Background: an optimization exercise with open tools, aiming at small area, a short achievable clock period and few clock cycles per item. Do not read the settings as production practice. In this exercise RTL edits were held to simulation tests only and were not proved equivalent to the original. The series may have gaps, and a smaller design here may also do less where the tests do not look.

--- flow/design.v: outline only ---
// module PixelSolver: 2494 lines
module PixelSolver (
  input               io_cmd_valid,
  output              io_cmd_ready,
  input      [27:0]   io_cmd_payload_x,
  input      [27:0]   io_cmd_payload_y,
  output              io_rsp_valid,
  input               io_rsp_ready,
  output     [5:0]    io_rsp_payload_iteration,
  input               clk,
  input               reset
);
  // ...
==> flow/run.sh <==
#!/bin/bash
# synth_recipe.tcl (not shown) runs the flow's synth.tcl, then flattens the netlist and writes it again
# the make line also repeats each setting of config.mk as NAME=value (left out here)
make -C /OpenROAD-flow-scripts/flow DESIGN_CONFIG=/design/flow/config.mk WORK_HOME=/design/flow/orfs CLKGATE_MAP_FILE= SYNTH_SCRIPT=/design/flow/synth_recipe.tcl finish
==> flow/config.mk <==
export PLATFORM = sky130hd
export DESIGN_NAME = PixelSolver
export DESIGN_NICKNAME = PixelSolver
export VERILOG_FILES = /design/flow/design.v
export SDC_FILE = /design/flow/constraint.sdc
export NUM_CORES = 4
export LEC_CHECK = 0
export CAP_MARGIN = 20
export CORE_MARGIN = 2
export CORE_UTILIZATION = 40
export SLEW_MARGIN = 20
==> flow/constraint.sdc <==
create_clock -name core_clock -period 10.0 [get_ports {clk}]
set_input_delay 2.0000 -clock core_clock [delete_from_list [all_inputs] [get_ports {clk}]]
set_output_delay 2.0000 -clock core_clock [all_outputs]
set_load 0.01 [all_outputs]
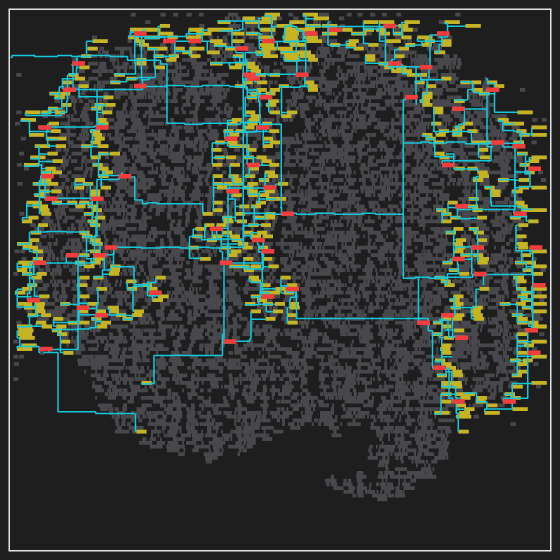
(run_1/clock_map.png)
[red] cells driving clock nets | count: 68
[yellow] flip-flops | count: 592
[cyan] clock wires | length: 8,350 um
routed clock nets: 69

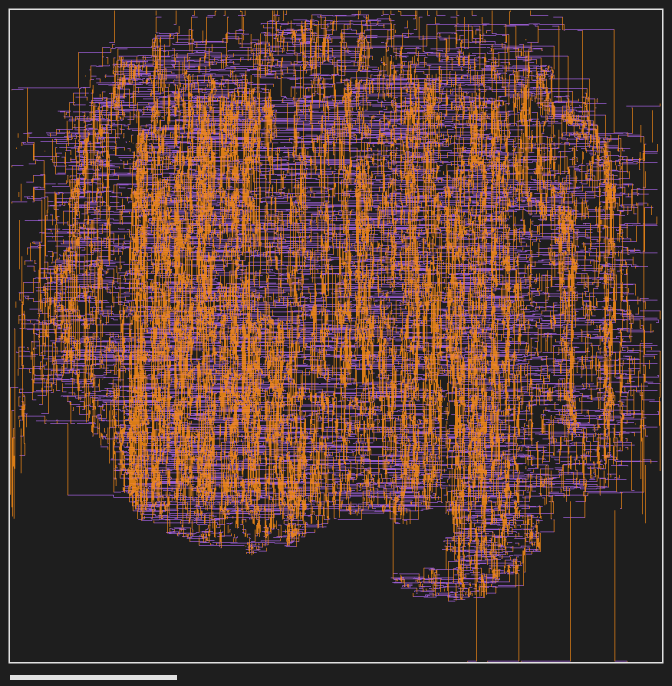
(run_1/metal_stack.png)
The bar under the picture is 100 um long. Two of the layers only.
| color | layer | wire length |
|---|---|---|
| orange | met2 | 78.0 mm |
| purple | met1 | 73.5 mm |

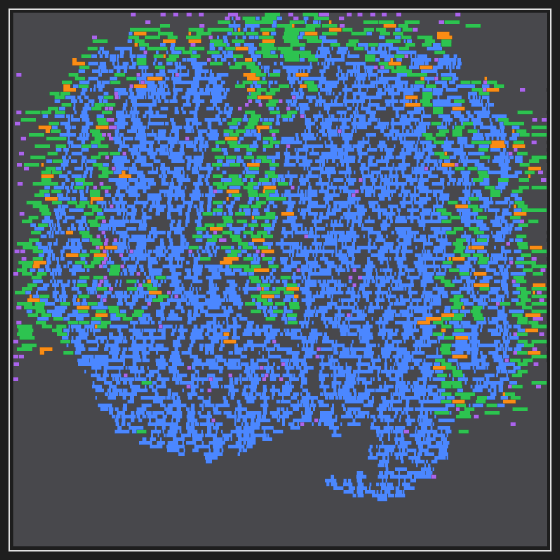
(run_1/cell_classes.png)
Fill, decap, tap and diode cells in gray.
| color | class | cells |
|---|---|---|
| orange | clock drivers and dummy loads | 123 |
| blue | all other logic | 4,808 |
| green | flip-flops | 592 |
| purple | other buffers and delay cells | 187 |
share of cell area taken by flip-flops and latches: 19.8%
Core Area: 149,000 um2
final standard cell area without fillers: 64,700 um2
fin util: 43.4%
floorplan row count: 142

==> implementation parameters, run 1 <==
Parameter                              Value

Clocking
  Maximum count of clock buffers along a single path ... 3
  Source-to-sink clock delay at the later pin of the worst-skew pair ... 700 ps
  Clock root buffer master ... clkbuf_16
  Number of H-tree branching levels ... 3
  Buffer count from post-CTS setup fixing ... 0
  CTS tree ... built
  Cts hold-fix bufs ... 0

Status
  Run status ... finished clean

Hold path
  Worst hold stages ... 0

Timing
  Post-Route Skew ... 66.3 ps
  Worst slew pin tran ... 1080 ps
  Worst slew margin relative to its limit ... 27.6%
  Final-report hold violation count ... 0
  Unrepaired setup endpoints after global routing ... no
  Final setup margin ... 3870 ps
  Time the final worst path needs with I/O delays and setup ... 6130 ps
  TNS Setup ... 0 ps
  Count of final setup violators ... 0

GRT
  GRT Total Usage ... 23.2%
  Pin count of the biggest net entering global routing ... 113

Finish
  Clock network contribution to total cell area ... 3.56%
  Filler cell count in the final layout ... 14,200
  Most area-hungry cell class in the final design ... multi-input combinational cells
  Inverters ... 999
  Number of antenna diodes ... 4
  Final standard cell count with taps included and fillers excluded ... 7,658
  Data buffer area share ... 2.43%
  Most used cells in the layout excluding fill and tap cells ... fa_1 (1,043), inv_1 (996), and2_1 (606), dfxtp_1 (447), a22oi_1 (363)
  Number of clock buffers in the layout ... 90
  Total area of multi-input combinational cells ... 41,800 um2
  Seq. cell area ... 12,800 um2
  Multi-input gate share of the layout cell area ... 64.6%

Placement
  Number of input and output port buffers inserted ... 67
  Weighted congestion reported at the end of routability-driven placement ... 0.867

Yosys
  Largest area contributor in the netlist ... fa_1
  Synthesized flop and latch total ... 592
  Post-Synthesis Cell Area ... 59,900 um2
  Cells after synthesis ... 5,802
  Post-synth EDFFs ... 86
  Distinct cells, synth ... 72
  Fraction of the yosys area taken by sequential cells ... 21.3%
  Post-synth ARST share ... 2.36%

Setup path
  Delay of the slowest critical-path stage ... 780 ps
  Critical Path Fanout Max ... 112
  Cell family with the largest share of critical-path delay ... compound AO/OA/AOI/OAI gates
  CP max stage cell ... buf_4
  WP data arrival ... 6680 ps
  Startpoint kind of the worst setup timing path ... register
  CP Cell Sequence ... fa_1 > fa_1 > ha_1 > nand3_1 > a211o_1 > a31oi_1 > o31ai_2 > a21o_1 > a21oi_1 > mux2i_1 > o21ai_4 > buf_4 > nand2_8 > buf_4 > mux2_2
  Slack of the worst reg-to-reg path ... 3870 ps
  Type of element capturing the critical path ... register

Floorplan
  Number of tap instances ... 1,944
  Die boundary width ... 391 um
  Top-level I/O count ... 68
  Total Die Area ... 153,000 um2

Routing
  Routed wire length per instance ... 22.5 um
Testbench counts for the RTL of run 1, summed over its fixed seeds: cycles 256,306, pixels 8,192.
run 1: synth_stat cells (all sizes together), types with 117 or more instances:
cell type / number
fa: 1043
inv: 999
and2: 607
dfxtp: 492
a22oi: 363
xor2: 304
clkbuf: 285
nand2: 247
xnor2: 243
ha: 234
mux2: 161
buf: 117
run 1: cells by family after synthesis:
group	Yosys count	synth area share [%]
xor gates and xnor gates	547	8.00
muxes	187	3.91
adders and majority gates	1277	39.7
and+or+nand+nor	1116	10.1
DFF	592	21.3
buffers and inverters	1401	8.91
AOI/OAI and AO/OA	682	7.98
run 1: routing by layer:
metal | routed length [um] | up-vias | share of wire, % | track usage [%]
met1 | 73500 | 21000 | 43 | 31.3
met2 | 78000 | 1771 | 45 | 36.6
met4 | 5710 | 0 | 3.3 | 7.46
met5 | 0 | - | 0 | 0
li1 | - | 17600 | - | -
met3 | 15300 | 381 | 8.9 | 5.37
==> run 2: too many edits to list; what changed since run 1 <==
flow/design.v: 2494 -> 2500 lines; modules unchanged: 0
  PixelSolver: edited, 2494 -> 2500 lines
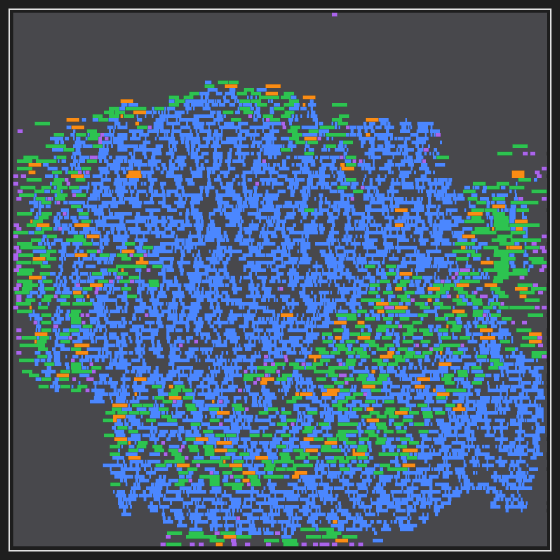
(run_2/cell_classes.png)
Fill, decap, tap and diode cells in gray.
| color | class | cells |
|---|---|---|
| orange | clock drivers and dummy loads | 136 |
| green | flip-flops | 634 |
| blue | all other logic | 4,840 |
| purple | other buffers and delay cells | 174 |
final standard cell area without fillers: 65,100 um2
share of cell area taken by flip-flops and latches: 21.0%

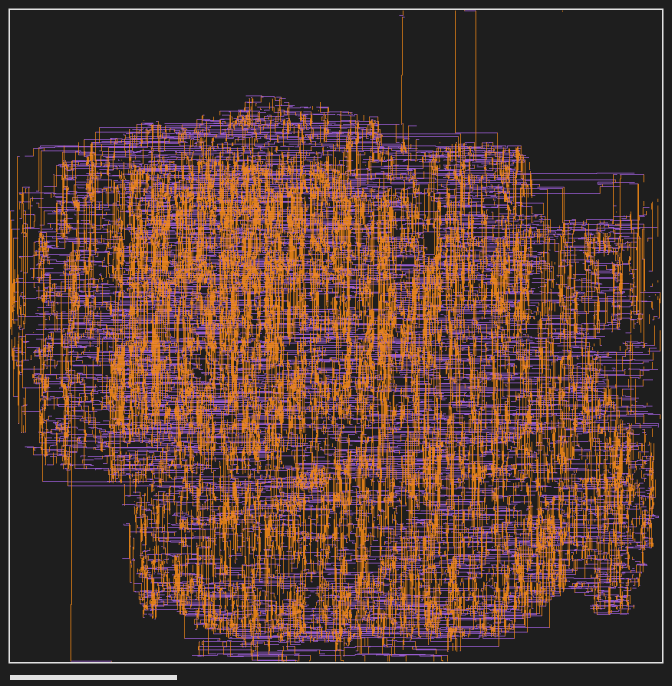
(run_2/metal_stack.png)
The bar under the picture is 100 um long. Two of the layers only.
| color | layer | wire length |
|---|---|---|
| orange | met2 | 79.2 mm |
| purple | met1 | 70.9 mm |
GRT Total Usage: 22.7%
via count: 40,700
routed wire length per instance: 21.7 um
WL final: 168,000 um

==> implementation parameters, run 2 <==
Parameter                              Value

Status
  Run status ... finished clean

Floorplan
  Floorplan row count ... 142
  Die boundary width ... 391 um
  Core Area ... 149,000 um2
  Top-level I/O count ... 68
  Total Die Area ... 153,000 um2

Clocking
  Buffer count from post-CTS setup fixing ... 0
  Maximum count of clock buffers along a single path ... 3
  Source-to-sink clock delay at the later pin of the worst-skew pair ... 700 ps
  CTS tree ... built

Yosys
  Post-synth ARST share ... 2.21%
  Distinct cells, synth ... 63
  Fraction of the yosys area taken by sequential cells ... 22.7%
  Synthesized flop and latch total ... 634
  Top cell types by occurrence after synthesis ... inv_1 (1,045), fa_1 (1,043), and2_1 (548)

Finish
  Filler cell count in the final layout ... 14,200
  Final standard cell count with taps included and fillers excluded ... 7,730
  Most used cells in the layout excluding fill and tap cells ... inv_1 (1,043), fa_1 (1,043), and2_1 (548), dfxtp_1 (497), o22ai_1 (363)
  Total area of multi-input combinational cells ... 40,800 um2

Routing
  Routed wl met2 ... 79,200 um
  Amount of wire on met3 after detailed routing ... 12,300 um
  Length of routed wiring on met1 ... 70,900 um
  Highest routed metal layer ... met4

GRT
  Pin count of the biggest net entering global routing ... 148
  Busiest layer in global routing ... met2

Timing
  TNS Setup ... 0 ps
  Final setup margin ... 4030 ps
  Post-Route Skew ... 40.3 ps
  Unrepaired setup endpoints after global routing ... no
  Final-report hold violation count ... 0
  Count of final setup violators ... 0

Setup path
  Cell family with the largest share of critical-path delay ... compound AO/OA/AOI/OAI gates
  Critical Path Fanout Max ... 147
  CP max stage cell ... a31oi_4
  Delay of the slowest critical-path stage ... 880 ps
  Slack of the worst reg-to-reg path ... 4030 ps
  WP data arrival ... 6530 ps

Hold path
  Worst hold stages ... 0
Testbench counts for the RTL of run 2, summed over its fixed seeds: cycles 256,306, pixels 8,192.
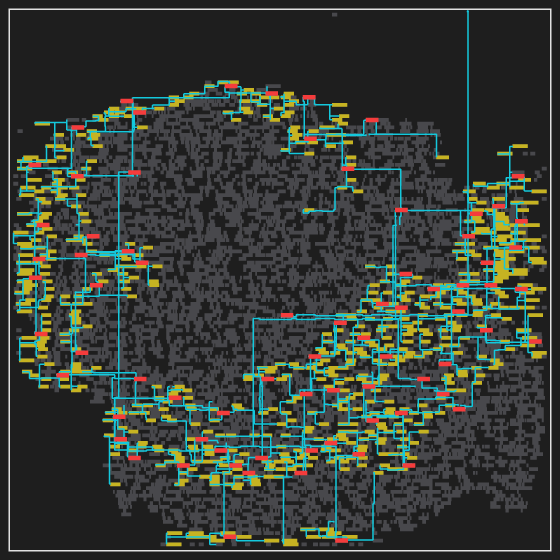
(run_2/clock_map.png)
[red] cells driving clock nets | count: 75
[cyan] clock wires | length: 9,350 um
[yellow] flip-flops | count: 634
routed clock nets: 76

run 2: area by class of cell:
cell class,instances,area share [%]
Inverter,1066,6.15
Sequential cell,634,21.0
Tap cell,1944,3.74
Timing Repair Buffer,174,2.30
Multi-Input combinational cell,3774,62.7
Clock inverter,39,0.783
Antenna cell,2,0.00769
Clock buffer,97,3.31
run 2: logic make-up (layout without fill, tap and decap cells):
kind of cell,after synthesis,in the layout,share of synthesized area [%]
other cells,0,2,0
fa+ha+maj,1277,1277,39.7
buf+inv,1450,1376,9.20
flops,634,634,22.7
compound gates,700,700,7.42
xor+xnor,554,554,8.10
mux,159,159,2.96
simple gates,1084,1084,9.85
==> run 3: changes to the inputs <==
--- a/flow/design.v
+++ b/flow/design.v
@@ -9,18 +9,20 @@
   input               clk,
   input               reset
 );
-  reg         cb_v;
-  reg  [27:0] cb_x, cb_y;
   reg         v1;
   reg  [27:0] x1, y1, x01, y01, ckx1, cky1;
   reg  [5:0]  it1;
   reg  [1:0]  tag1;
+  reg  [13:0] bo1, bt1;      
+  reg  [13:0] bn1n;          
+  reg  [27:0] x1n;           
   reg         v2;
-  reg  [27:0] sxx2, cxx2, syy2, cyy2, sxy2, cxy2;
-  reg         cixx2, ciyy2, cixy2;
-  reg  [13:0] bo1, bt1;
-  reg  [27:0] x1n;
-  reg  [13:0] bn1n;
+  reg  [27:0] sxx2, cxx2;
+  reg         cixx2;
+  reg  [27:0] syy2, cyy2;
+  reg         ciyy2;
+  reg  [27:0] sxy2, cxy2;
+  reg  [19:0] lsxy2, lcxy2;
   reg  [27:0] x02, y02, ckx2, cky2;
   reg  [5:0]  it2;
   reg  [1:0]  tag2;
@@ -30,7 +32,9 @@
   reg  [2:0]  nseq, head;
   reg         out_v;
   reg  [5:0]  out_d;
-  assign io_cmd_ready = !cb_v;
+  wire [2:0]  outstanding = nseq - head;
+  assign io_cmd_ready = !v1 && !outstanding[2];
+  wire        acc = io_cmd_valid && io_cmd_ready;
   assign io_rsp_valid = out_v;
   assign io_rsp_payload_iteration = out_d;
   wire pxx_hs1 = x1[2] ^ (x1[0] & x1[3]);
@@ -2047,12 +2051,14 @@
   wire pxy_fc1986 = (pxy_fc1974 & pxy_fs1983) | (pxy_fc1974 & pxy_fc1976) | (pxy_fs1983 & pxy_fc1976);
   wire [47:0] pxy_s0 = {pxy_hc1978, pxy_hs1977, pxy_hc1958, pxy_hs1957, pxy_hc1934, pxy_hs1933, pxy_hc1906, pxy_hs1905, pxy_hc1874, pxy_hs1873, pxy_hc1838, pxy_hs1837, pxy_hc1798, pxy_hs1797, pxy_hc1754, pxy_hs1753, pxy_hc1706, pxy_fc1680, pxy_hc1654, pxy_hc1628, pxy_hc1602, pxy_hc1576, pxy_hc1552, pxy_hc1528, pxy_hc1506, pxy_hc1484, pxy_hc1464, pxy_hc1444, pxy_hc1426, pxy_hc1408, pxy_hc1392, pxy_hc1376, pxy_hc1362, pxy_hc1348, pxy_hc1336, pxy_hc1324, pxy_hc1314, pxy_hc1304, pxy_fs1301, pxy_fs1293, pxy_fs1285, pxy_fs1279, pxy_fs1273, pxy_fs1269, pxy_hc1266, (((bo1[1] & ~x1n[0]) | (bt1[1] & 1'b0)) ^ bn1), (((bo1[0] & ~x1n[1]) | (bt1[0] & ~x1n[0])) ^ bn0), bn0};
   wire [47:0] pxy_s1 = {pxy_fs1985, pxy_fc1968, pxy_fs1967, pxy_fc1946, pxy_fs1945, pxy_fc1920, pxy_fs1919, pxy_fc1890, pxy_fs1889, pxy_fc1856, pxy_fs1855, pxy_fc1818, pxy_fs1817, pxy_fc1776, pxy_fs1775, pxy_fc1730, pxy_fs1729, pxy_hs1705, pxy_fs1679, pxy_hs1653, pxy_hs1627, pxy_hs1601, pxy_hs1575, pxy_hs1551, pxy_hs1527, pxy_hs1505, pxy_hs1483, pxy_hs1463, pxy_hs1443, pxy_hs1425, pxy_hs1407, pxy_hs1391, pxy_hs1375, pxy_hs1361, pxy_hs1347, pxy_hs1335, pxy_hs1323, pxy_hs1313, pxy_hs1303, pxy_hs1295, pxy_hs1287, pxy_hs1281, pxy_hs1275, pxy_hs1271, pxy_hs1267, pxy_hs1265, 1'b0, (((bo1[0] & ~x1n[0]) | (bt1[0] & 1'b0)) ^ bn0)};
-  wire [20:0] pxy_lo = {1'b0, pxy_s0[19:0]} + {1'b0, pxy_s1[19:0]};
-  wire pxy_cy = pxy_lo[20];
+  wire [19:0] pxy_ls = pxy_s0[19:0];
+  wire [19:0] pxy_lc = pxy_s1[19:0];
   wire [27:0] pxy_hs = pxy_s0[47:20];
   wire [27:0] pxy_hc = pxy_s1[47:20];
   wire        per1 = (x1 == ckx1) && (y1 == cky1);
   wire        save1 = (it1[1:0] == 2'b00);
+  wire [20:0] loxy = {1'b0, lsxy2} + {1'b0, lcxy2};
+  wire cixy2 = loxy[20];
   wire nx_fs1987 = sxx2[0] ^ cxx2[0] ^ ~syy2[0];
   wire nx_fc1988 = (sxx2[0] & cxx2[0]) | (sxx2[0] & ~syy2[0]) | (cxx2[0] & ~syy2[0]);
   wire nx_fs1989 = ~cyy2[0] ^ x02[0] ^ nx_fs1987;
@@ -2397,8 +2403,17 @@
   wire        last = esc || (it2 == 6'd63) || per2;
   wire [5:0]  res = per2 ? 6'd63 : it2;
   wire        retire = v2 && last;
-  wire [2:0]  outstanding = nseq - head;
-  wire        ins = cb_v && (!v2 || last) && !outstanding[2];
+  wire [28:0] ny_e = {ny, 1'b0};
+  wire [13:0] ny_bo, ny_bt, ny_bn;
+  genvar gk;
+  generate
+    for (gk = 0; gk < 14; gk = gk + 1) begin : booth_enc
+      assign ny_bo[gk] = ny_e[2*gk+1] ^ ny_e[2*gk];
+      assign ny_bt[gk] = (ny_e[2*gk+2] & ~ny_e[2*gk+1] & ~ny_e[2*gk]) |
+                         (~ny_e[2*gk+2] & ny_e[2*gk+1] & ny_e[2*gk]);
+      assign ny_bn[gk] = ny_e[2*gk+2];
+    end
+  endgenerate
   reg  [5:0]  rob_head;
   always @(*) begin
     case (head[1:0])
@@ -2412,7 +2427,6 @@
   wire        pop = out_free && rob_v[head[1:0]];
   always @(posedge clk or posedge reset) begin
     if (reset) begin
-      cb_v <= 1'b0;
       v1 <= 1'b0;
       v2 <= 1'b0;
       rob_v <= 4'd0;
@@ -2420,73 +2434,64 @@
       head <= 3'd0;
       out_v <= 1'b0;
     end else begin
-      if (ins) cb_v <= 1'b0;
-      else if (io_cmd_valid) cb_v <= 1'b1;
-      v1 <= ins || (v2 && !last);
-      v2 <= v1;
-      if (ins) nseq <= nseq + 3'd1;
+      v1 <= v2 && !last;
+      v2 <= v1 || acc;
+      if (acc) nseq <= nseq + 3'd1;
       if (pop) head <= head + 3'd1;
       if (out_free) out_v <= rob_v[head[1:0]];
       rob_v <= (rob_v & ~({3'd0, pop} << head[1:0])) | ({3'd0, retire} << tag2);
     end
   end
-  wire [27:0] x1_d = ins ? cb_x : nx;
-  wire [27:0] y1_d = ins ? cb_y : ny;
-  wire [28:0] y1_e = {y1_d, 1'b0};
-  wire [13:0] y1_bo, y1_bt;
-  genvar gk;
-  generate
-    for (gk = 0; gk < 14; gk = gk + 1) begin : booth_enc
-      assign y1_bo[gk] = y1_e[2*gk+1] ^ y1_e[2*gk];
-      assign y1_bt[gk] = (y1_e[2*gk+2] & ~y1_e[2*gk+1] & ~y1_e[2*gk]) |
-                         (~y1_e[2*gk+2] & y1_e[2*gk+1] & y1_e[2*gk]);
-    end
-  endgenerate
   always @(posedge clk) begin
-    if (!cb_v) begin
-      cb_x <= io_cmd_payload_x;
-      cb_y <= io_cmd_payload_y;
-    end
-    if (ins) begin
-      x1 <= cb_x;
-      y1 <= cb_y;
-      x01 <= cb_x;
-      y01 <= cb_y;
-      ckx1 <= 28'd0;
-      cky1 <= 28'd0;
-      it1 <= 6'd1;
-      tag1 <= nseq[1:0];
+    x1 <= nx;
+    y1 <= ny;
+    x1n <= ~nx;
+    bo1 <= ny_bo;
+    bt1 <= ny_bt;
+    bn1n <= ~ny_bn;
+    x01 <= x02;
+    y01 <= y02;
+    ckx1 <= ckx2;
+    cky1 <= cky2;
+    it1 <= it2 + 6'd1;
+    tag1 <= tag2;
+    if (v1) begin
+      sxx2 <= pxx_hs;
+      cxx2 <= pxx_hc;
+      cixx2 <= pxx_cy;
+      syy2 <= pyy_hs;
+      cyy2 <= pyy_hc;
+      ciyy2 <= pyy_cy;
+      sxy2 <= pxy_hs;
+      cxy2 <= pxy_hc;
+      lsxy2 <= pxy_ls;
+      lcxy2 <= pxy_lc;
+      x02 <= x01;
+      y02 <= y01;
+      ckx2 <= save1 ? x1 : ckx1;
+      cky2 <= save1 ? y1 : cky1;
+      it2 <= it1;
+      tag2 <= tag1;
+      per2 <= per1;
     end else begin
-      x1 <= nx;
-      y1 <= ny;
-      x01 <= x02;
-      y01 <= y02;
-      ckx1 <= ckx2;
-      cky1 <= cky2;
-      it1 <= it2 + 6'd1;
-      tag1 <= tag2;
+      sxx2 <= 28'd0;
+      cxx2 <= 28'd0;
+      cixx2 <= 1'b0;
+      syy2 <= 28'd0;
+      cyy2 <= 28'd0;
+      ciyy2 <= 1'b0;
+      sxy2 <= 28'd0;
+      cxy2 <= 28'd0;
+      lsxy2 <= 20'd0;
+      lcxy2 <= 20'd0;
+      x02 <= io_cmd_payload_x;
+      y02 <= io_cmd_payload_y;
+      ckx2 <= 28'd0;
+      cky2 <= 28'd0;
+      it2 <= 6'd0;
+      tag2 <= nseq[1:0];
+      per2 <= 1'b0;
     end
-    sxx2 <= pxx_hs;
-    cxx2 <= pxx_hc;
-    cixx2 <= pxx_cy;
-    syy2 <= pyy_hs;
-    cyy2 <= pyy_hc;
-    ciyy2 <= pyy_cy;
-    sxy2 <= pxy_hs;
-    cxy2 <= pxy_hc;
-    cixy2 <= pxy_cy;
-    bo1 <= y1_bo;
-    x1n <= ~x1_d;
-    bn1n <= ~{y1_d[27], y1_d[25], y1_d[23], y1_d[21], y1_d[19], y1_d[17], y1_d[15],
-              y1_d[13], y1_d[11], y1_d[9], y1_d[7], y1_d[5], y1_d[3], y1_d[1]};
-    bt1 <= y1_bt;
-    x02 <= x01;
-    y02 <= y01;
-    ckx2 <= save1 ? x1 : ckx1;
-    cky2 <= save1 ? y1 : cky1;
-    it2 <= it1;
-    tag2 <= tag1;
-    per2 <= per1;
     if (retire) begin
       case (tag2)
         2'd0: rob_d0 <= res;
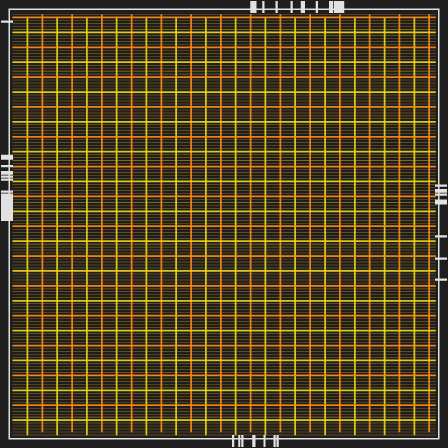
(run_3/pdn.png)
Pins as bars on the die edge.
| color | net |
|---|---|
| yellow | VSS |
| orange | VDD |
met1 rails: 142
rows: 141
met4 straps: 28
signal pins: 68

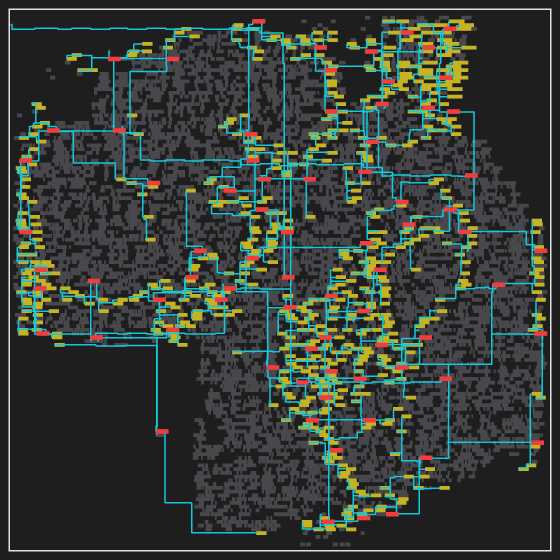
(run_3/clock_map.png)
[red] cells driving clock nets | count: 75
[cyan] clock wires | length: 9,780 um
[yellow] flip-flops | count: 615
routed clock nets: 76
flops lie: all over the die
Post-Route Skew: 50.3 ps
source-to-sink clock delay at the later pin of the worst-skew pair: 720 ps

==> implementation parameters, run 3 <==
Parameter                              Value

Setup path
  Delay of the slowest critical-path stage ... 790 ps
  CP Cell Sequence ... inv_1 > buf_4 > xnor2_1 > inv_1 > ha_1 > fa_1 > fa_1 > inv_1 > fa_1 > inv_1 > fa_1 > inv_1 > fa_1 > and2_1
  Cell family with the largest share of critical-path delay ... adder cells
  Slack of the worst reg-to-reg path ... 5080 ps
  CP max stage cell ... dfxtp_1

Status
  Run status ... finished clean

Timing
  Time the final worst path needs with I/O delays and setup ... 4920 ps
  Final-report hold violation count ... 0

GRT
  Met2 track demand over resource in global routing ... 36.5%
  Busiest layer in global routing ... met2
  Met3 track demand over resource in global routing ... 4.78%
  Met1 GRT Util ... 30.3%
  GRT Total Usage ... 22.8%
  Pin count of the biggest net entering global routing ... 113

Yosys
  Most frequently used cell type in the post-synthesis netlist ... inv_1
  Multiplexer share of the synthesized area ... 1.48%
  Post-synth EDFFs ... 30
  Synth Area in Compound Gates ... 7.55%
  Post-Synthesis Cell Area ... 59,700 um2
  Cells after synthesis ... 6,083
  Largest area contributor in the netlist ... fa_1
  Post-synth ARST share ... 2.11%
  Synthesized flop and latch total ... 615

Routing
  Amount of wire on met3 after detailed routing ... 12,800 um
  Highest routed metal layer ... met4

Floorplan
  Core Area ... 148,000 um2

Placement
  Weighted congestion reported at the end of routability-driven placement ... 0.896
  Number of input and output port buffers inserted ... 67
Testbench counts for the RTL of run 3, summed over its fixed seeds: cycles 263,406, pixels 8,192.
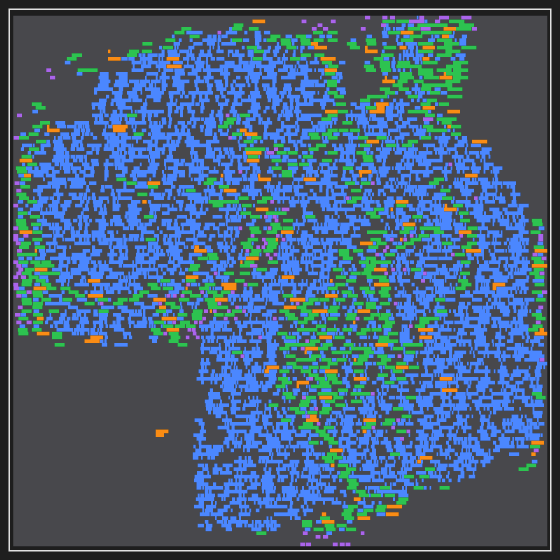
(run_3/cell_classes.png)
Fill, decap, tap and diode cells in gray.
| color | class | cells |
|---|---|---|
| orange | clock drivers and dummy loads | 137 |
| blue | all other logic | 5,084 |
| purple | other buffers and delay cells | 163 |
| green | flip-flops | 615 |

==> run 3: cell count changes after synthesis, sizes merged, moves of 38 or more <==
cell,before,now
mux2,135,61
edfxtp,86,30
nor2b,71,13
a21boi,2,59
dfxtp,534,572
and2,548,740
inv,1062,1214
nand2,234,331
==> run 3: cell type report <==
class                   instances  share of cell area [%]
multi-input cells            3864                    63.2
clock inverters                43                    1.11
flip-flops and latches        615                    19.6
repair buffers                163                    2.16
inverters                    1220                    7.06
clock buffers                  94                    3.16
well taps                    1930                    3.72
==> run 3: worst reg2reg max path: stages (launching register included) <==
cell and delay, ps:
dfxtp_1 790, inv_1 340, buf_4 340, xnor2_1 500
inv_1 90, ha_1 240, fa_1 480, fa_1 500
inv_1 50, fa_1 500, inv_1 50, fa_1 350
inv_1 70, fa_1 390, and2_1 160
==> run 3: per-stage QoR <==
step                setup WS [ps]  hold slack, ps
floorplan                    5490             310
global placement             5100             310
detailed placement           5080             312
CTS                          5100             316
global route                 4850             317
finish                       5080             315
==> run 4: changes to the inputs <==
==> flow/flow/run.sh (new file) <==
#!/bin/bash
# Standard layout, with one extra step between synthesis and floorplan:
# flow/polarity.py removes the inverters that Yosys's adder extraction leaves
# between full adders (full adders are self-dual), choosing each adder's
# signal polarity so that as few inverters as possible remain. Registers and
# every non-inverter cell keep their names and types.
set -euo pipefail
R=orfs/results/${FLOW_PLATFORM}/PixelSolver/base
bash standard.sh synth > synth.log 2>&1
cp "$R/1_2_yosys.v" yosys_standard.v
python3 flow/polarity.py yosys_standard.v polarity.v > polarity.log 2>&1
cp polarity.v "$R/1_2_yosys.v"
rm -f "$R/1_synth.odb"
bash standard.sh finish > finish.log 2>&1
==> flow/flow/polarity.py (new file) <==
#!/usr/bin/env python3
"""Inverter-polarity clean-up of a Yosys gate netlist (sky130hd).

Full adders are self-dual: FA(~a,~b,~c) = (~sum, ~cout). Yosys's adder
extraction leaves many inverters between full adders. This pass removes every
inverter that drives only cell pins, then chooses for each full adder whether
it works on true or complemented signals (and swaps and2/nand2, or2/nor2,
xor2/xnor2 where that helps) so that as few inverters as possible are needed,
and puts those back. The function of the netlist is unchanged; registers,
ports and every other cell are untouched.

usage: polarity.py in.v out.v
"""
import re
import sys

INV = {"sky130_fd_sc_hd__inv_1", "sky130_fd_sc_hd__inv_2", "sky130_fd_sc_hd__inv_4",
       "sky130_fd_sc_hd__clkinv_1", "sky130_fd_sc_hd__clkinv_2"}
FA = {"sky130_fd_sc_hd__fa_1", "sky130_fd_sc_hd__fa_2", "sky130_fd_sc_hd__fa_4"}
SWAP = {
    "sky130_fd_sc_hd__and2_1": ("sky130_fd_sc_hd__nand2_1", 6.256, 3.754),
    "sky130_fd_sc_hd__nand2_1": ("sky130_fd_sc_hd__and2_1", 3.754, 6.256),
    "sky130_fd_sc_hd__or2_1": ("sky130_fd_sc_hd__nor2_1", 6.256, 3.754),
    "sky130_fd_sc_hd__nor2_1": ("sky130_fd_sc_hd__or2_1", 3.754, 6.256),
    "sky130_fd_sc_hd__xor2_1": ("sky130_fd_sc_hd__xnor2_1", 8.758, 8.758),
    "sky130_fd_sc_hd__xnor2_1": ("sky130_fd_sc_hd__xor2_1", 8.758, 8.758),
}
OUTPINS = {"X", "Y", "Q", "Q_N", "SUM", "COUT", "HI", "LO"}
INV_AREA = 3.754


def main():
    src = open(sys.argv[1]).read()
    m = re.search(r"^\s*sky130_fd_sc_hd__\w+\s+\S+\s*\(", src, re.M)
    head = src[:m.start()]
    end = src.rindex("endmodule")
    body = src[m.start():end]
    tail = src[end:]
    assert "assign" not in body
    cells = []
    for cm in re.finditer(r"(sky130_fd_sc_hd__\w+)\s+(\\\S+\s|\S+)\s*\((.*?)\);", body, re.S):
        pins = {}
        for pm in re.finditer(r"\.(\w+)\(([^()]*)\)", cm.group(3)):
            pins[pm.group(1)] = pm.group(2).strip()
        cells.append([cm.group(1), cm.group(2).strip(), pins])
    # ports
    outports = set()
    for pm in re.finditer(r"^\s*output\s+(\[(\d+):(\d+)\]\s+)?(\S+);", head, re.M):
        if pm.group(1):
            for i in range(int(pm.group(3)), int(pm.group(2)) + 1):
                outports.add("%s[%d]" % (pm.group(4), i))
        else:
            outports.add(pm.group(4))

    driver = {}
    for ci, (t, n, pins) in enumerate(cells):
        for p, net in pins.items():
            if p in OUTPINS:
                driver[net] = (ci, p)
    removable = set()
    for ci, (t, n, pins) in enumerate(cells):
        if t in INV and pins["Y"] not in outports:
            removable.add(ci)

    def root(net):
        par = 0
        seen = 0
        while net in driver and driver[net][0] in removable:
            net = cells[driver[net][0]][2]["A"]
            par ^= 1
            seen += 1
            assert seen < 100
        return net, par

    # consumers: root -> list of (cell, pin, parity)
    cons = {}
    for ci, (t, n, pins) in enumerate(cells):
        if ci in removable:
            continue
        for p, net in pins.items():
            if p in OUTPINS:
                continue
            r, par = root(net)
            cons.setdefault(r, []).append((ci, p, par))
    # a removed inverter's output that is a register or port name is never used
    # as such here: only cell pins read nets.
    flip = [0] * len(cells)
    flippable = [ci for ci, c in enumerate(cells) if (c[0] in FA or c[0] in SWAP)
                 and not any(c[2][p] in outports for p in c[2] if p in OUTPINS)]

    def phys(r):
        d = driver.get(r)
        return flip[d[0]] if d else 0

    def need(ci, par):
        return par ^ (flip[ci] if cells[ci][0] in FA else 0)

    def net_cost(r):
        ph = phys(r)
        for ci, p, par in cons.get(r, ()):
            if need(ci, par) != ph:
                return INV_AREA
        return 0.0

    def cell_area(ci):
        t = cells[ci][0]
        if t in SWAP:
            return SWAP[t][2] if flip[ci] else SWAP[t][1]
        return 0.0

    def affected(ci):
        t, n, pins = cells[ci]
        rs = set()
        for p, net in pins.items():
            if p in OUTPINS:
                rs.add(net)
            elif t in FA:
                rs.add(root(net)[0])
        return rs

    aff = {ci: affected(ci) for ci in flippable}
    total0 = sum(net_cost(r) for r in cons)
    improved = True
    rounds = 0
    while improved and rounds < 50:
        improved = False
        rounds += 1
        for ci in flippable:
            rs = aff[ci]
            before = sum(net_cost(r) for r in rs) + cell_area(ci)
            flip[ci] ^= 1
            after = sum(net_cost(r) for r in rs) + cell_area(ci)
            if after < before - 1e-9:
                improved = True
            else:
                flip[ci] ^= 1
    # simulated annealing from the greedy result, keeping the best
    import math
    import random
    rng = random.Random(1)
    cur = sum(net_cost(r) for r in cons) + sum(cell_area(ci) for ci in flippable)
    best, best_flip = cur, list(flip)
    steps = 400 * len(flippable)
    for k in range(steps):
        temp = 4.0 * (1 - k / steps) + 0.05
        ci = flippable[rng.randrange(len(flippable))]
        rs = aff[ci]
        before = sum(net_cost(r) for r in rs) + cell_area(ci)
        flip[ci] ^= 1
        after = sum(net_cost(r) for r in rs) + cell_area(ci)
        d = after - before
        if d <= 0 or rng.random() < math.exp(-d / temp):
            cur += d
            if cur < best - 1e-9:
                best, best_flip = cur, list(flip)
        else:
            flip[ci] ^= 1
    flip[:] = best_flip
    total1 = sum(net_cost(r) for r in cons)

    # rebuild
    newwires = []
    ninv = 0
    invnet = {}
    for r, lst in cons.items():
        ph = phys(r)
        for ci, p, par in lst:
            if need(ci, par) != ph:
                if r not in invnet:
                    ninv += 1
                    invnet[r] = "pol_n%d" % ninv
                    newwires.append(invnet[r])
                cells[ci][2][p] = invnet[r]
            else:
                cells[ci][2][p] = r
    out = []
    for ci, (t, n, pins) in enumerate(cells):
        if ci in removable:
            continue
        if t in SWAP and flip[ci]:
            t2 = SWAP[t][0]
            po = "X" if "X" in pins else "Y"
            pn = "Y" if t2.split("__")[1].startswith(("nand", "nor", "xnor")) else "X"
            pins = {(pn if p == po else p): v for p, v in pins.items()}
            t = t2
        out.append("  %s %s (\n%s\n  );\n" % (t, n if not n.startswith("\\") else n + " ",
                                            ",\n".join("    .%s(%s)" % (p, fmt(v)) for p, v in pins.items())))
    for r, w in invnet.items():
        out.append("  sky130_fd_sc_hd__inv_1 %s_i (\n    .A(%s),\n    .Y(%s)\n  );\n" % (w, fmt(r), w))
    head = head + "".join("  wire %s;\n" % w for w in newwires)
    open(sys.argv[2], "w").write(head + "".join(out) + tail)
    nflip_fa = sum(1 for ci in flippable if flip[ci] and cells[ci][0] in FA)
    nflip_g = sum(1 for ci in flippable if flip[ci] and cells[ci][0] in SWAP)
    sys.stderr.write("polarity: removed %d inverters, added %d; flipped %d adders, %d gates;"
                     " inverter+swap cost %.0f -> %.0f after %d rounds\n"
                     % (len(removable), ninv, nflip_fa, nflip_g, total0, total1, rounds))


def fmt(net):
    if net.startswith("\\") and not net.endswith(" "):
        return net + " "
    return net


if __name__ == "__main__":
    main()
==> flow/standard.sh (new file) <==
#!/bin/bash
# synth_recipe.tcl (not shown) runs the flow's synth.tcl, then flattens the netlist and writes it again
# the make line also repeats each setting of config.mk as NAME=value (left out here)
make -C /OpenROAD-flow-scripts/flow DESIGN_CONFIG=/design/flow/config.mk WORK_HOME=/design/flow/orfs CLKGATE_MAP_FILE= SYNTH_SCRIPT=/design/flow/synth_recipe.tcl "${@:-finish}"
removed: flow/run.sh
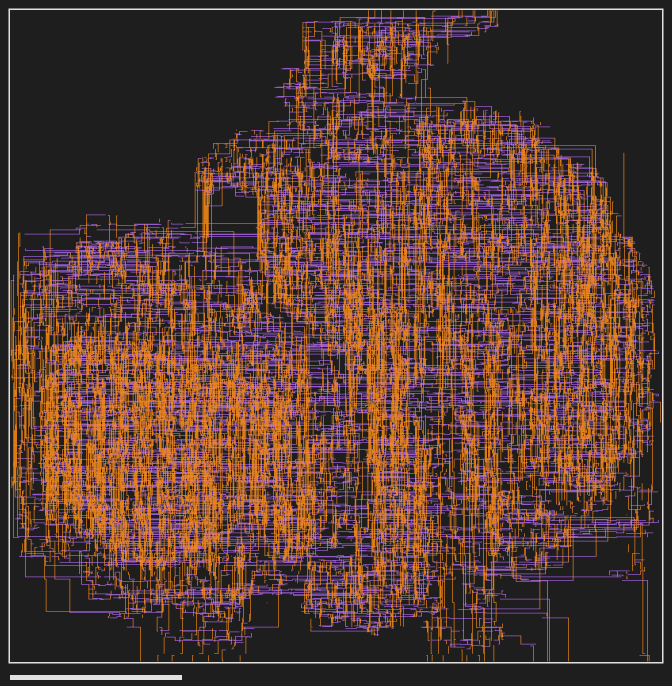
(run_4/metal_stack.png)
The bar under the picture is 100 um long. Two of the layers only.
| color | layer | wire length |
|---|---|---|
| purple | met1 | 66.7 mm |
| orange | met2 | 77.0 mm |

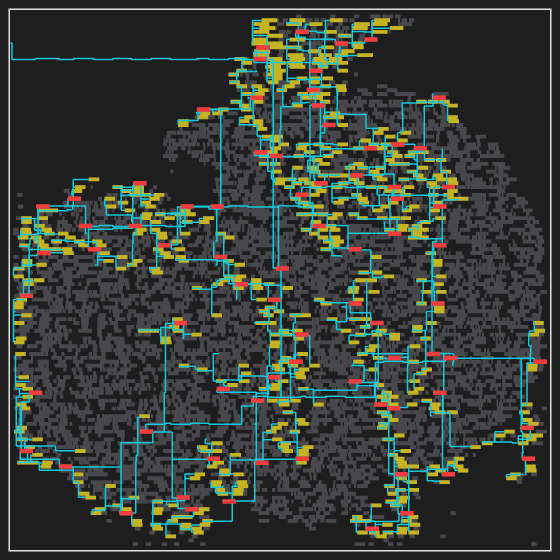
(run_4/clock_map.png)
[cyan] clock wires | length: 9,240 um
[red] cells driving clock nets | count: 77
[yellow] flip-flops | count: 615
flops lie: all over the die

==> implementation parameters, run 4 <==
Parameter                              Value

Yosys
  Total nets after synthesis ... 6,599
  Post-Synthesis Cell Area ... 56,100 um2
  Syn Area/Cell ... 10.7 um2
  Cells after synthesis ... 5,262

Timing
  Worst slew margin relative to its limit ... 19.0%
  Time the final worst path needs with I/O delays and setup ... 5230 ps
  Count of final setup violators ... 0
  Final setup margin ... 4770 ps
  Worst slew pin tran ... 1210 ps
  Final-report hold violation count ... 0
  TNS Setup ... 0 ps
  Unrepaired setup endpoints after global routing ... no

Clocking
  Number of H-tree branching levels ... 3
  Cts hold-fix bufs ... 0
  Source-to-sink clock delay at the later pin of the worst-skew pair ... 710 ps
  Buffer count from post-CTS setup fixing ... 0
  Clock root buffer master ... clkbuf_16
  CTS tree ... built

Routing
  WL final ... 166,000 um
  Number of nets still failing antenna checks after routing ... 0
  Routed wire length per instance ... 23.4 um
  Via count ... 38,400

Floorplan
  Die boundary width ... 378 um
  Floorplan row count ... 137
  Top-level I/O count ... 68
  Core Area ... 139,000 um2
  Total Die Area ... 143,000 um2

Setup path
  Type of element capturing the critical path ... register
  Startpoint kind of the worst setup timing path ... register
  Class of the most critical setup path ... register to register
  Critical Path Fanout Max ... 28
  Slack of the worst reg-to-reg path ... 4770 ps

Finish
  Fin util ... 44.0%
  Final standard cell area without fillers ... 61,400 um2
  Filler cell count in the final layout ... 13,100
  Total area of multi-input combinational cells ... 40,500 um2
  Final standard cell count with taps included and fillers excluded ... 7,081
  Most used cells in the layout excluding fill and tap cells ... fa_1 (1,043), dfxtp_1 (555), nand2_1 (554), and2_1 (515), inv_1 (397)
  Seq. cell area ... 12,700 um2

GRT
  GRT Total Usage ... 23.8%
  Pin count of the biggest net entering global routing ... 91

Status
  Run status ... finished clean

Placement
  Weighted congestion reported at the end of routability-driven placement ... 0.898
  Number of input and output port buffers inserted ... 67
  Pre-CTS setup slack ... 5050 ps

Hold path
  Type of the tightest min-delay check ... register to register
  Worst hold stages ... 0
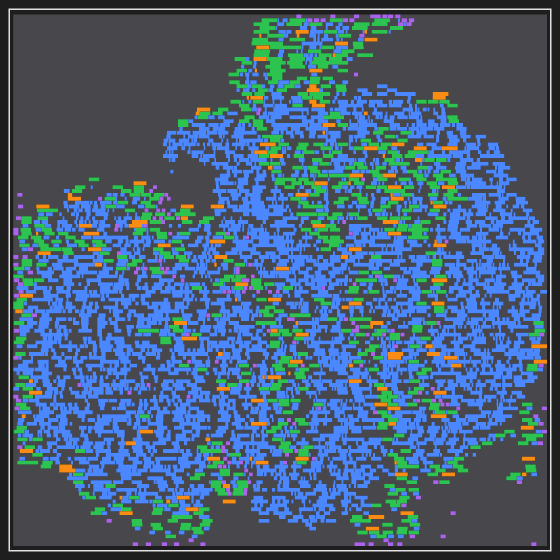
(run_4/cell_classes.png)
Fill, decap, tap and diode cells in gray.
| color | class | cells |
|---|---|---|
| purple | other buffers and delay cells | 183 |
| orange | clock drivers and dummy loads | 141 |
| green | flip-flops | 615 |
| blue | all other logic | 4,263 |

[run 4: metal layers]
metal	global-route usage (%)	up-vias	wire, um
met4	11.9	2	9450
li1	-	16500	-
met2	38.3	1766	77000
met5	0.549	-	106
met1	30.4	19700	66700
met3	4.82	449	12600
[run 4: critical path, stage by stage, from the launching register on]
cell      delay, ps
dfxtp_1         330
clkinv_1        840
o22ai_1         540
xnor2_1         140
fa_1            460
fa_1            380
inv_1            90
fa_1            420
fa_1            400
fa_1            460
fa_1            390
fa_1            490
inv_1            40
and2_1          150
[run 4: layout make-up]
cell class / count / area share (%)
diodes: 3 / 0.0122
clock buffers: 104 / 3.53
clock inverters: 37 / 1.04
inverters: 399 / 2.44
multi-input cells: 3864 / 65.9
flip-flops and latches: 615 / 20.7
well taps: 1876 / 3.82
repair buffers: 183 / 2.51
==> run 5: changes to the inputs <==
--- a/flow/flow/run.sh
+++ b/flow/flow/run.sh
@@ -4,6 +4,9 @@
 # between full adders (full adders are self-dual), choosing each adder's
 # signal polarity so that as few inverters as possible remain. Registers and
 # every non-inverter cell keep their names and types.
+# The clock period is 10 ns, far above what the design needs, so by default
+# the timing repair steps have nothing to do; a setup margin makes them work
+# towards a shorter achieved period (the constraints themselves are unchanged).
 set -euo pipefail
 R=orfs/results/${FLOW_PLATFORM}/PixelSolver/base
 bash standard.sh synth > synth.log 2>&1
@@ -11,4 +14,4 @@
 python3 flow/polarity.py yosys_standard.v polarity.v > polarity.log 2>&1
 cp polarity.v "$R/1_2_yosys.v"
 rm -f "$R/1_synth.odb"
-bash standard.sh finish > finish.log 2>&1
+bash standard.sh SETUP_SLACK_MARGIN=6 finish > finish.log 2>&1
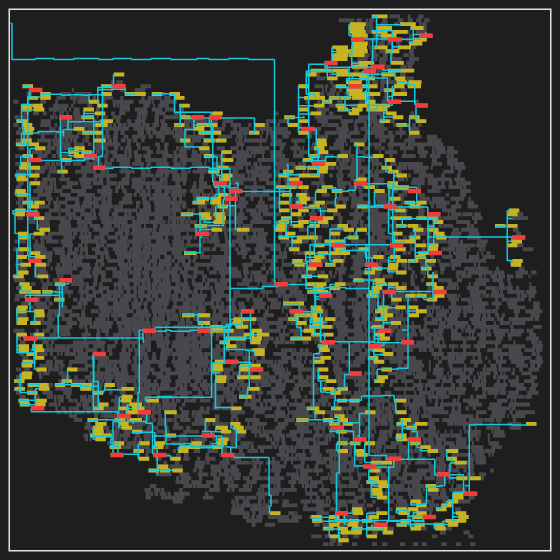
(run_5/clock_map.png)
[yellow] flip-flops | count: 615
[cyan] clock wires | length: 8,890 um
[red] cells driving clock nets | count: 74
flops lie: all over the die
source-to-sink clock delay at the later pin of the worst-skew pair: 690 ps

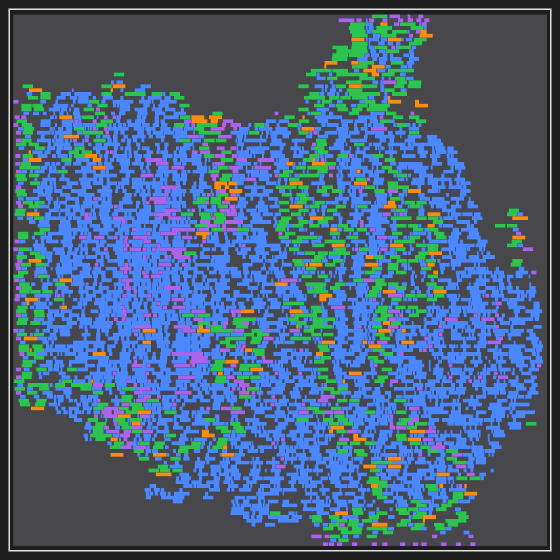
(run_5/cell_classes.png)
Fill, decap, tap and diode cells in gray.
| color | class | cells |
|---|---|---|
| purple | other buffers and delay cells | 391 |
| green | flip-flops | 615 |
| orange | clock drivers and dummy loads | 132 |
| blue | all other logic | 4,271 |

==> implementation parameters, run 5 <==
Parameter                              Value

Timing
  TNS Setup ... 0 ps
  Time the final worst path needs with I/O delays and setup ... 4190 ps
  Worst slew margin relative to its limit ... 37.7%
  Worst slew pin tran ... 934 ps
  Count of final setup violators ... 0

GRT
  Met1 GRT Util ... 30.8%
  Met3 track demand over resource in global routing ... 5.51%
  Met2 track demand over resource in global routing ... 38.0%
  Pin count of the biggest net entering global routing ... 107
  GRT Total Usage ... 23.7%

Routing
  Routed wl met2 ... 79,200 um
  Via count ... 40,100
  Highest routed metal layer ... met5
  WL final ... 173,000 um
  Amount of wire on met3 after detailed routing ... 16,500 um
  Number of nets still failing antenna checks after routing ... 0
  Routed wire length per instance ... 23.7 um

Setup path
  Critical Path Fanout Max ... 30
  WP data arrival ... 4760 ps
  Startpoint kind of the worst setup timing path ... register
  Delay of the slowest critical-path stage ... 520 ps
  Slack of the worst reg-to-reg path ... 5810 ps
  Cell family with the largest share of critical-path delay ... adder cells
  CP max stage cell ... fa_2
  CP Cell Sequence ... buf_8 > xnor2_1 > fa_2 > fa_2 > inv_2 > fa_1 > fa_2 > fa_1 > fa_2 > fa_2 > inv_1 > and2_1

Floorplan
  Total Die Area ... 143,000 um2
  Die boundary width ... 378 um
  Floorplan row count ... 137
  Top-level I/O count ... 68
  Core Area ... 139,000 um2

Yosys
  Post-Synthesis Cell Area ... 56,100 um2
  Syn Area/Cell ... 10.7 um2
  Total nets after synthesis ... 6,599

Finish
  Filler cell count in the final layout ... 12,400
  Most used cells in the layout excluding fill and tap cells ... fa_1 (935), nand2_1 (552), and2_1 (512), dfxtp_1 (497), inv_1 (353)
  Fin util ... 48.0%

Placement
  Number of input and output port buffers inserted ... 67

Hold path
  Type of the tightest min-delay check ... register to register
  Worst hold stages ... 0

Status
  Run status ... finished clean

Clocking
  CTS tree ... built
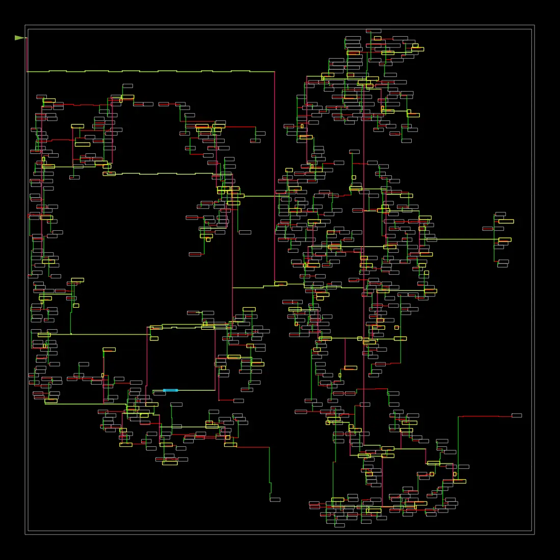
(run_5/final_clocks.png)
Post-Route Skew: 39.7 ps
number of buffers added by the clock tree synthesis step: 74
number of sequential cells in the layout: 615
clock sink count: 615

## run 5: stage by stage
step | area (um2) | cells | worst slack (ps)
floorplan | 56600 | 5262 | 5980
global placement | 58600 | 6928 | 5210
detailed placement | 58600 | 6928 | 5130
CTS | 63700 | 7141 | 5830
global route | 66800 | 7285 | 5700
finish | 66800 | 7286 | 5810
## run 5: area by class of cell
| class | count | area, um2 | area share [%] |
|---|---|---|---|
| antenna | 1 | 2.50 | 0.00374 |
| clock buffer | 101 | 2150 | 3.22 |
| clock inverter | 31 | 377 | 0.564 |
| inverter | 399 | 1650 | 2.47 |
| multi-input combinational | 3864 | 42300 | 63.3 |
| sequential | 615 | 12900 | 19.3 |
| tap | 1876 | 2350 | 3.51 |
| timing repair buffer | 391 | 5060 | 7.58 |
| timing repair inverter | 8 | 58.8 | 0.0880 |
## run 5: what timing repair did
item | in CTS | in global routing
pin swaps | 74 | 123
hold buffers | 0 | 0
setup endpoints to repair | 183 | 127
buffers inserted | 56 | 125
gates resized for setup | 393 | 377
gates cloned | 25 | 19
==> run 6: changes to the inputs <==
--- a/flow/design.v
+++ b/flow/design.v
@@ -32,8 +32,8 @@
   reg  [2:0]  nseq, head;
   reg         out_v;
   reg  [5:0]  out_d;
-  wire [2:0]  outstanding = nseq - head;
-  assign io_cmd_ready = !v1 && !outstanding[2];
+  reg         full;          
+  assign io_cmd_ready = !v1 && !full;
   wire        acc = io_cmd_valid && io_cmd_ready;
   assign io_rsp_valid = out_v;
   assign io_rsp_payload_iteration = out_d;
@@ -2425,6 +2425,8 @@
   end
   wire        out_free = !out_v || io_rsp_ready;
   wire        pop = out_free && rob_v[head[1:0]];
+  wire [2:0]  nseq_next = nseq + {2'd0, acc};
+  wire [2:0]  head_next = head + {2'd0, pop};
   always @(posedge clk or posedge reset) begin
     if (reset) begin
       v1 <= 1'b0;
@@ -2432,12 +2434,14 @@
       rob_v <= 4'd0;
       nseq <= 3'd0;
       head <= 3'd0;
+      full <= 1'b0;
       out_v <= 1'b0;
     end else begin
       v1 <= v2 && !last;
       v2 <= v1 || acc;
-      if (acc) nseq <= nseq + 3'd1;
-      if (pop) head <= head + 3'd1;
+      nseq <= nseq_next;
+      head <= head_next;
+      full <= nseq_next - head_next == 3'd4;
       if (out_free) out_v <= rob_v[head[1:0]];
       rob_v <= (rob_v & ~({3'd0, pop} << head[1:0])) | ({3'd0, retire} << tag2);
     end
--- a/flow/flow/run.sh
+++ b/flow/flow/run.sh
@@ -14,4 +14,4 @@
 python3 flow/polarity.py yosys_standard.v polarity.v > polarity.log 2>&1
 cp polarity.v "$R/1_2_yosys.v"
 rm -f "$R/1_synth.odb"
-bash standard.sh SETUP_SLACK_MARGIN=6 finish > finish.log 2>&1
+bash standard.sh SETUP_SLACK_MARGIN=6.5 finish > finish.log 2>&1
--- a/flow/flow/polarity.py
+++ b/flow/flow/polarity.py
@@ -27,6 +27,7 @@
 }
 OUTPINS = {"X", "Y", "Q", "Q_N", "SUM", "COUT", "HI", "LO"}
 INV_AREA = 3.754
+FANOUT_MAX = 3
 
 
 def main():
@@ -61,6 +62,28 @@
     for ci, (t, n, pins) in enumerate(cells):
         if t in INV and pins["Y"] not in outports:
             removable.add(ci)
+    # Leave high-fanout nets as synthesis buffered them: only inverters whose
+    # whole inverter tree feeds at most FANOUT_MAX cell pins are taken out.
+    sinks = {}
+    for ci, (t, n, pins) in enumerate(cells):
+        for p, net in pins.items():
+            if p not in OUTPINS:
+                sinks[net] = sinks.get(net, 0) + 1
+
+    def tree_root(net):
+        while net in driver and driver[net][0] in removable:
+            net = cells[driver[net][0]][2]["A"]
+        return net
+
+    tree_pins = {}
+    for ci, (t, n, pins) in enumerate(cells):
+        if ci in removable:
+            continue
+        for p, net in pins.items():
+            if p not in OUTPINS:
+                r = tree_root(net)
+                tree_pins[r] = tree_pins.get(r, 0) + 1
+    removable = {ci for ci in removable if tree_pins.get(tree_root(cells[ci][2]["A"]), 0) <= FANOUT_MAX}
 
     def root(net):
         par = 0
@@ -97,9 +120,11 @@
 
     def net_cost(r):
         ph = phys(r)
-        for ci, p, par in cons.get(r, ()):
+        lst = cons.get(r, ())
+        for ci, p, par in lst:
             if need(ci, par) != ph:
-                return INV_AREA
+                # an inverter on a high-fanout net would be slow: avoid
+                return INV_AREA if len(lst) <= FANOUT_MAX else 50 * INV_AREA
         return 0.0
 
     def cell_area(ci):
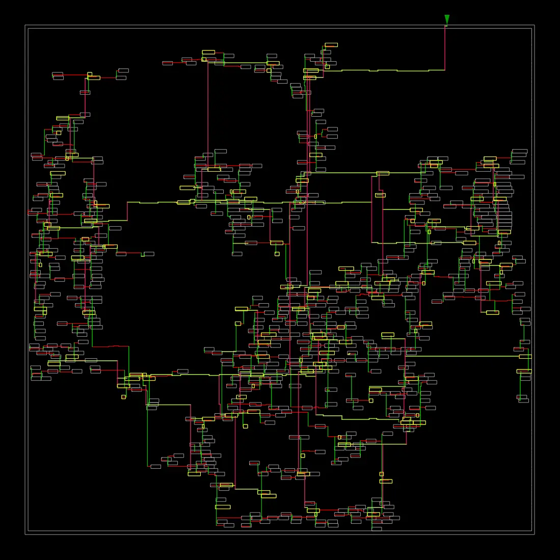
(run_6/final_clocks.png)
Post-Route Skew: 36.7 ps
clock sink count: 616
source-to-sink clock delay at the later pin of the worst-skew pair: 710 ps
number of clock buffers in the layout: 89

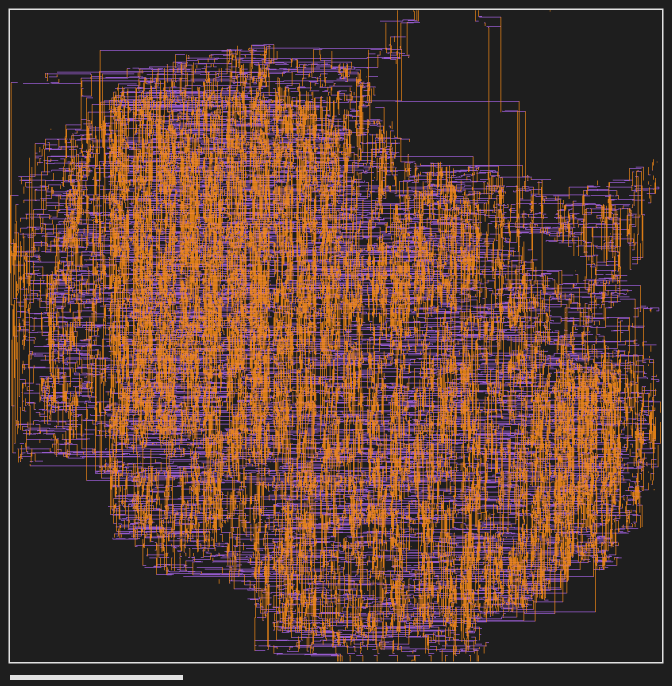
(run_6/metal_stack.png)
The bar under the picture is 100 um long. Two of the layers only.
| color | layer | wire length |
|---|---|---|
| purple | met1 | 75.9 mm |
| orange | met2 | 87.7 mm |

==> implementation parameters, run 6 <==
Parameter                              Value

Routing
  Routed wire length per instance ... 26.1 um
  Number of nets still failing antenna checks after routing ... 0

Placement
  Standard cell area after detailed placement ... 59,200 um2
  Number of input and output port buffers inserted ... 67

Clocking
  Clock root buffer master ... clkbuf_16
  CTS tree ... built
  Number of buffers added by the clock tree synthesis step ... 74
  Number of H-tree branching levels ... 3

Timing
  TNS Setup ... 0 ps
  Time the final worst path needs with I/O delays and setup ... 4480 ps
  Worst slew pin tran ... 1070 ps
  Count of final setup violators ... 0
  Final-report hold violation count ... 0

Floorplan
  Floorplan row count ... 137

Setup path
  Delay of the slowest critical-path stage ... 530 ps
  Slack of the worst reg-to-reg path ... 5520 ps
  Class of the most critical setup path ... register to register
  Startpoint kind of the worst setup timing path ... register

Status
  Run status ... finished clean

Finish
  Filler cell count in the final layout ... 11,800

Yosys
  Post-Synthesis Cell Area ... 55,900 um2
Testbench counts for the RTL of run 6, summed over its fixed seeds: cycles 263,406, pixels 8,192.
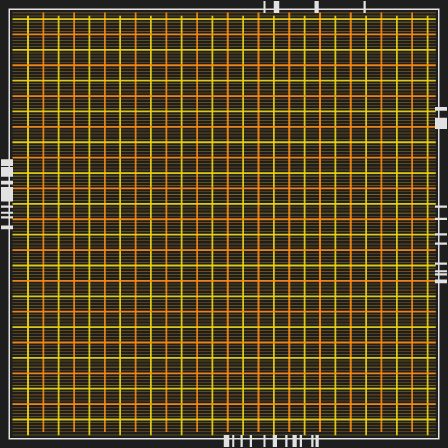
(run_6/pdn.png)
Pins as bars on the die edge.
| color | net |
|---|---|
| yellow | VSS |
| orange | VDD |
met5 straps: 27
signal pins: 68
rows: 137
Core Area: 139,000 um2
floorplan die height: 378 um

[run 6: layout make-up]
class / count / area (um2) / share of cell area, %
clock buffer: 89 / 2000 / 2.76
clock inverter: 45 / 642 / 0.884
timing repair inverter: 16 / 144 / 0.198
inverter: 402 / 1860 / 2.56
multi-input combinational: 3846 / 44200 / 60.9
timing repair buffer: 644 / 8310 / 11.4
tap: 1876 / 2350 / 3.23
antenna: 4 / 10.0 / 0.0138
sequential: 616 / 13100 / 18.0
[run 6: what timing repair did]
item,CTS,global route
setup endpoints to repair,285,265
setup buffers,196,254
pin swaps,178,342
resized for setup,619,669
gates cloned,40,25
hold buffers,0,0
[run 6: metrics by stage]
step	setup slack [ps]	hold slack, ps	instances
floorplan	6080	310	5258
global placement	5270	310	6885
detailed placement	5220	312	6885
CTS	5530	318	7255
global route	5370	323	7535
finish	5520	318	7538
[run 6: routing by layer]
metal | part of all wire [%] | vias to the layer above | global-route usage (%)
li1 | - | 17400 | -
met1 | 39 | 21700 | 33.6
met2 | 45 | 2603 | 40.7
met3 | 11 | 702 | 6.75
met4 | 5.7 | 4 | 9.88
met5 | 0.014 | - | 0.172
==> run 7: changes to the inputs <==
--- a/flow/config.mk
+++ b/flow/config.mk
@@ -7,5 +7,5 @@
 export LEC_CHECK = 0
 export CAP_MARGIN = 20
 export CORE_MARGIN = 2
-export CORE_UTILIZATION = 40
+export CORE_UTILIZATION = 55
 export SLEW_MARGIN = 20
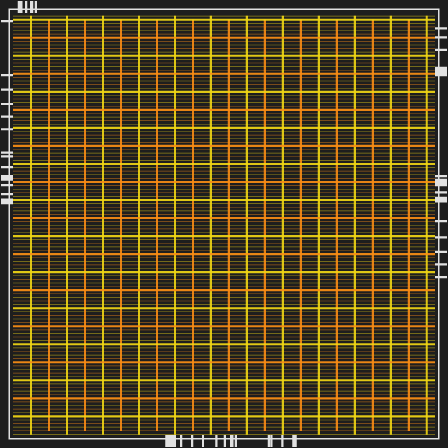
(run_7/pdn.png)
Pins as bars on the die edge.
| color | net |
|---|---|
| yellow | VSS |
| orange | VDD |
met4 straps: 23
met5 straps: 23
rows: 116
met1 rails: 117

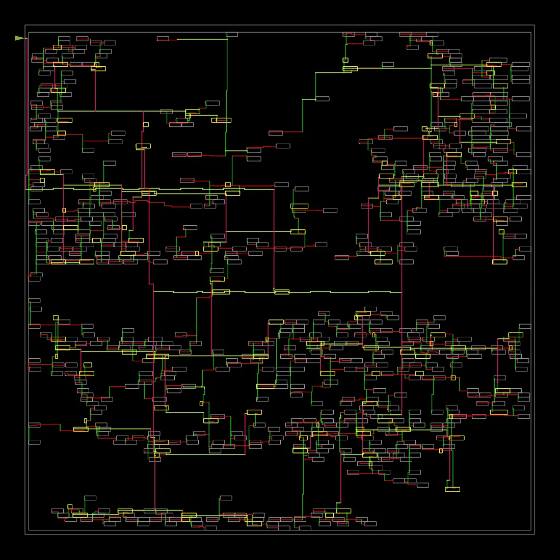
(run_7/final_clocks.png)
number of sequential cells in the layout: 616

==> implementation parameters, run 7 <==
Parameter                              Value

Timing
  Worst slew pin tran ... 1010 ps
  TNS Setup ... 0 ps
  Post-Route Skew ... 35.3 ps
  Final setup margin ... 5710 ps
  Count of final setup violators ... 0
  Final-report hold violation count ... 0

Floorplan
  Floorplan die height ... 323 um
  Total Die Area ... 104,000 um2
  Core Area ... 100,000 um2
  Top-level I/O count ... 68

Setup path
  CP dominant cell by count ... fa_1
  WP data arrival ... 4860 ps
  Class of the most critical setup path ... register to register
  CP max stage cell ... fa_1

Yosys
  Post-Synthesis Cell Area ... 55,900 um2
  Cells after synthesis ... 5,258

Placement
  Weighted congestion reported at the end of routability-driven placement ... 0.887

Finish
  Data buffer area share ... 12.7%
  Number of antenna diodes ... 0
  Seq. cell area ... 13,100 um2
  Most area-hungry cell class in the final design ... multi-input combinational cells
  Total area of multi-input combinational cells ... 44,900 um2
  Share of cell area taken by flip-flops and latches ... 17.8%
  Clock network contribution to total cell area ... 3.39%
  Inverters ... 423

Clocking
  Number of buffers added by the clock tree synthesis step ... 75
  Clock sink count ... 616
  Number of H-tree branching levels ... 3

GRT
  GRT Total Usage ... 36.7%

Routing
  Routed wl met2 ... 86,500 um
  Highest routed metal layer ... met5
  WL final ... 200,000 um

Status
  Run status ... finished clean

Hold path
  Worst hold stages ... 0
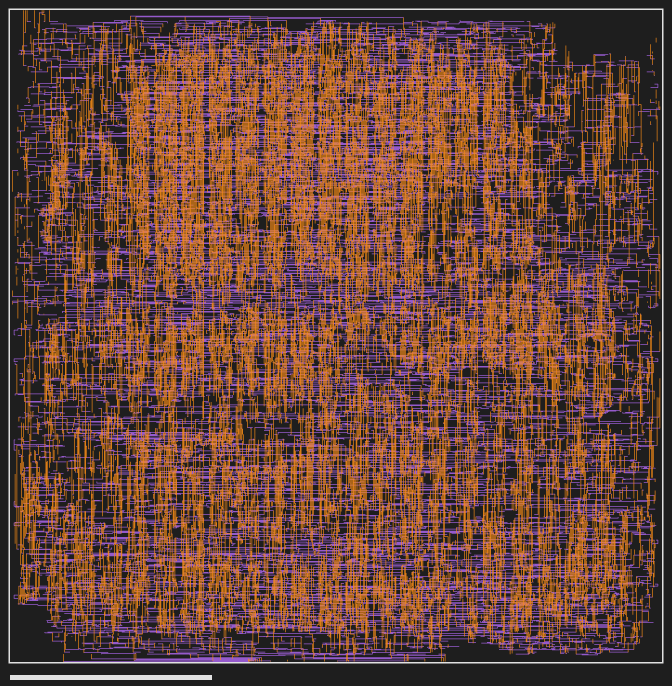
(run_7/metal_stack.png)
The bar under the picture is 100 um long. Two of the layers only.
| color | layer | wire length |
|---|---|---|
| purple | met1 | 75.8 mm |
| orange | met2 | 86.5 mm |

-- run 7: stage by stage --
step	instance area, um2	cells	hold WS (ps)	util [%]
global placement	58600	6371	310	58.3
floorplan	59300	5258	310	-
finish	73700	7121	311	73.3
CTS	68700	6896	312	68.4
global route	73700	7121	325	73.3
detailed placement	58600	6371	312	58.3
-- run 7: worst max-delay path, delay by kind of cell, from the launching register on --
family	cells	cell delay, ps
AOI/OAI and AO/OA	8	2090
xor gates and xnor gates	1	140
DFF	1	340
adders and majority gates	4	1650
-- run 7: routing by layer --
metal | up-vias | GRT usage, %
li1 | 17700 | -
met1 | 22000 | 50.1
met2 | 2791 | 54.8
met3 | 789 | 11.7
met4 | 10 | 14.4
met5 | - | 0
-- run 7: timing repair --
item                                    CTS  global route
resized for setup                       844           650
pin swaps                               269           316
hold endpoints to repair                  0             0
hold buffers                              0             0
cloned                                   49            30
setup buffers                           343           195
endpoints found under the setup margin  277           266
==> run 8: changes to the inputs <==
--- a/flow/flow/run.sh
+++ b/flow/flow/run.sh
@@ -14,4 +14,4 @@
 python3 flow/polarity.py yosys_standard.v polarity.v > polarity.log 2>&1
 cp polarity.v "$R/1_2_yosys.v"
 rm -f "$R/1_synth.odb"
-bash standard.sh SETUP_SLACK_MARGIN=6.5 finish > finish.log 2>&1
+bash standard.sh SETUP_SLACK_MARGIN=6 finish > finish.log 2>&1
--- a/flow/config.mk
+++ b/flow/config.mk
@@ -7,5 +7,5 @@
 export LEC_CHECK = 0
 export CAP_MARGIN = 20
 export CORE_MARGIN = 2
-export CORE_UTILIZATION = 55
+export CORE_UTILIZATION = 40
 export SLEW_MARGIN = 20
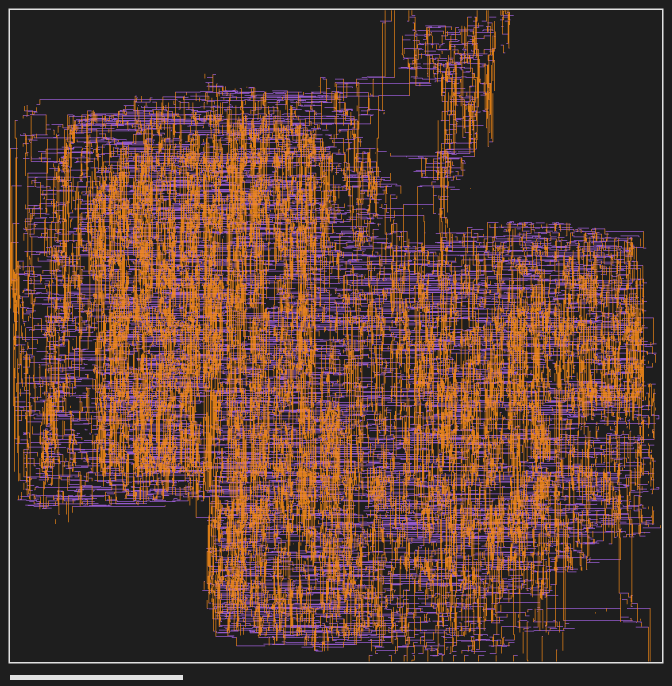
(run_8/metal_stack.png)
The bar under the picture is 100 um long. Two of the layers only.
| color | layer | wire length |
|---|---|---|
| orange | met2 | 80.5 mm |
| purple | met1 | 68.6 mm |

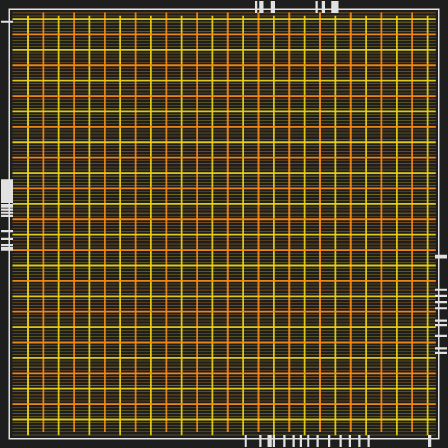
(run_8/pdn.png)
Pins as bars on the die edge.
| color | net |
|---|---|
| orange | VDD |
| yellow | VSS |
met1 rails: 138
rows: 137
met5 straps: 27
die boundary width: 378 um

==> implementation parameters, run 8 <==
Parameter                              Value

Status
  Run status ... finished clean

Placement
  Pre-CTS setup slack ... 5160 ps
  Standard cell area after detailed placement ... 58,300 um2

Routing
  Via count ... 39,800
  Length of routed wiring on met1 ... 68,600 um
  WL final ... 176,000 um
  Routed wire length per instance ... 24.4 um
  Highest routed metal layer ... met5
  Routed wl met2 ... 80,500 um
  Number of nets still failing antenna checks after routing ... 0

Floorplan
  Total Die Area ... 143,000 um2
  Core Area ... 139,000 um2

GRT
  Met2 track demand over resource in global routing ... 38.6%
  Pin count of the biggest net entering global routing ... 177
  Met1 GRT Util ... 32.0%

Hold path
  Type of the tightest min-delay check ... register to register

Setup path
  Class of the most critical setup path ... register to register
  Slack of the worst reg-to-reg path ... 5700 ps
  WP data arrival ... 4870 ps

Finish
  Fin util ... 47.2%
  Most used cells in the layout excluding fill and tap cells ... fa_1 (970), nand2_1 (646), dfxtp_1 (503), and2_1 (425), inv_1 (364)

Timing
  Final setup margin ... 5700 ps
  Worst slew pin tran ... 939 ps
  TNS Setup ... 0 ps
  Unrepaired setup endpoints after global routing ... yes
  Hold slack final ... 311 ps

Clocking
  Source-to-sink clock delay at the later pin of the worst-skew pair ... 680 ps
  Clock sink count ... 616
  CTS tree ... built
  Number of H-tree branching levels ... 3

Yosys
  Cells after synthesis ... 5,258
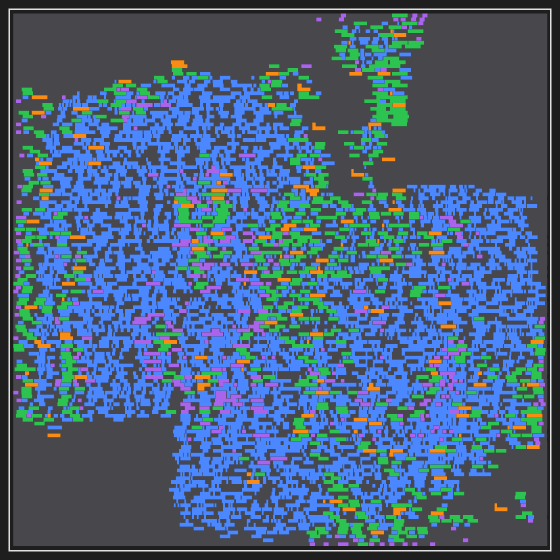
(run_8/cell_classes.png)
Fill, decap, tap and diode cells in gray.
| color | class | cells |
|---|---|---|
| green | flip-flops | 616 |
| blue | all other logic | 4,256 |
| purple | other buffers and delay cells | 334 |
| orange | clock drivers and dummy loads | 137 |
final standard cell area without fillers: 65,700 um2
floorplan row count: 137

## run 8: worst max-delay path, cell delays in order (launching register included)
cell and delay [ps]:
dfxtp_2 340, fa_1 580, inv_2 50, fa_2 380, fa_1 540, ha_4 230
o21ai_4 70, a21oi_2 80, o21a_1 190, o21ai_2 170, o31a_1 230, o211ai_1 180
o41a_1 430, a211o_1 300, a21oi_2 210, buf_4 150, xnor2_2 50
## run 8: what timing repair did
item / in CTS / in global routing
resized for setup: 422 / 241
hold endpoints to repair: 0 / 0
pin swaps: 80 / 116
cloned: 24 / 17
setup buffers: 73 / 52
endpoints found under the setup margin: 194 / 165
## run 8: cell type report
cell class | count | area, um2
Fill cell | 12600 | 73500
Antenna cell | 4 | 10.0
Tap cell | 1876 | 2350
Sequential cell | 616 | 12900
Multi-Input combinational cell | 3846 | 41500
Timing Repair inverter | 8 | 51.3
Clock inverter | 38 | 603
Inverter | 402 | 1700
Clock buffer | 99 | 2120
Timing Repair Buffer | 334 | 4490
==> run 9: changes to the inputs <==
--- a/flow/flow/run.sh
+++ b/flow/flow/run.sh
@@ -14,4 +14,4 @@
 python3 flow/polarity.py yosys_standard.v polarity.v > polarity.log 2>&1
 cp polarity.v "$R/1_2_yosys.v"
 rm -f "$R/1_synth.odb"
-bash standard.sh SETUP_SLACK_MARGIN=6 finish > finish.log 2>&1
+bash standard.sh SETUP_SLACK_MARGIN=5.5 finish > finish.log 2>&1
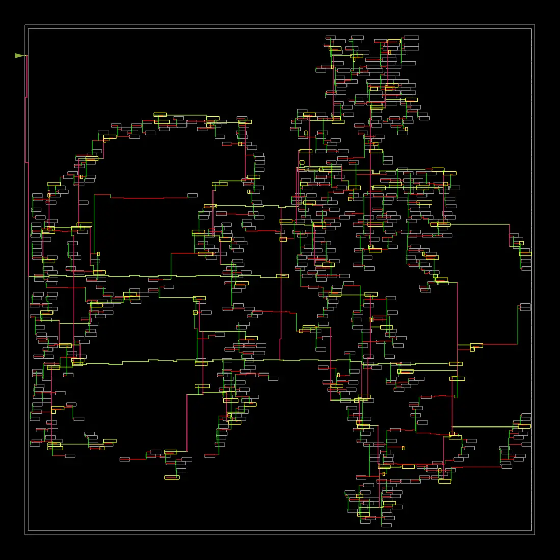
(run_9/final_clocks.png)
number of buffers added by the clock tree synthesis step: 75

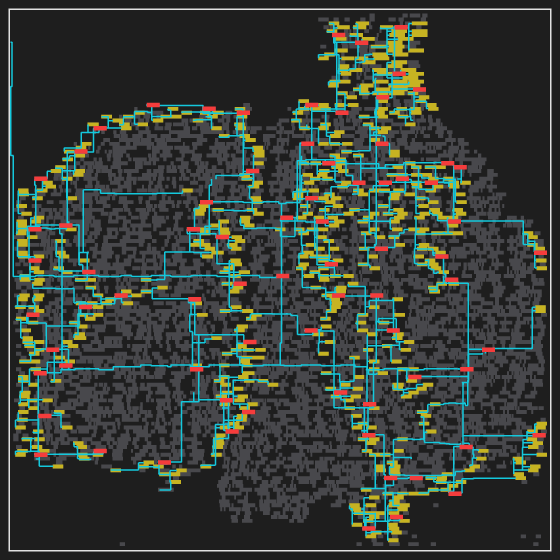
(run_9/clock_map.png)
[cyan] clock wires | length: 9,290 um
[red] cells driving clock nets | count: 75
[yellow] flip-flops | count: 616
routed clock nets: 76
Post-Route Skew: 39.4 ps

==> implementation parameters, run 9 <==
Parameter                              Value

Finish
  Multi-input gate share of the layout cell area ... 66.1%
  Seq. cell area ... 12,800 um2
  Layout buffer count excluding clock buffers ... 181
  Filler cell count in the final layout ... 13,200
  Clock network contribution to total cell area ... 4.22%
  Multi-input gate count ... 3,846
  Number of sequential cells in the layout ... 616
  Final standard cell count with taps included and fillers excluded ... 7,054
  Most area-hungry cell class in the final design ... multi-input combinational cells
  Inverters ... 403
  Most used cells in the layout excluding fill and tap cells ... fa_1 (1,042), nand2_1 (646), dfxtp_1 (544), and2_1 (429)

Routing
  Number of nets still failing antenna checks after routing ... 0
  Highest routed metal layer ... met5
  Routed wl met2 ... 74,300 um
  Amount of wire on met3 after detailed routing ... 15,300 um
  WL final ... 161,000 um
  Routed wire length per instance ... 22.8 um

Status
  Run status ... finished clean

Hold path
  Worst hold stages ... 0
  Type of the tightest min-delay check ... register to register

Placement
  Number of input and output port buffers inserted ... 67
  Number of placed cells counting well taps ... 6,905
  Pre-CTS setup slack ... 4820 ps
  Weighted congestion reported at the end of routability-driven placement ... 0.918

Clocking
  Clock root buffer master ... clkbuf_16
  Number of H-tree branching levels ... 3
  Clock sink count ... 616
  Maximum count of clock buffers along a single path ... 3

Timing
  Worst slew margin relative to its limit ... 29.1%
  Count of final setup violators ... 0
  Final setup margin ... 5510 ps
  TNS Setup ... 0 ps
  Final-report hold violation count ... 0
  Worst slew pin tran ... 1060 ps

Floorplan
  Total Die Area ... 143,000 um2
  Floorplan die height ... 378 um
  Number of tap instances ... 1,876
  Floorplan row count ... 137
  Core Area ... 139,000 um2
  Die boundary width ... 378 um

Setup path
  Class of the most critical setup path ... register to register
  WP data arrival ... 5070 ps
  Startpoint kind of the worst setup timing path ... register

Yosys
  Syn Area/Cell ... 10.6 um2
  Post-Synthesis Cell Area ... 55,900 um2
  Total nets after synthesis ... 6,597

GRT
  GRT Total Usage ... 23.2%
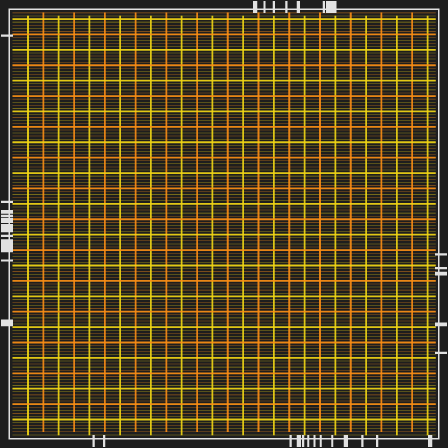
(run_9/pdn.png)
Pins as bars on the die edge.
| color | net |
|---|---|
| yellow | VSS |
| orange | VDD |
met1 rails: 138
rows: 137
met4 straps: 27
signal pins: 68

run 9: through the flow:
stage                     cell area (um2)  hold slack, ps  util [%]
after detailed placement            58200             312      41.8
after global routing                61400             316      44.1
after global placement              58200             310      41.8
final                               61500             313      44.1
after floorplan                     55900             310         -
after CTS                           61100             304      43.9
run 9: what timing repair did:
item,in CTS,in global routing
pin swaps,11,24
gates cloned,1,1
endpoints found under the setup margin,85,69
hold buffers,0,0
resized for setup,48,58
setup buffers,3,12
run 9: layer usage:
layer,vias up,GRT usage [%]
met5,-,0
met4,4,7.58
met3,435,6.28
met2,1782,36.9
met1,19700,30.6
li1,16400,-
run 9: critical path, stage by stage, from the launching register on:
cell and delay, ps:
dfxtp_1 320, buf_4 450, o22ai_1 190, xnor2_1 170
fa_1 480, fa_1 430, fa_1 460, fa_1 390
fa_1 470, fa_1 390, fa_1 420, and2_1 160
==> run 10: changes to the inputs <==
--- a/flow/flow/run.sh
+++ b/flow/flow/run.sh
@@ -14,4 +14,4 @@
 python3 flow/polarity.py yosys_standard.v polarity.v > polarity.log 2>&1
 cp polarity.v "$R/1_2_yosys.v"
 rm -f "$R/1_synth.odb"
-bash standard.sh SETUP_SLACK_MARGIN=5.5 finish > finish.log 2>&1
+bash standard.sh SETUP_SLACK_MARGIN=6.5 TNS_END_PERCENT=0 finish > finish.log 2>&1
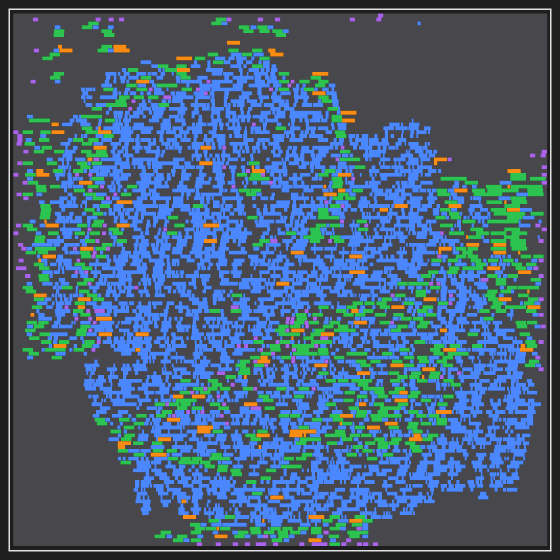
(run_10/cell_classes.png)
Fill, decap, tap and diode cells in gray.
| color | class | cells |
|---|---|---|
| blue | all other logic | 4,252 |
| green | flip-flops | 616 |
| orange | clock drivers and dummy loads | 130 |
| purple | other buffers and delay cells | 180 |
final standard cell area without fillers: 61,500 um2
share of cell area taken by flip-flops and latches: 20.7%
fin util: 44.2%

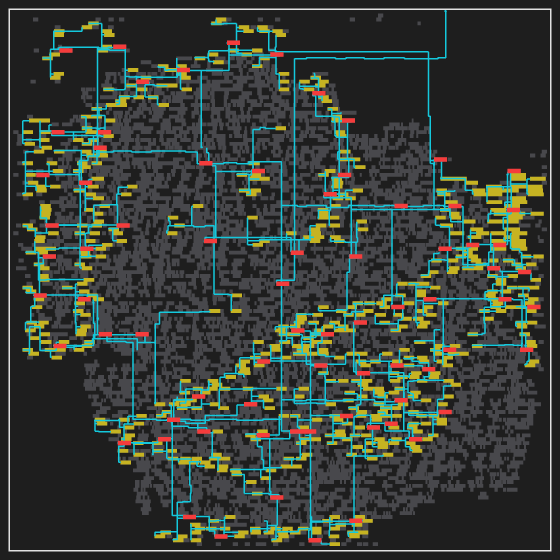
(run_10/clock_map.png)
[cyan] clock wires | length: 9,530 um
[red] cells driving clock nets | count: 74
[yellow] flip-flops | count: 616
routed clock nets: 75

==> implementation parameters, run 10 <==
Parameter                              Value

Setup path
  WP buf/inv ... 1
  Type of element capturing the critical path ... register
  CP max stage cell ... fa_1
  Delay of the slowest critical-path stage ... 540 ps
  Critical Path Fanout Max ... 13
  CP Cell Sequence ... clkinvlp_4 > o22ai_1 > xor2_1 > fa_1 > fa_1 > fa_1 > fa_1 > fa_1 > fa_1 > and2_1
  WP data arrival ... 4960 ps
  Class of the most critical setup path ... register to register

Yosys
  Cells after synthesis ... 5,258

Floorplan
  Floorplan die height ... 378 um
  Core Area ... 139,000 um2
  Floorplan row count ... 137
  Die boundary width ... 378 um

Routing
  WL final ... 160,000 um
  Via count ... 37,900

Placement
  Number of placed cells counting well taps ... 6,897
  Standard cell area after detailed placement ... 58,300 um2
  Weighted congestion reported at the end of routability-driven placement ... 0.892
  Pre-CTS setup slack ... 5200 ps

Status
  Run status ... finished clean

Clocking
  Source-to-sink clock delay at the later pin of the worst-skew pair ... 710 ps
  Clock sink count ... 616
  CTS tree ... built

Finish
  Final standard cell count with taps included and fillers excluded ... 7,054
  Number of antenna diodes ... 0
  Most used cells in the layout excluding fill and tap cells ... fa_1 (1,031), nand2_1 (647), dfxtp_1 (546), and2_1 (429), xnor2_1 (383)

GRT
  GRT Total Usage ... 23.2%

Timing
  TNS Setup ... 0 ps
  Time the final worst path needs with I/O delays and setup ... 4370 ps
  Worst slew margin relative to its limit ... 31.9%
  Unrepaired setup endpoints after global routing ... yes
  Final-report hold violation count ... 0

Hold path
  Type of the tightest min-delay check ... register to register
  Worst hold stages ... 0
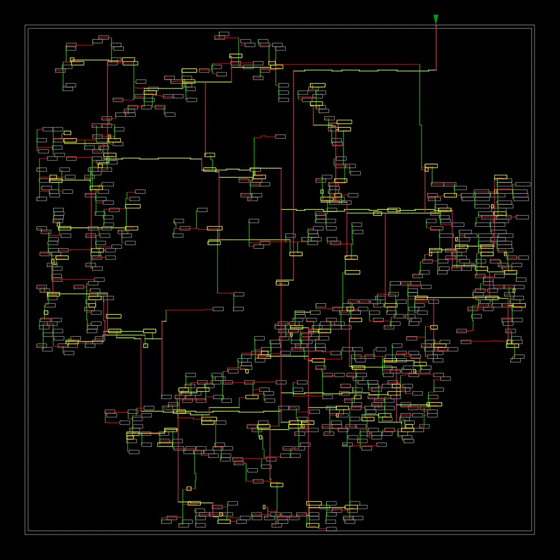
(run_10/final_clocks.png)
number of clock buffers in the layout: 100
number of buffers added by the clock tree synthesis step: 74
Post-Route Skew: 48.9 ps

## run 10: layout make-up
| class | instances | area [um2] |
|---|---|---|
| fill | 13100 | 77700 |
| multi-input combinational | 3846 | 40600 |
| sequential | 616 | 12800 |
| tap | 1876 | 2350 |
| clock buffer | 100 | 2120 |
| inverter | 402 | 1580 |
| timing repair buffer | 180 | 1550 |
| clock inverter | 30 | 499 |
| timing repair inverter | 4 | 20.0 |
## run 10: repair_timing
action,CTS,global route
gates resized for setup,30,80
buffers inserted,8,15
hold buffers,0,0
cloned,1,3
pin swaps,25,36
setup endpoints to repair,289,300
## run 10: metal layers
| metal | vias up | routed length [um] | global-route usage [%] |
|---|---|---|---|
| met5 | - | 0 | 0 |
| met4 | 0 | 5000 | 6.99 |
| met3 | 356 | 13400 | 5.15 |
| met2 | 1610 | 75800 | 38.1 |
| met1 | 19500 | 66200 | 30.7 |
| li1 | 16400 | - | - |
==> run 11: changes to the inputs <==
--- a/flow/config.mk
+++ b/flow/config.mk
@@ -8,4 +8,5 @@
 export CAP_MARGIN = 20
 export CORE_MARGIN = 2
 export CORE_UTILIZATION = 40
+export CTS_BUF_LIST = sky130_fd_sc_hd__clkbuf_8
 export SLEW_MARGIN = 20
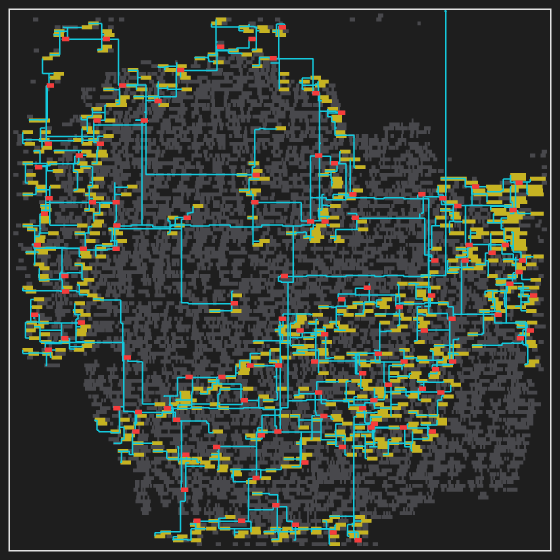
(run_11/clock_map.png)
[cyan] clock wires | length: 9,870 um
[red] cells driving clock nets | count: 112
[yellow] flip-flops | count: 616
flops lie: all over the die
Post-Route Skew: 71.4 ps
source-to-sink clock delay at the later pin of the worst-skew pair: 850 ps

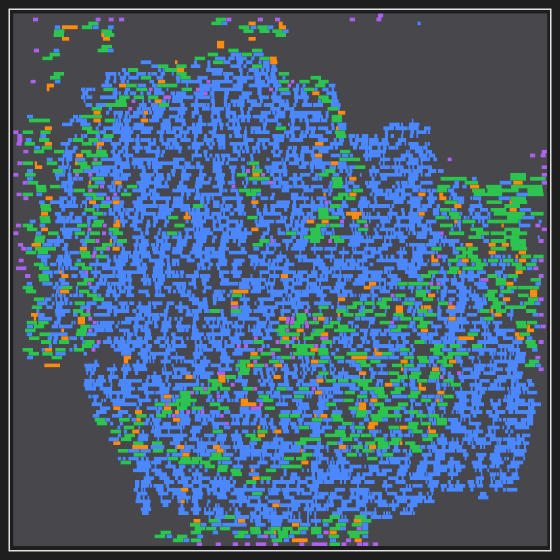
(run_11/cell_classes.png)
Fill, decap, tap and diode cells in gray.
| color | class | cells |
|---|---|---|
| blue | all other logic | 4,249 |
| orange | clock drivers and dummy loads | 207 |
| purple | other buffers and delay cells | 162 |
| green | flip-flops | 616 |
final standard cell area without fillers: 61,000 um2
fin util: 43.9%
share of cell area taken by flip-flops and latches: 20.9%

==> implementation parameters, run 11 <==
Parameter                              Value

Setup path
  Cell family with the largest share of critical-path delay ... adder cells
  Startpoint kind of the worst setup timing path ... register
  Class of the most critical setup path ... register to register
  Critical path depth ... 9
  WP data arrival ... 5170 ps
  CP Cell Sequence ... nand2_1 > fa_1 > fa_1 > fa_1 > fa_1 > fa_1 > fa_1 > inv_1 > and2_1
  Type of element capturing the critical path ... register
  Delay of the slowest critical-path stage ... 1040 ps
  Critical Path Fanout Max ... 30
  CP dominant cell by count ... fa_1

Yosys
  Syn Area/Cell ... 10.6 um2
  Total nets after synthesis ... 6,597
  Post-Synthesis Cell Area ... 55,900 um2

Clocking
  Clock root buffer master ... clkbuf_8
  Cts hold-fix bufs ... 0
  CTS tree ... built
  Maximum count of clock buffers along a single path ... 3
  Clock sink count ... 616

Status
  Run status ... finished clean

Floorplan
  Floorplan die height ... 378 um
  Die boundary width ... 378 um
  Core Area ... 139,000 um2
  Floorplan row count ... 137

Finish
  Filler cell count in the final layout ... 13,200
  Most used cells in the layout excluding fill and tap cells ... fa_1 (1,032), nand2_1 (647), dfxtp_1 (551), and2_1 (429), inv_1 (395)

Timing
  Time the final worst path needs with I/O delays and setup ... 4470 ps
  Hold slack final ... 311 ps
  Worst slew margin relative to its limit ... 27.3%
  Count of final setup violators ... 0
  TNS Setup ... 0 ps
  Unrepaired setup endpoints after global routing ... yes

Routing
  Via count ... 38,200
  WL final ... 160,000 um

GRT
  GRT Total Usage ... 23.2%

Placement
  Number of input and output port buffers inserted ... 67
  Number of placed cells counting well taps ... 6,897
  Pre-CTS setup slack ... 5200 ps

Hold path
  Worst hold stages ... 0
  Type of the tightest min-delay check ... register to register
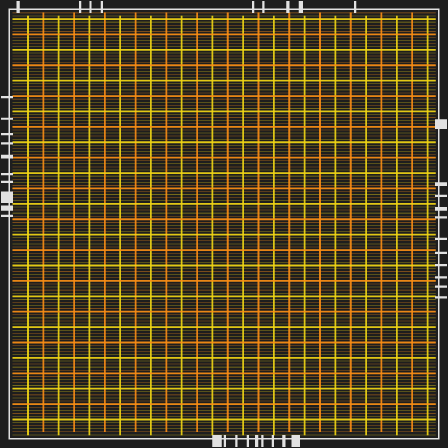
(run_11/pdn.png)
Pins as bars on the die edge.
| color | net |
|---|---|
| yellow | VSS |
| orange | VDD |
met1 rails: 138
rows: 137
signal pins: 68
met4 straps: 27

[run 11: cell type report]
class / count / area, um2 / share of cell area [%]
clock buffer: 145 / 2000 / 3.27
multi-input combinational: 3846 / 40500 / 66.3
timing repair inverter: 1 / 5.00 / 0.00820
timing repair buffer: 162 / 1400 / 2.29
inverter: 402 / 1550 / 2.54
clock inverter: 62 / 551 / 0.902
sequential: 616 / 12700 / 20.9
tap: 1876 / 2350 / 3.85
antenna: 2 / 5.00 / 0.00820
[run 11: routing by layer]
layer	track usage [%]	vias up	routed length, um
met5	0	-	0
met4	7.57	0	4820
met3	4.97	347	13700
met2	37.8	1718	75500
met1	30.7	19700	66000
li1	-	16500	-
[run 11: repair_timing]
item                       in CTS  in global routing
pin swaps                      17                  4
setup endpoints to repair     287                301
buffers inserted                5                  0
resized for setup              39                  4
cloned                          1                  0
[run 11: through the flow]
stage	area, um2
final	61000
after global routing	61000
after CTS	61000
after detailed placement	58300
after global placement	58300
after floorplan	56500
==> run 12: changes to the inputs <==
==> flow/config.mk (replaced) <==
export PLATFORM = sky130hd
export DESIGN_NAME = PixelSolver
export DESIGN_NICKNAME = PixelSolver
export VERILOG_FILES = /design/flow/design.v
export SDC_FILE = /design/flow/constraint.sdc
export NUM_CORES = 4
export LEC_CHECK = 0
export CAP_MARGIN = 10
export CORE_MARGIN = 2
export CORE_UTILIZATION = 40
export SLEW_MARGIN = 10
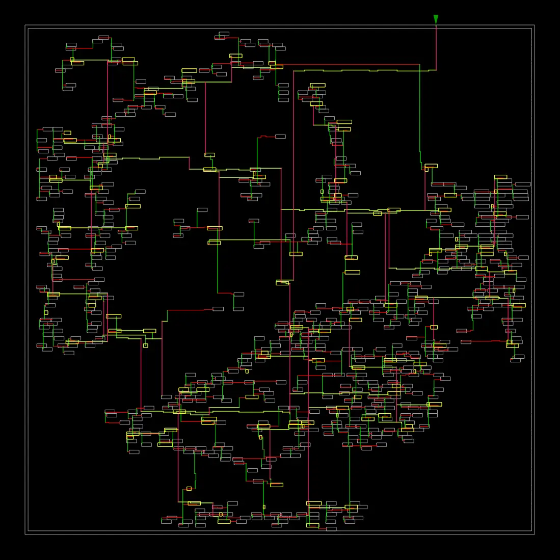
(run_12/final_clocks.png)
source-to-sink clock delay at the later pin of the worst-skew pair: 710 ps

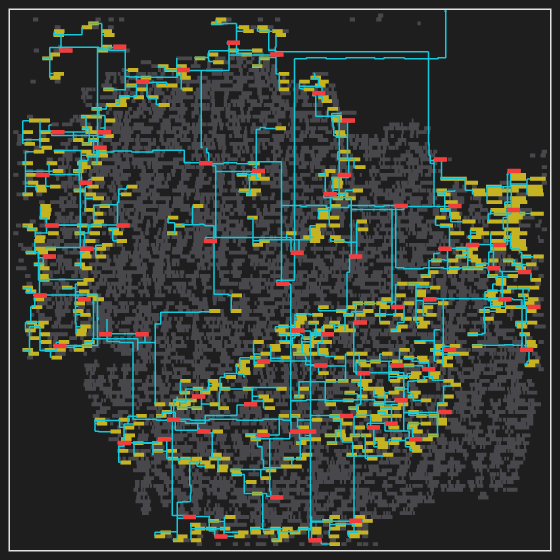
(run_12/clock_map.png)
[cyan] clock wires | length: 9,510 um
[yellow] flip-flops | count: 616
[red] cells driving clock nets | count: 74
flops lie: all over the die
routed clock nets: 75
Post-Route Skew: 50.6 ps

==> implementation parameters, run 12 <==
Parameter                              Value

Clocking
  Maximum count of clock buffers along a single path ... 3
  Resized Gates After CTS ... 32
  Clock root buffer master ... clkbuf_16
  Cts hold-fix bufs ... 0
  CTS tree ... built
  Buffer count from post-CTS setup fixing ... 11

Setup path
  WP data arrival ... 4970 ps
  Class of the most critical setup path ... register to register
  Slack of the worst reg-to-reg path ... 5610 ps
  Type of element capturing the critical path ... register
  Critical Path Fanout Max ... 13

Yosys
  Post-Synthesis Cell Area ... 55,900 um2
  Syn Area/Cell ... 10.6 um2
  Total nets after synthesis ... 6,597
  Cells after synthesis ... 5,258

Placement
  Number of input and output port buffers inserted ... 67
  Standard cell area after detailed placement ... 58,300 um2
  Number of placed cells counting well taps ... 6,897
  Pre-CTS setup slack ... 5200 ps
  Weighted congestion reported at the end of routability-driven placement ... 0.892

Floorplan
  Die boundary width ... 378 um
  Floorplan die height ... 378 um
  Total Die Area ... 143,000 um2
  Top-level I/O count ... 68
  Core Area ... 139,000 um2

Finish
  Most used cells in the layout excluding fill and tap cells ... fa_1 (1,031), nand2_1 (647), dfxtp_1 (545), and2_1 (429), xnor2_1 (383)
  Final standard cell count with taps included and fillers excluded ... 7,058
  Fin util ... 44.2%
  Final standard cell area without fillers ... 61,500 um2
  Number of antenna diodes ... 0

Timing
  Time the final worst path needs with I/O delays and setup ... 4390 ps
  Final-report hold violation count ... 0
  TNS Setup ... 0 ps
  Unrepaired setup endpoints after global routing ... yes
  Final setup margin ... 5610 ps
  Count of final setup violators ... 0

Hold path
  Type of the tightest min-delay check ... register to register

Routing
  Number of nets still failing antenna checks after routing ... 0
  WL final ... 161,000 um
  Routed wl met2 ... 75,900 um
  Via count ... 38,100
  Length of routed wiring on met1 ... 66,000 um
  Amount of wire on met3 after detailed routing ... 13,900 um
  Routed wire length per instance ... 22.8 um

Status
  Run status ... finished clean

GRT
  Met3 track demand over resource in global routing ... 5.07%
  GRT Total Usage ... 23.2%
  Pin count of the biggest net entering global routing ... 96
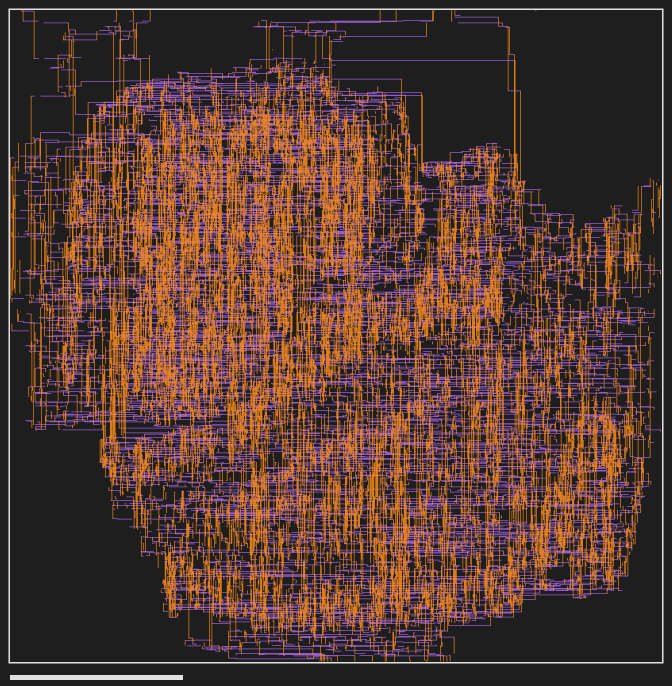
(run_12/metal_stack.png)
The bar under the picture is 100 um long. Two of the layers only.
| color | layer | wire length |
|---|---|---|
| orange | met2 | 75.9 mm |
| purple | met1 | 66.0 mm |

-- run 12: cell types whose count changed in the layout (fill, tap and decap cells not counted), moves of 10 or more --
cell       previous run  this run
clkbuf_1              0        11
clkbuf_8            145        12
buf_4                94       111
inv_4                 7        17
clkbuf_16             0        77
inv_1               395       369
clkinv_2             23        10
-- run 12: critical path: stages (launching register included) --
cell	delay, ps
dfxtp_1	420
clkinvlp_4	310
o22ai_1	230
xor2_1	240
fa_1	490
fa_1	480
fa_1	510
fa_1	450
fa_1	540
fa_1	420
and2_1	160
-- run 12: cell type report --
cell class	count	area [um2]
tap	1876	2350
sequential	616	12800
inverter	402	1580
clock inverter	30	499
clock buffer	100	2120
timing repair buffer	183	1590
timing repair inverter	5	27.5
fill	13100	77700
multi-input combinational	3846	40600
==> run 13: changes to the inputs <==
--- a/flow/design.v
+++ b/flow/design.v
@@ -33,7 +33,8 @@
   reg         out_v;
   reg  [5:0]  out_d;
   reg         full;          
-  assign io_cmd_ready = !v1 && !full;
+  reg         rdy;           
+  assign io_cmd_ready = rdy;
   wire        acc = io_cmd_valid && io_cmd_ready;
   assign io_rsp_valid = out_v;
   assign io_rsp_payload_iteration = out_d;
@@ -2427,6 +2428,8 @@
   wire        pop = out_free && rob_v[head[1:0]];
   wire [2:0]  nseq_next = nseq + {2'd0, acc};
   wire [2:0]  head_next = head + {2'd0, pop};
+  wire        full_next = nseq_next - head_next == 3'd4;
+  wire        v1_next = v2 && !last;
   always @(posedge clk or posedge reset) begin
     if (reset) begin
       v1 <= 1'b0;
@@ -2435,13 +2438,15 @@
       nseq <= 3'd0;
       head <= 3'd0;
       full <= 1'b0;
+      rdy <= 1'b1;
       out_v <= 1'b0;
     end else begin
-      v1 <= v2 && !last;
+      v1 <= v1_next;
       v2 <= v1 || acc;
       nseq <= nseq_next;
       head <= head_next;
-      full <= nseq_next - head_next == 3'd4;
+      full <= full_next;
+      rdy <= !v1_next && !full_next;
       if (out_free) out_v <= rob_v[head[1:0]];
       rob_v <= (rob_v & ~({3'd0, pop} << head[1:0])) | ({3'd0, retire} << tag2);
     end
--- a/flow/config.mk
+++ b/flow/config.mk
@@ -5,7 +5,7 @@
 export SDC_FILE = /design/flow/constraint.sdc
 export NUM_CORES = 4
 export LEC_CHECK = 0
-export CAP_MARGIN = 10
+export CAP_MARGIN = 20
 export CORE_MARGIN = 2
 export CORE_UTILIZATION = 40
-export SLEW_MARGIN = 10
+export SLEW_MARGIN = 20
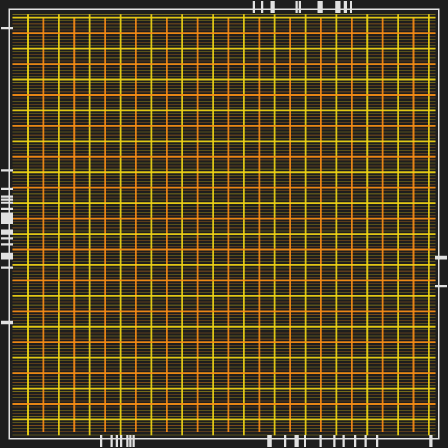
(run_13/pdn.png)
Pins as bars on the die edge.
| color | net |
|---|---|
| yellow | VSS |
| orange | VDD |
met5 straps: 27
met4 straps: 27
signal pins: 68
die boundary width: 377 um
Core Area: 138,000 um2
floorplan die height: 377 um

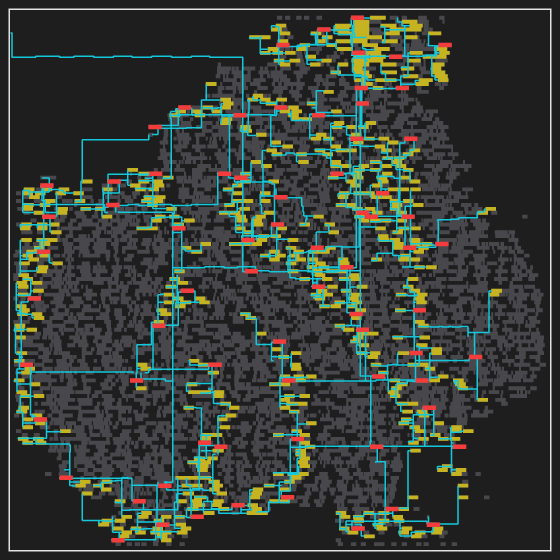
(run_13/clock_map.png)
[red] cells driving clock nets | count: 72
[yellow] flip-flops | count: 616
[cyan] clock wires | length: 9,280 um
flops lie: all over the die
routed clock nets: 73

==> implementation parameters, run 13 <==
Parameter                              Value

Setup path
  Slack of the worst reg-to-reg path ... 5510 ps
  Startpoint kind of the worst setup timing path ... register
  Type of element capturing the critical path ... register
  Delay of the slowest critical-path stage ... 570 ps
  Critical path depth ... 16

Yosys
  Post-Synthesis Cell Area ... 55,600 um2
  Syn Area/Cell ... 10.6 um2

Finish
  Total area of multi-input combinational cells ... 40,100 um2
  Seq. cell area ... 12,800 um2
  Number of antenna diodes ... 0

Timing
  Worst slew pin tran ... 1070 ps
  Time the final worst path needs with I/O delays and setup ... 4490 ps

Clocking
  Number of H-tree branching levels ... 3
  Clock root buffer master ... clkbuf_16
  Cts hold-fix bufs ... 0

Routing
  WL final ... 160,000 um
  Via count ... 38,100
  Highest routed metal layer ... met4
  Number of nets still failing antenna checks after routing ... 0

Status
  Run status ... finished clean

GRT
  Met2 track demand over resource in global routing ... 36.8%
  Busiest layer in global routing ... met2
  Met3 track demand over resource in global routing ... 4.43%

Floorplan
  Floorplan row count ... 136
  Total Die Area ... 142,000 um2

Placement
  Weighted congestion reported at the end of routability-driven placement ... 0.889
Testbench counts for the RTL of run 13, summed over its fixed seeds: cycles 263,406, pixels 8,192.
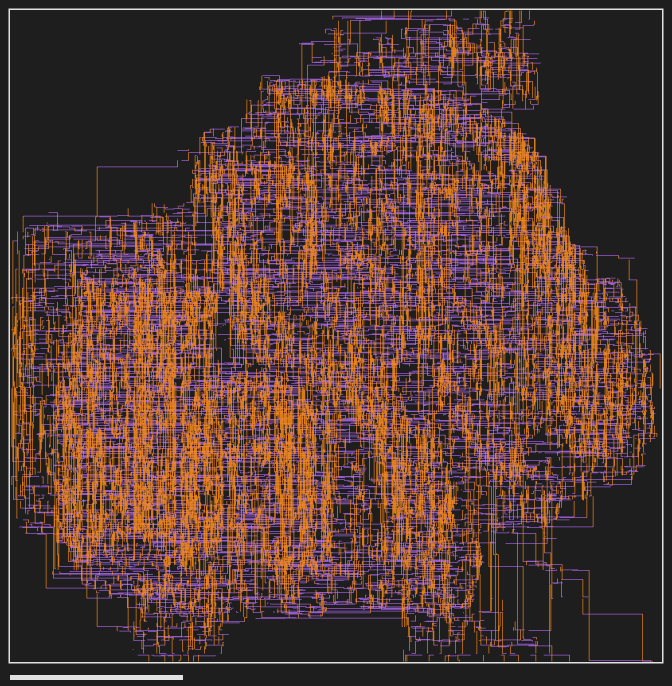
(run_13/metal_stack.png)
The bar under the picture is 100 um long. Two of the layers only.
| color | layer | wire length |
|---|---|---|
| orange | met2 | 74.0 mm |
| purple | met1 | 66.5 mm |

-- run 13: cell type report --
| class | instances | share of cell area (%) |
|---|---|---|
| multi-input combinational | 3831 | 66.1 |
| inverter | 400 | 2.48 |
| clock buffer | 96 | 3.40 |
| clock inverter | 36 | 0.743 |
| tap | 1794 | 3.70 |
| timing repair buffer | 179 | 2.50 |
| sequential | 616 | 21.0 |
-- run 13: stage by stage --
step / instance area, um2 / utilization [%] / setup slack (ps)
finish: 60600 / 44.0 / 5510
detailed placement: 57800 / 42.0 / 4750
global placement: 57800 / 42.0 / 4860
CTS: 60600 / 44.0 / 5510
global route: 60600 / 44.0 / 5350
floorplan: 55600 / - / 5670
-- run 13: what timing repair did --
item	4_1_cts	5_1_grt
pin swaps	16	1
hold endpoints to repair	0	0
gates resized for setup	51	6
endpoints found under the setup margin	284	283
setup buffers	6	0
==> run 14: changes to the inputs <==
--- a/flow/config.mk
+++ b/flow/config.mk
@@ -7,5 +7,5 @@
 export LEC_CHECK = 0
 export CAP_MARGIN = 20
 export CORE_MARGIN = 2
-export CORE_UTILIZATION = 40
+export CORE_UTILIZATION = 50
 export SLEW_MARGIN = 20
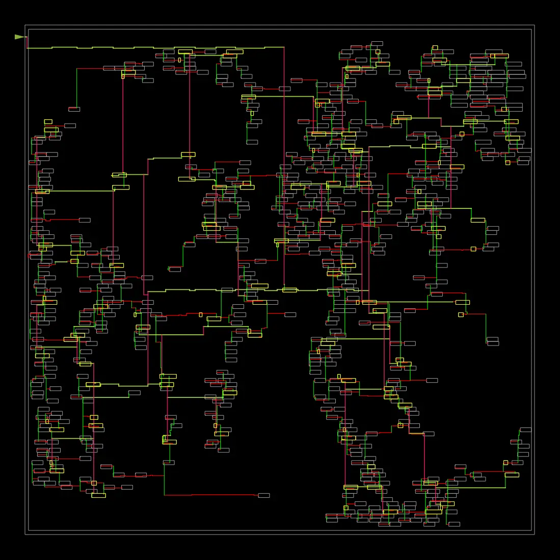
(run_14/final_clocks.png)
number of clock buffers in the layout: 94

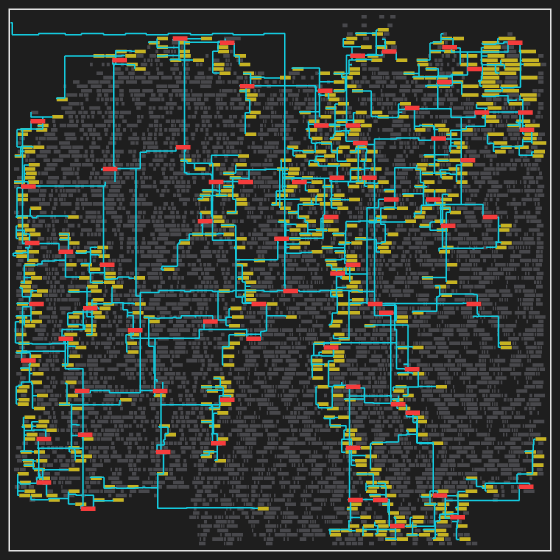
(run_14/clock_map.png)
[yellow] flip-flops | count: 616
[cyan] clock wires | length: 9,190 um
[red] cells driving clock nets | count: 74
routed clock nets: 75
flops lie: all over the die
Post-Route Skew: 31.7 ps

==> implementation parameters, run 14 <==
Parameter                              Value

Yosys
  Cells after synthesis ... 5,241
  Post-Synthesis Cell Area ... 55,600 um2
  Syn Area/Cell ... 10.6 um2

Floorplan
  Floorplan row count ... 122
  Die boundary width ... 337 um
  Floorplan die height ... 337 um

Timing
  TNS Setup ... 0 ps
  Count of final setup violators ... 0
  Final-report hold violation count ... 0
  Unrepaired setup endpoints after global routing ... yes

Placement
  Number of input and output port buffers inserted ... 67

Finish
  Filler cell count in the final layout ... 9,861
  Number of antenna diodes ... 0
  Final standard cell area without fillers ... 60,200 um2
  Number of sequential cells in the layout ... 616
  Clock network contribution to total cell area ... 4.15%
  Most area-hungry cell class in the final design ... multi-input combinational cells

Setup path
  CP dominant cell by count ... fa_1
  Delay of the slowest critical-path stage ... 510 ps
  Type of element capturing the critical path ... register
  Slack of the worst reg-to-reg path ... 5490 ps
  Class of the most critical setup path ... register to register
  CP max stage cell ... fa_1

Clocking
  Clock root buffer master ... clkbuf_16
  Number of H-tree branching levels ... 3

Status
  Run status ... finished clean

Routing
  Via count ... 37,900
  Number of nets still failing antenna checks after routing ... 0
  Routed wire length per instance ... 23.8 um

GRT
  Pin count of the biggest net entering global routing ... 81
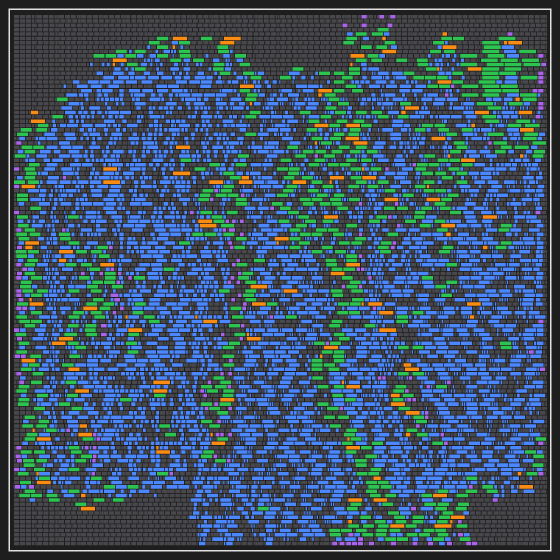
(run_14/cell_classes.png)
Fill, decap, tap and diode cells in gray.
| color | class | cells |
|---|---|---|
| orange | clock drivers and dummy loads | 132 |
| green | flip-flops | 616 |
| purple | other buffers and delay cells | 171 |
| blue | all other logic | 4,232 |
Core Area: 111,000 um2
fin util: 54.5%
share of cell area taken by flip-flops and latches: 21.2%

==> run 14: cell types whose count changed in the layout (fill, tap and decap cells not counted), moves of 4 or more <==
cell,previous run,this run
buf_4,111,99
clkbuf_8,13,7
clkinvlp_4,2,8
dfxtp_1,546,542
dfxtp_2,19,28
dfxtp_4,7,2
inv_2,17,6
inv_4,2,13
xnor2_1,387,383
xnor2_2,1,5
==> run 14: per-layer routing <==
layer / up-vias / share of wire, % / track usage [%]
met2: 1802 / 46 / 46.3
met3: 421 / 8.9 / 6.38
met4: 0 / 4.0 / 11.4
met1: 19400 / 41 / 38.3
li1: 16300 / - / -
met5: - / 0 / 0
==> run 14: timing repair <==
| item | 4_1_cts | 5_1_grt |
|---|---|---|
| pin swaps | 10 | 9 |
| gates cloned | 1 | 0 |
| resized for setup | 52 | 29 |
| setup buffers | 7 | 3 |
| setup endpoints to repair | 280 | 299 |
==> run 14: stage by stage <==
step                      cells  hold WS (ps)  setup slack [ps]
after floorplan            5241           310              5670
after global placement     6496           310              5000
after detailed placement   6496           312              4930
after CTS                  6636           323              5530
after global routing       6639           327              5360
final                      6639           322              5490
==> run 15: changes to the inputs <==
--- a/flow/flow/run.sh
+++ b/flow/flow/run.sh
@@ -14,4 +14,4 @@
 python3 flow/polarity.py yosys_standard.v polarity.v > polarity.log 2>&1
 cp polarity.v "$R/1_2_yosys.v"
 rm -f "$R/1_synth.odb"
-bash standard.sh SETUP_SLACK_MARGIN=6.5 TNS_END_PERCENT=0 finish > finish.log 2>&1
+bash standard.sh SETUP_SLACK_MARGIN=7 TNS_END_PERCENT=0 finish > finish.log 2>&1
--- a/flow/config.mk
+++ b/flow/config.mk
@@ -7,5 +7,5 @@
 export LEC_CHECK = 0
 export CAP_MARGIN = 20
 export CORE_MARGIN = 2
-export CORE_UTILIZATION = 50
+export CORE_UTILIZATION = 40
 export SLEW_MARGIN = 20
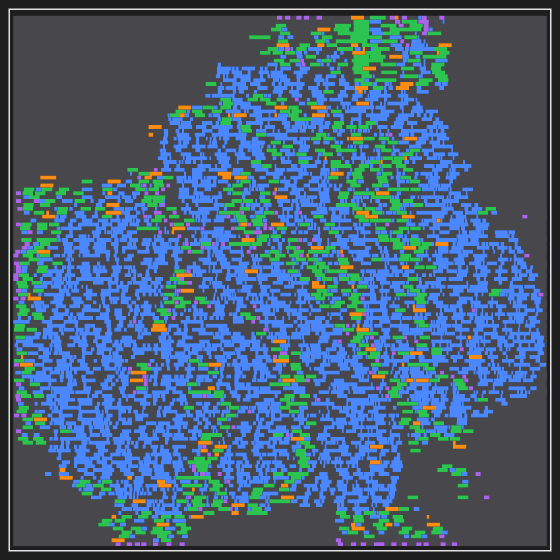
(run_15/cell_classes.png)
Fill, decap, tap and diode cells in gray.
| color | class | cells |
|---|---|---|
| blue | all other logic | 4,231 |
| orange | clock drivers and dummy loads | 132 |
| green | flip-flops | 616 |
| purple | other buffers and delay cells | 179 |

==> implementation parameters, run 15 <==
Parameter                              Value

Status
  Run status ... finished clean

Setup path
  Slack of the worst reg-to-reg path ... 5510 ps
  WP data arrival ... 5040 ps
  Critical Path Fanout Max ... 2
  Startpoint kind of the worst setup timing path ... register

Placement
  Standard cell area after detailed placement ... 57,800 um2
  Number of input and output port buffers inserted ... 67
  Weighted congestion reported at the end of routability-driven placement ... 0.889
  Number of placed cells counting well taps ... 6,814
  Pre-CTS setup slack ... 4750 ps

Yosys
  Total nets after synthesis ... 6,580
  Syn Area/Cell ... 10.6 um2
  Cells after synthesis ... 5,241

Floorplan
  Floorplan row count ... 136

Routing
  Length of routed wiring on met1 ... 66,500 um
  Routed wl met2 ... 74,000 um
  Routed wire length per instance ... 23.0 um
  WL final ... 160,000 um

Clocking
  Clock sink count ... 616
  Number of H-tree branching levels ... 3
  Maximum count of clock buffers along a single path ... 3
  Number of buffers added by the clock tree synthesis step ... 72

Finish
  Final standard cell count with taps included and fillers excluded ... 6,952
  Most used cells in the layout excluding fill and tap cells ... fa_1 (1,039), nand2_1 (662), dfxtp_1 (546), and2_1 (428), xnor2_1 (387)
  Fin util ... 44.0%

Timing
  Final-report hold violation count ... 0
  Final setup margin ... 5510 ps
  Worst slew pin tran ... 1070 ps
  Worst slew margin relative to its limit ... 28.5%
  Unrepaired setup endpoints after global routing ... yes
  TNS Setup ... 0 ps

Hold path
  Worst hold stages ... 0

GRT
  Pin count of the biggest net entering global routing ... 99
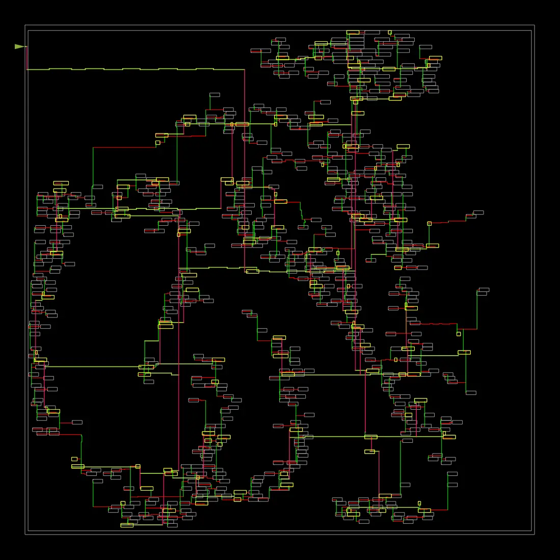
(run_15/final_clocks.png)
Post-Route Skew: 26.6 ps

run 15: timing repair:
action,4_1_cts,5_1_grt
buffers inserted,6,0
pin swaps,16,1
setup endpoints to repair,325,331
gates resized for setup,51,6
run 15: metal layers:
metal  GRT usage [%]  vias up
li1                -    16400
met5               0        -
met1            31.2    19700
met3            4.43      380
met4            9.54        0
met2            36.8     1676
run 15: area by class of cell:
type	instances	area (um2)	share of cell area, %
Multi-Input combinational cell	3831	40100	66.1
Sequential cell	616	12800	21.0
Tap cell	1794	2240	3.70
Clock buffer	96	2060	3.40
Timing Repair Buffer	179	1520	2.50
Inverter	400	1510	2.48
Clock inverter	36	450	0.743
run 15: worst max-delay path, cell delays in order (launching register included):
cell and delay (ps):
dfxtp_2 330, inv_1 60, fa_2 410, fa_1 510, fa_1 570, ha_4 220, a21o_1 190, a21oi_2 140
nor2b_2 70, o31ai_4 270, o221ai_4 170, o41ai_4 290, o21a_2 220, nor2_2 50, or3_4 380, and3_4 160
or3_1 330

==> notes/layouts.md <==
Pictures saved along the way, in no particular order.

Wiring by layer.
The bar under the picture is 100 um long. Two of the layers only.
(a)
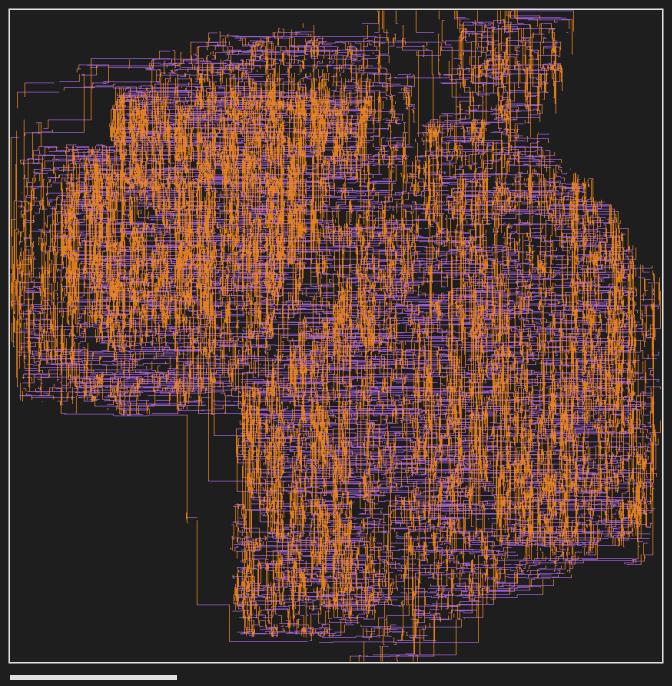
(b)
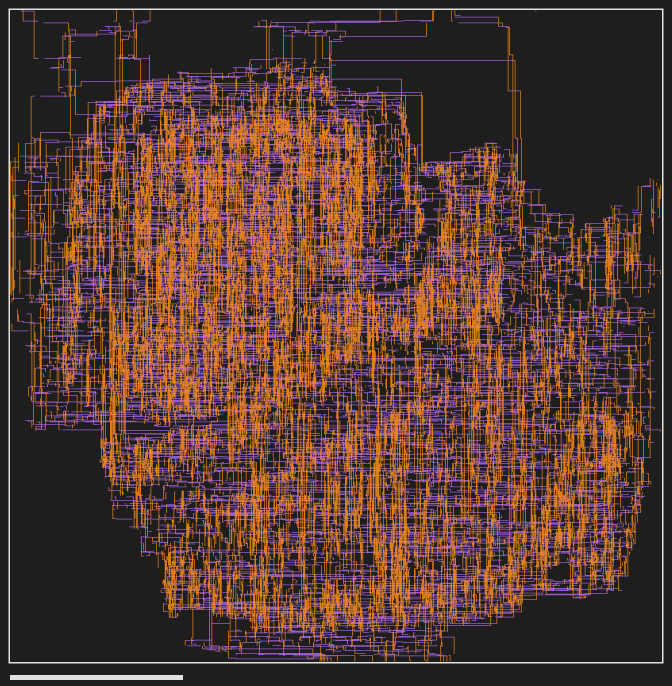
(c)
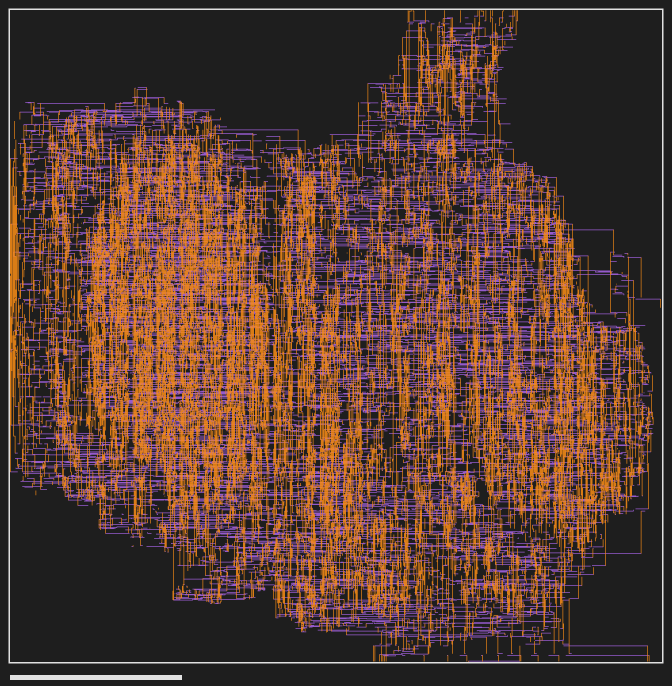
(a): run 3
(b): run 10
(c): run 5

Key to (a):
| color | layer | wire length |
|---|---|---|
| purple | met1 | 71.2 mm |
| orange | met2 | 77.2 mm |


## Gallery

Supply network.
Pins as bars on the die edge.
shot_01.png
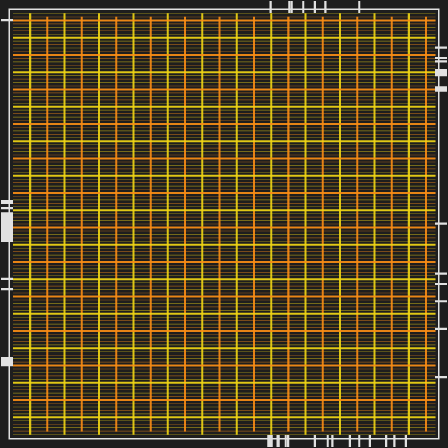
shot_02.png
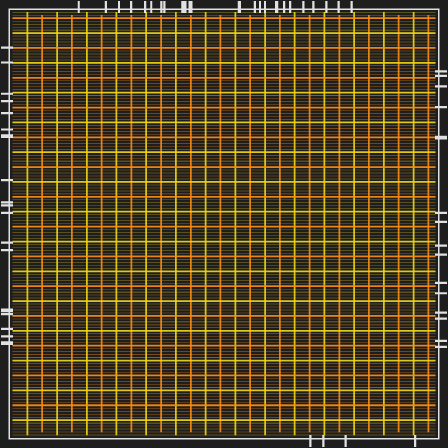
shot_03.png
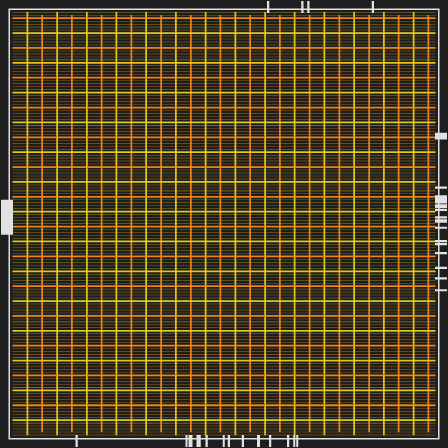
shot_04.png
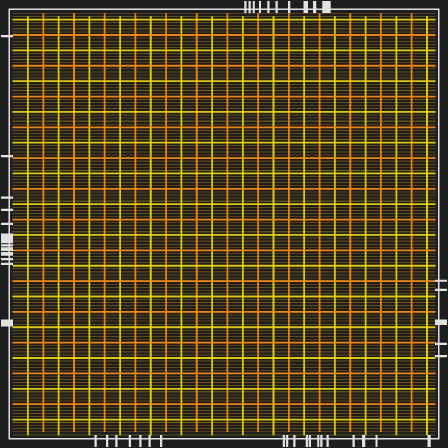
The one with the smallest die is shot_01.png.
- run 14 = shot_01.png
- run 2 = shot_03.png
- run 4 = shot_04.png
- run 1 = shot_02.png

Key to shot_03.png:
| color | net |
|---|---|
| yellow | VSS |
| orange | VDD |
met5 straps: 28
met4 straps: 28
rows: 142
met1 rails: 143

[static timing again, ports no longer ideal]
In the flow no input, the clock included, has a driving cell. The finished layouts below were timed again as built, in two steps. Step 1, drivers: a clkbuf_16 drives clk and a buf_2 each remaining input, both assumed. Step 2 times the ports against the registers' clock, not the clock port: input delays grow and output delays shrink by t, the midpoint of the rising clock arrivals with the driver on. Three values: no drivers, after step 1, after step 2; two values: the first two.
run | t (ns) | slack for setup (ns) | worst setup path after step 2 | worst slew at a driven data input, ns
run 1 | 0.747 | 3.867 / 3.867 / 3.867 | register to register | 0.08
run 2 | 0.766 | 4.027 / 4.027 / 4.027 | register to register | 0.09
run 3 | 0.778 | 5.083 / 5.083 / 5.083 | register to register | 0.12
run 4 | 0.757 | 4.770 / 4.770 / 4.770 | register to register | 0.07
run 5 | 0.744 | 5.811 / 5.811 / 5.811 | register to register | 0.13
run 6 | 0.759 | 5.520 / 5.520 / 5.520 | register to register | 0.08
run 7 | 0.716 | 5.709 / 5.709 / 5.709 | register to register | 0.10
run 8 | 0.754 | 5.699 / 5.699 / 5.699 | register to register | 0.09
run 9 | 0.757 | 5.510 / 5.510 / 5.510 | register to register | 0.07
run 10 | 0.754 | 5.626 / 5.626 / 5.626 | register to register | 0.09
run 11 | 0.887 | 5.532 / 5.532 / 5.532 | register to register | 0.08
run 12 | 0.755 | 5.613 / 5.613 / 5.613 | register to register | 0.09
run 13 | 0.746 | 5.511 / 5.511 / 5.511 | register to register | 0.09
run 14 | 0.735 | 5.489 / 5.489 / 5.489 | register to register | 0.11
run 15 | 0.746 | 5.511 / 5.511 / 5.511 | register to register | 0.09
After both steps every run listed still meets setup and hold.
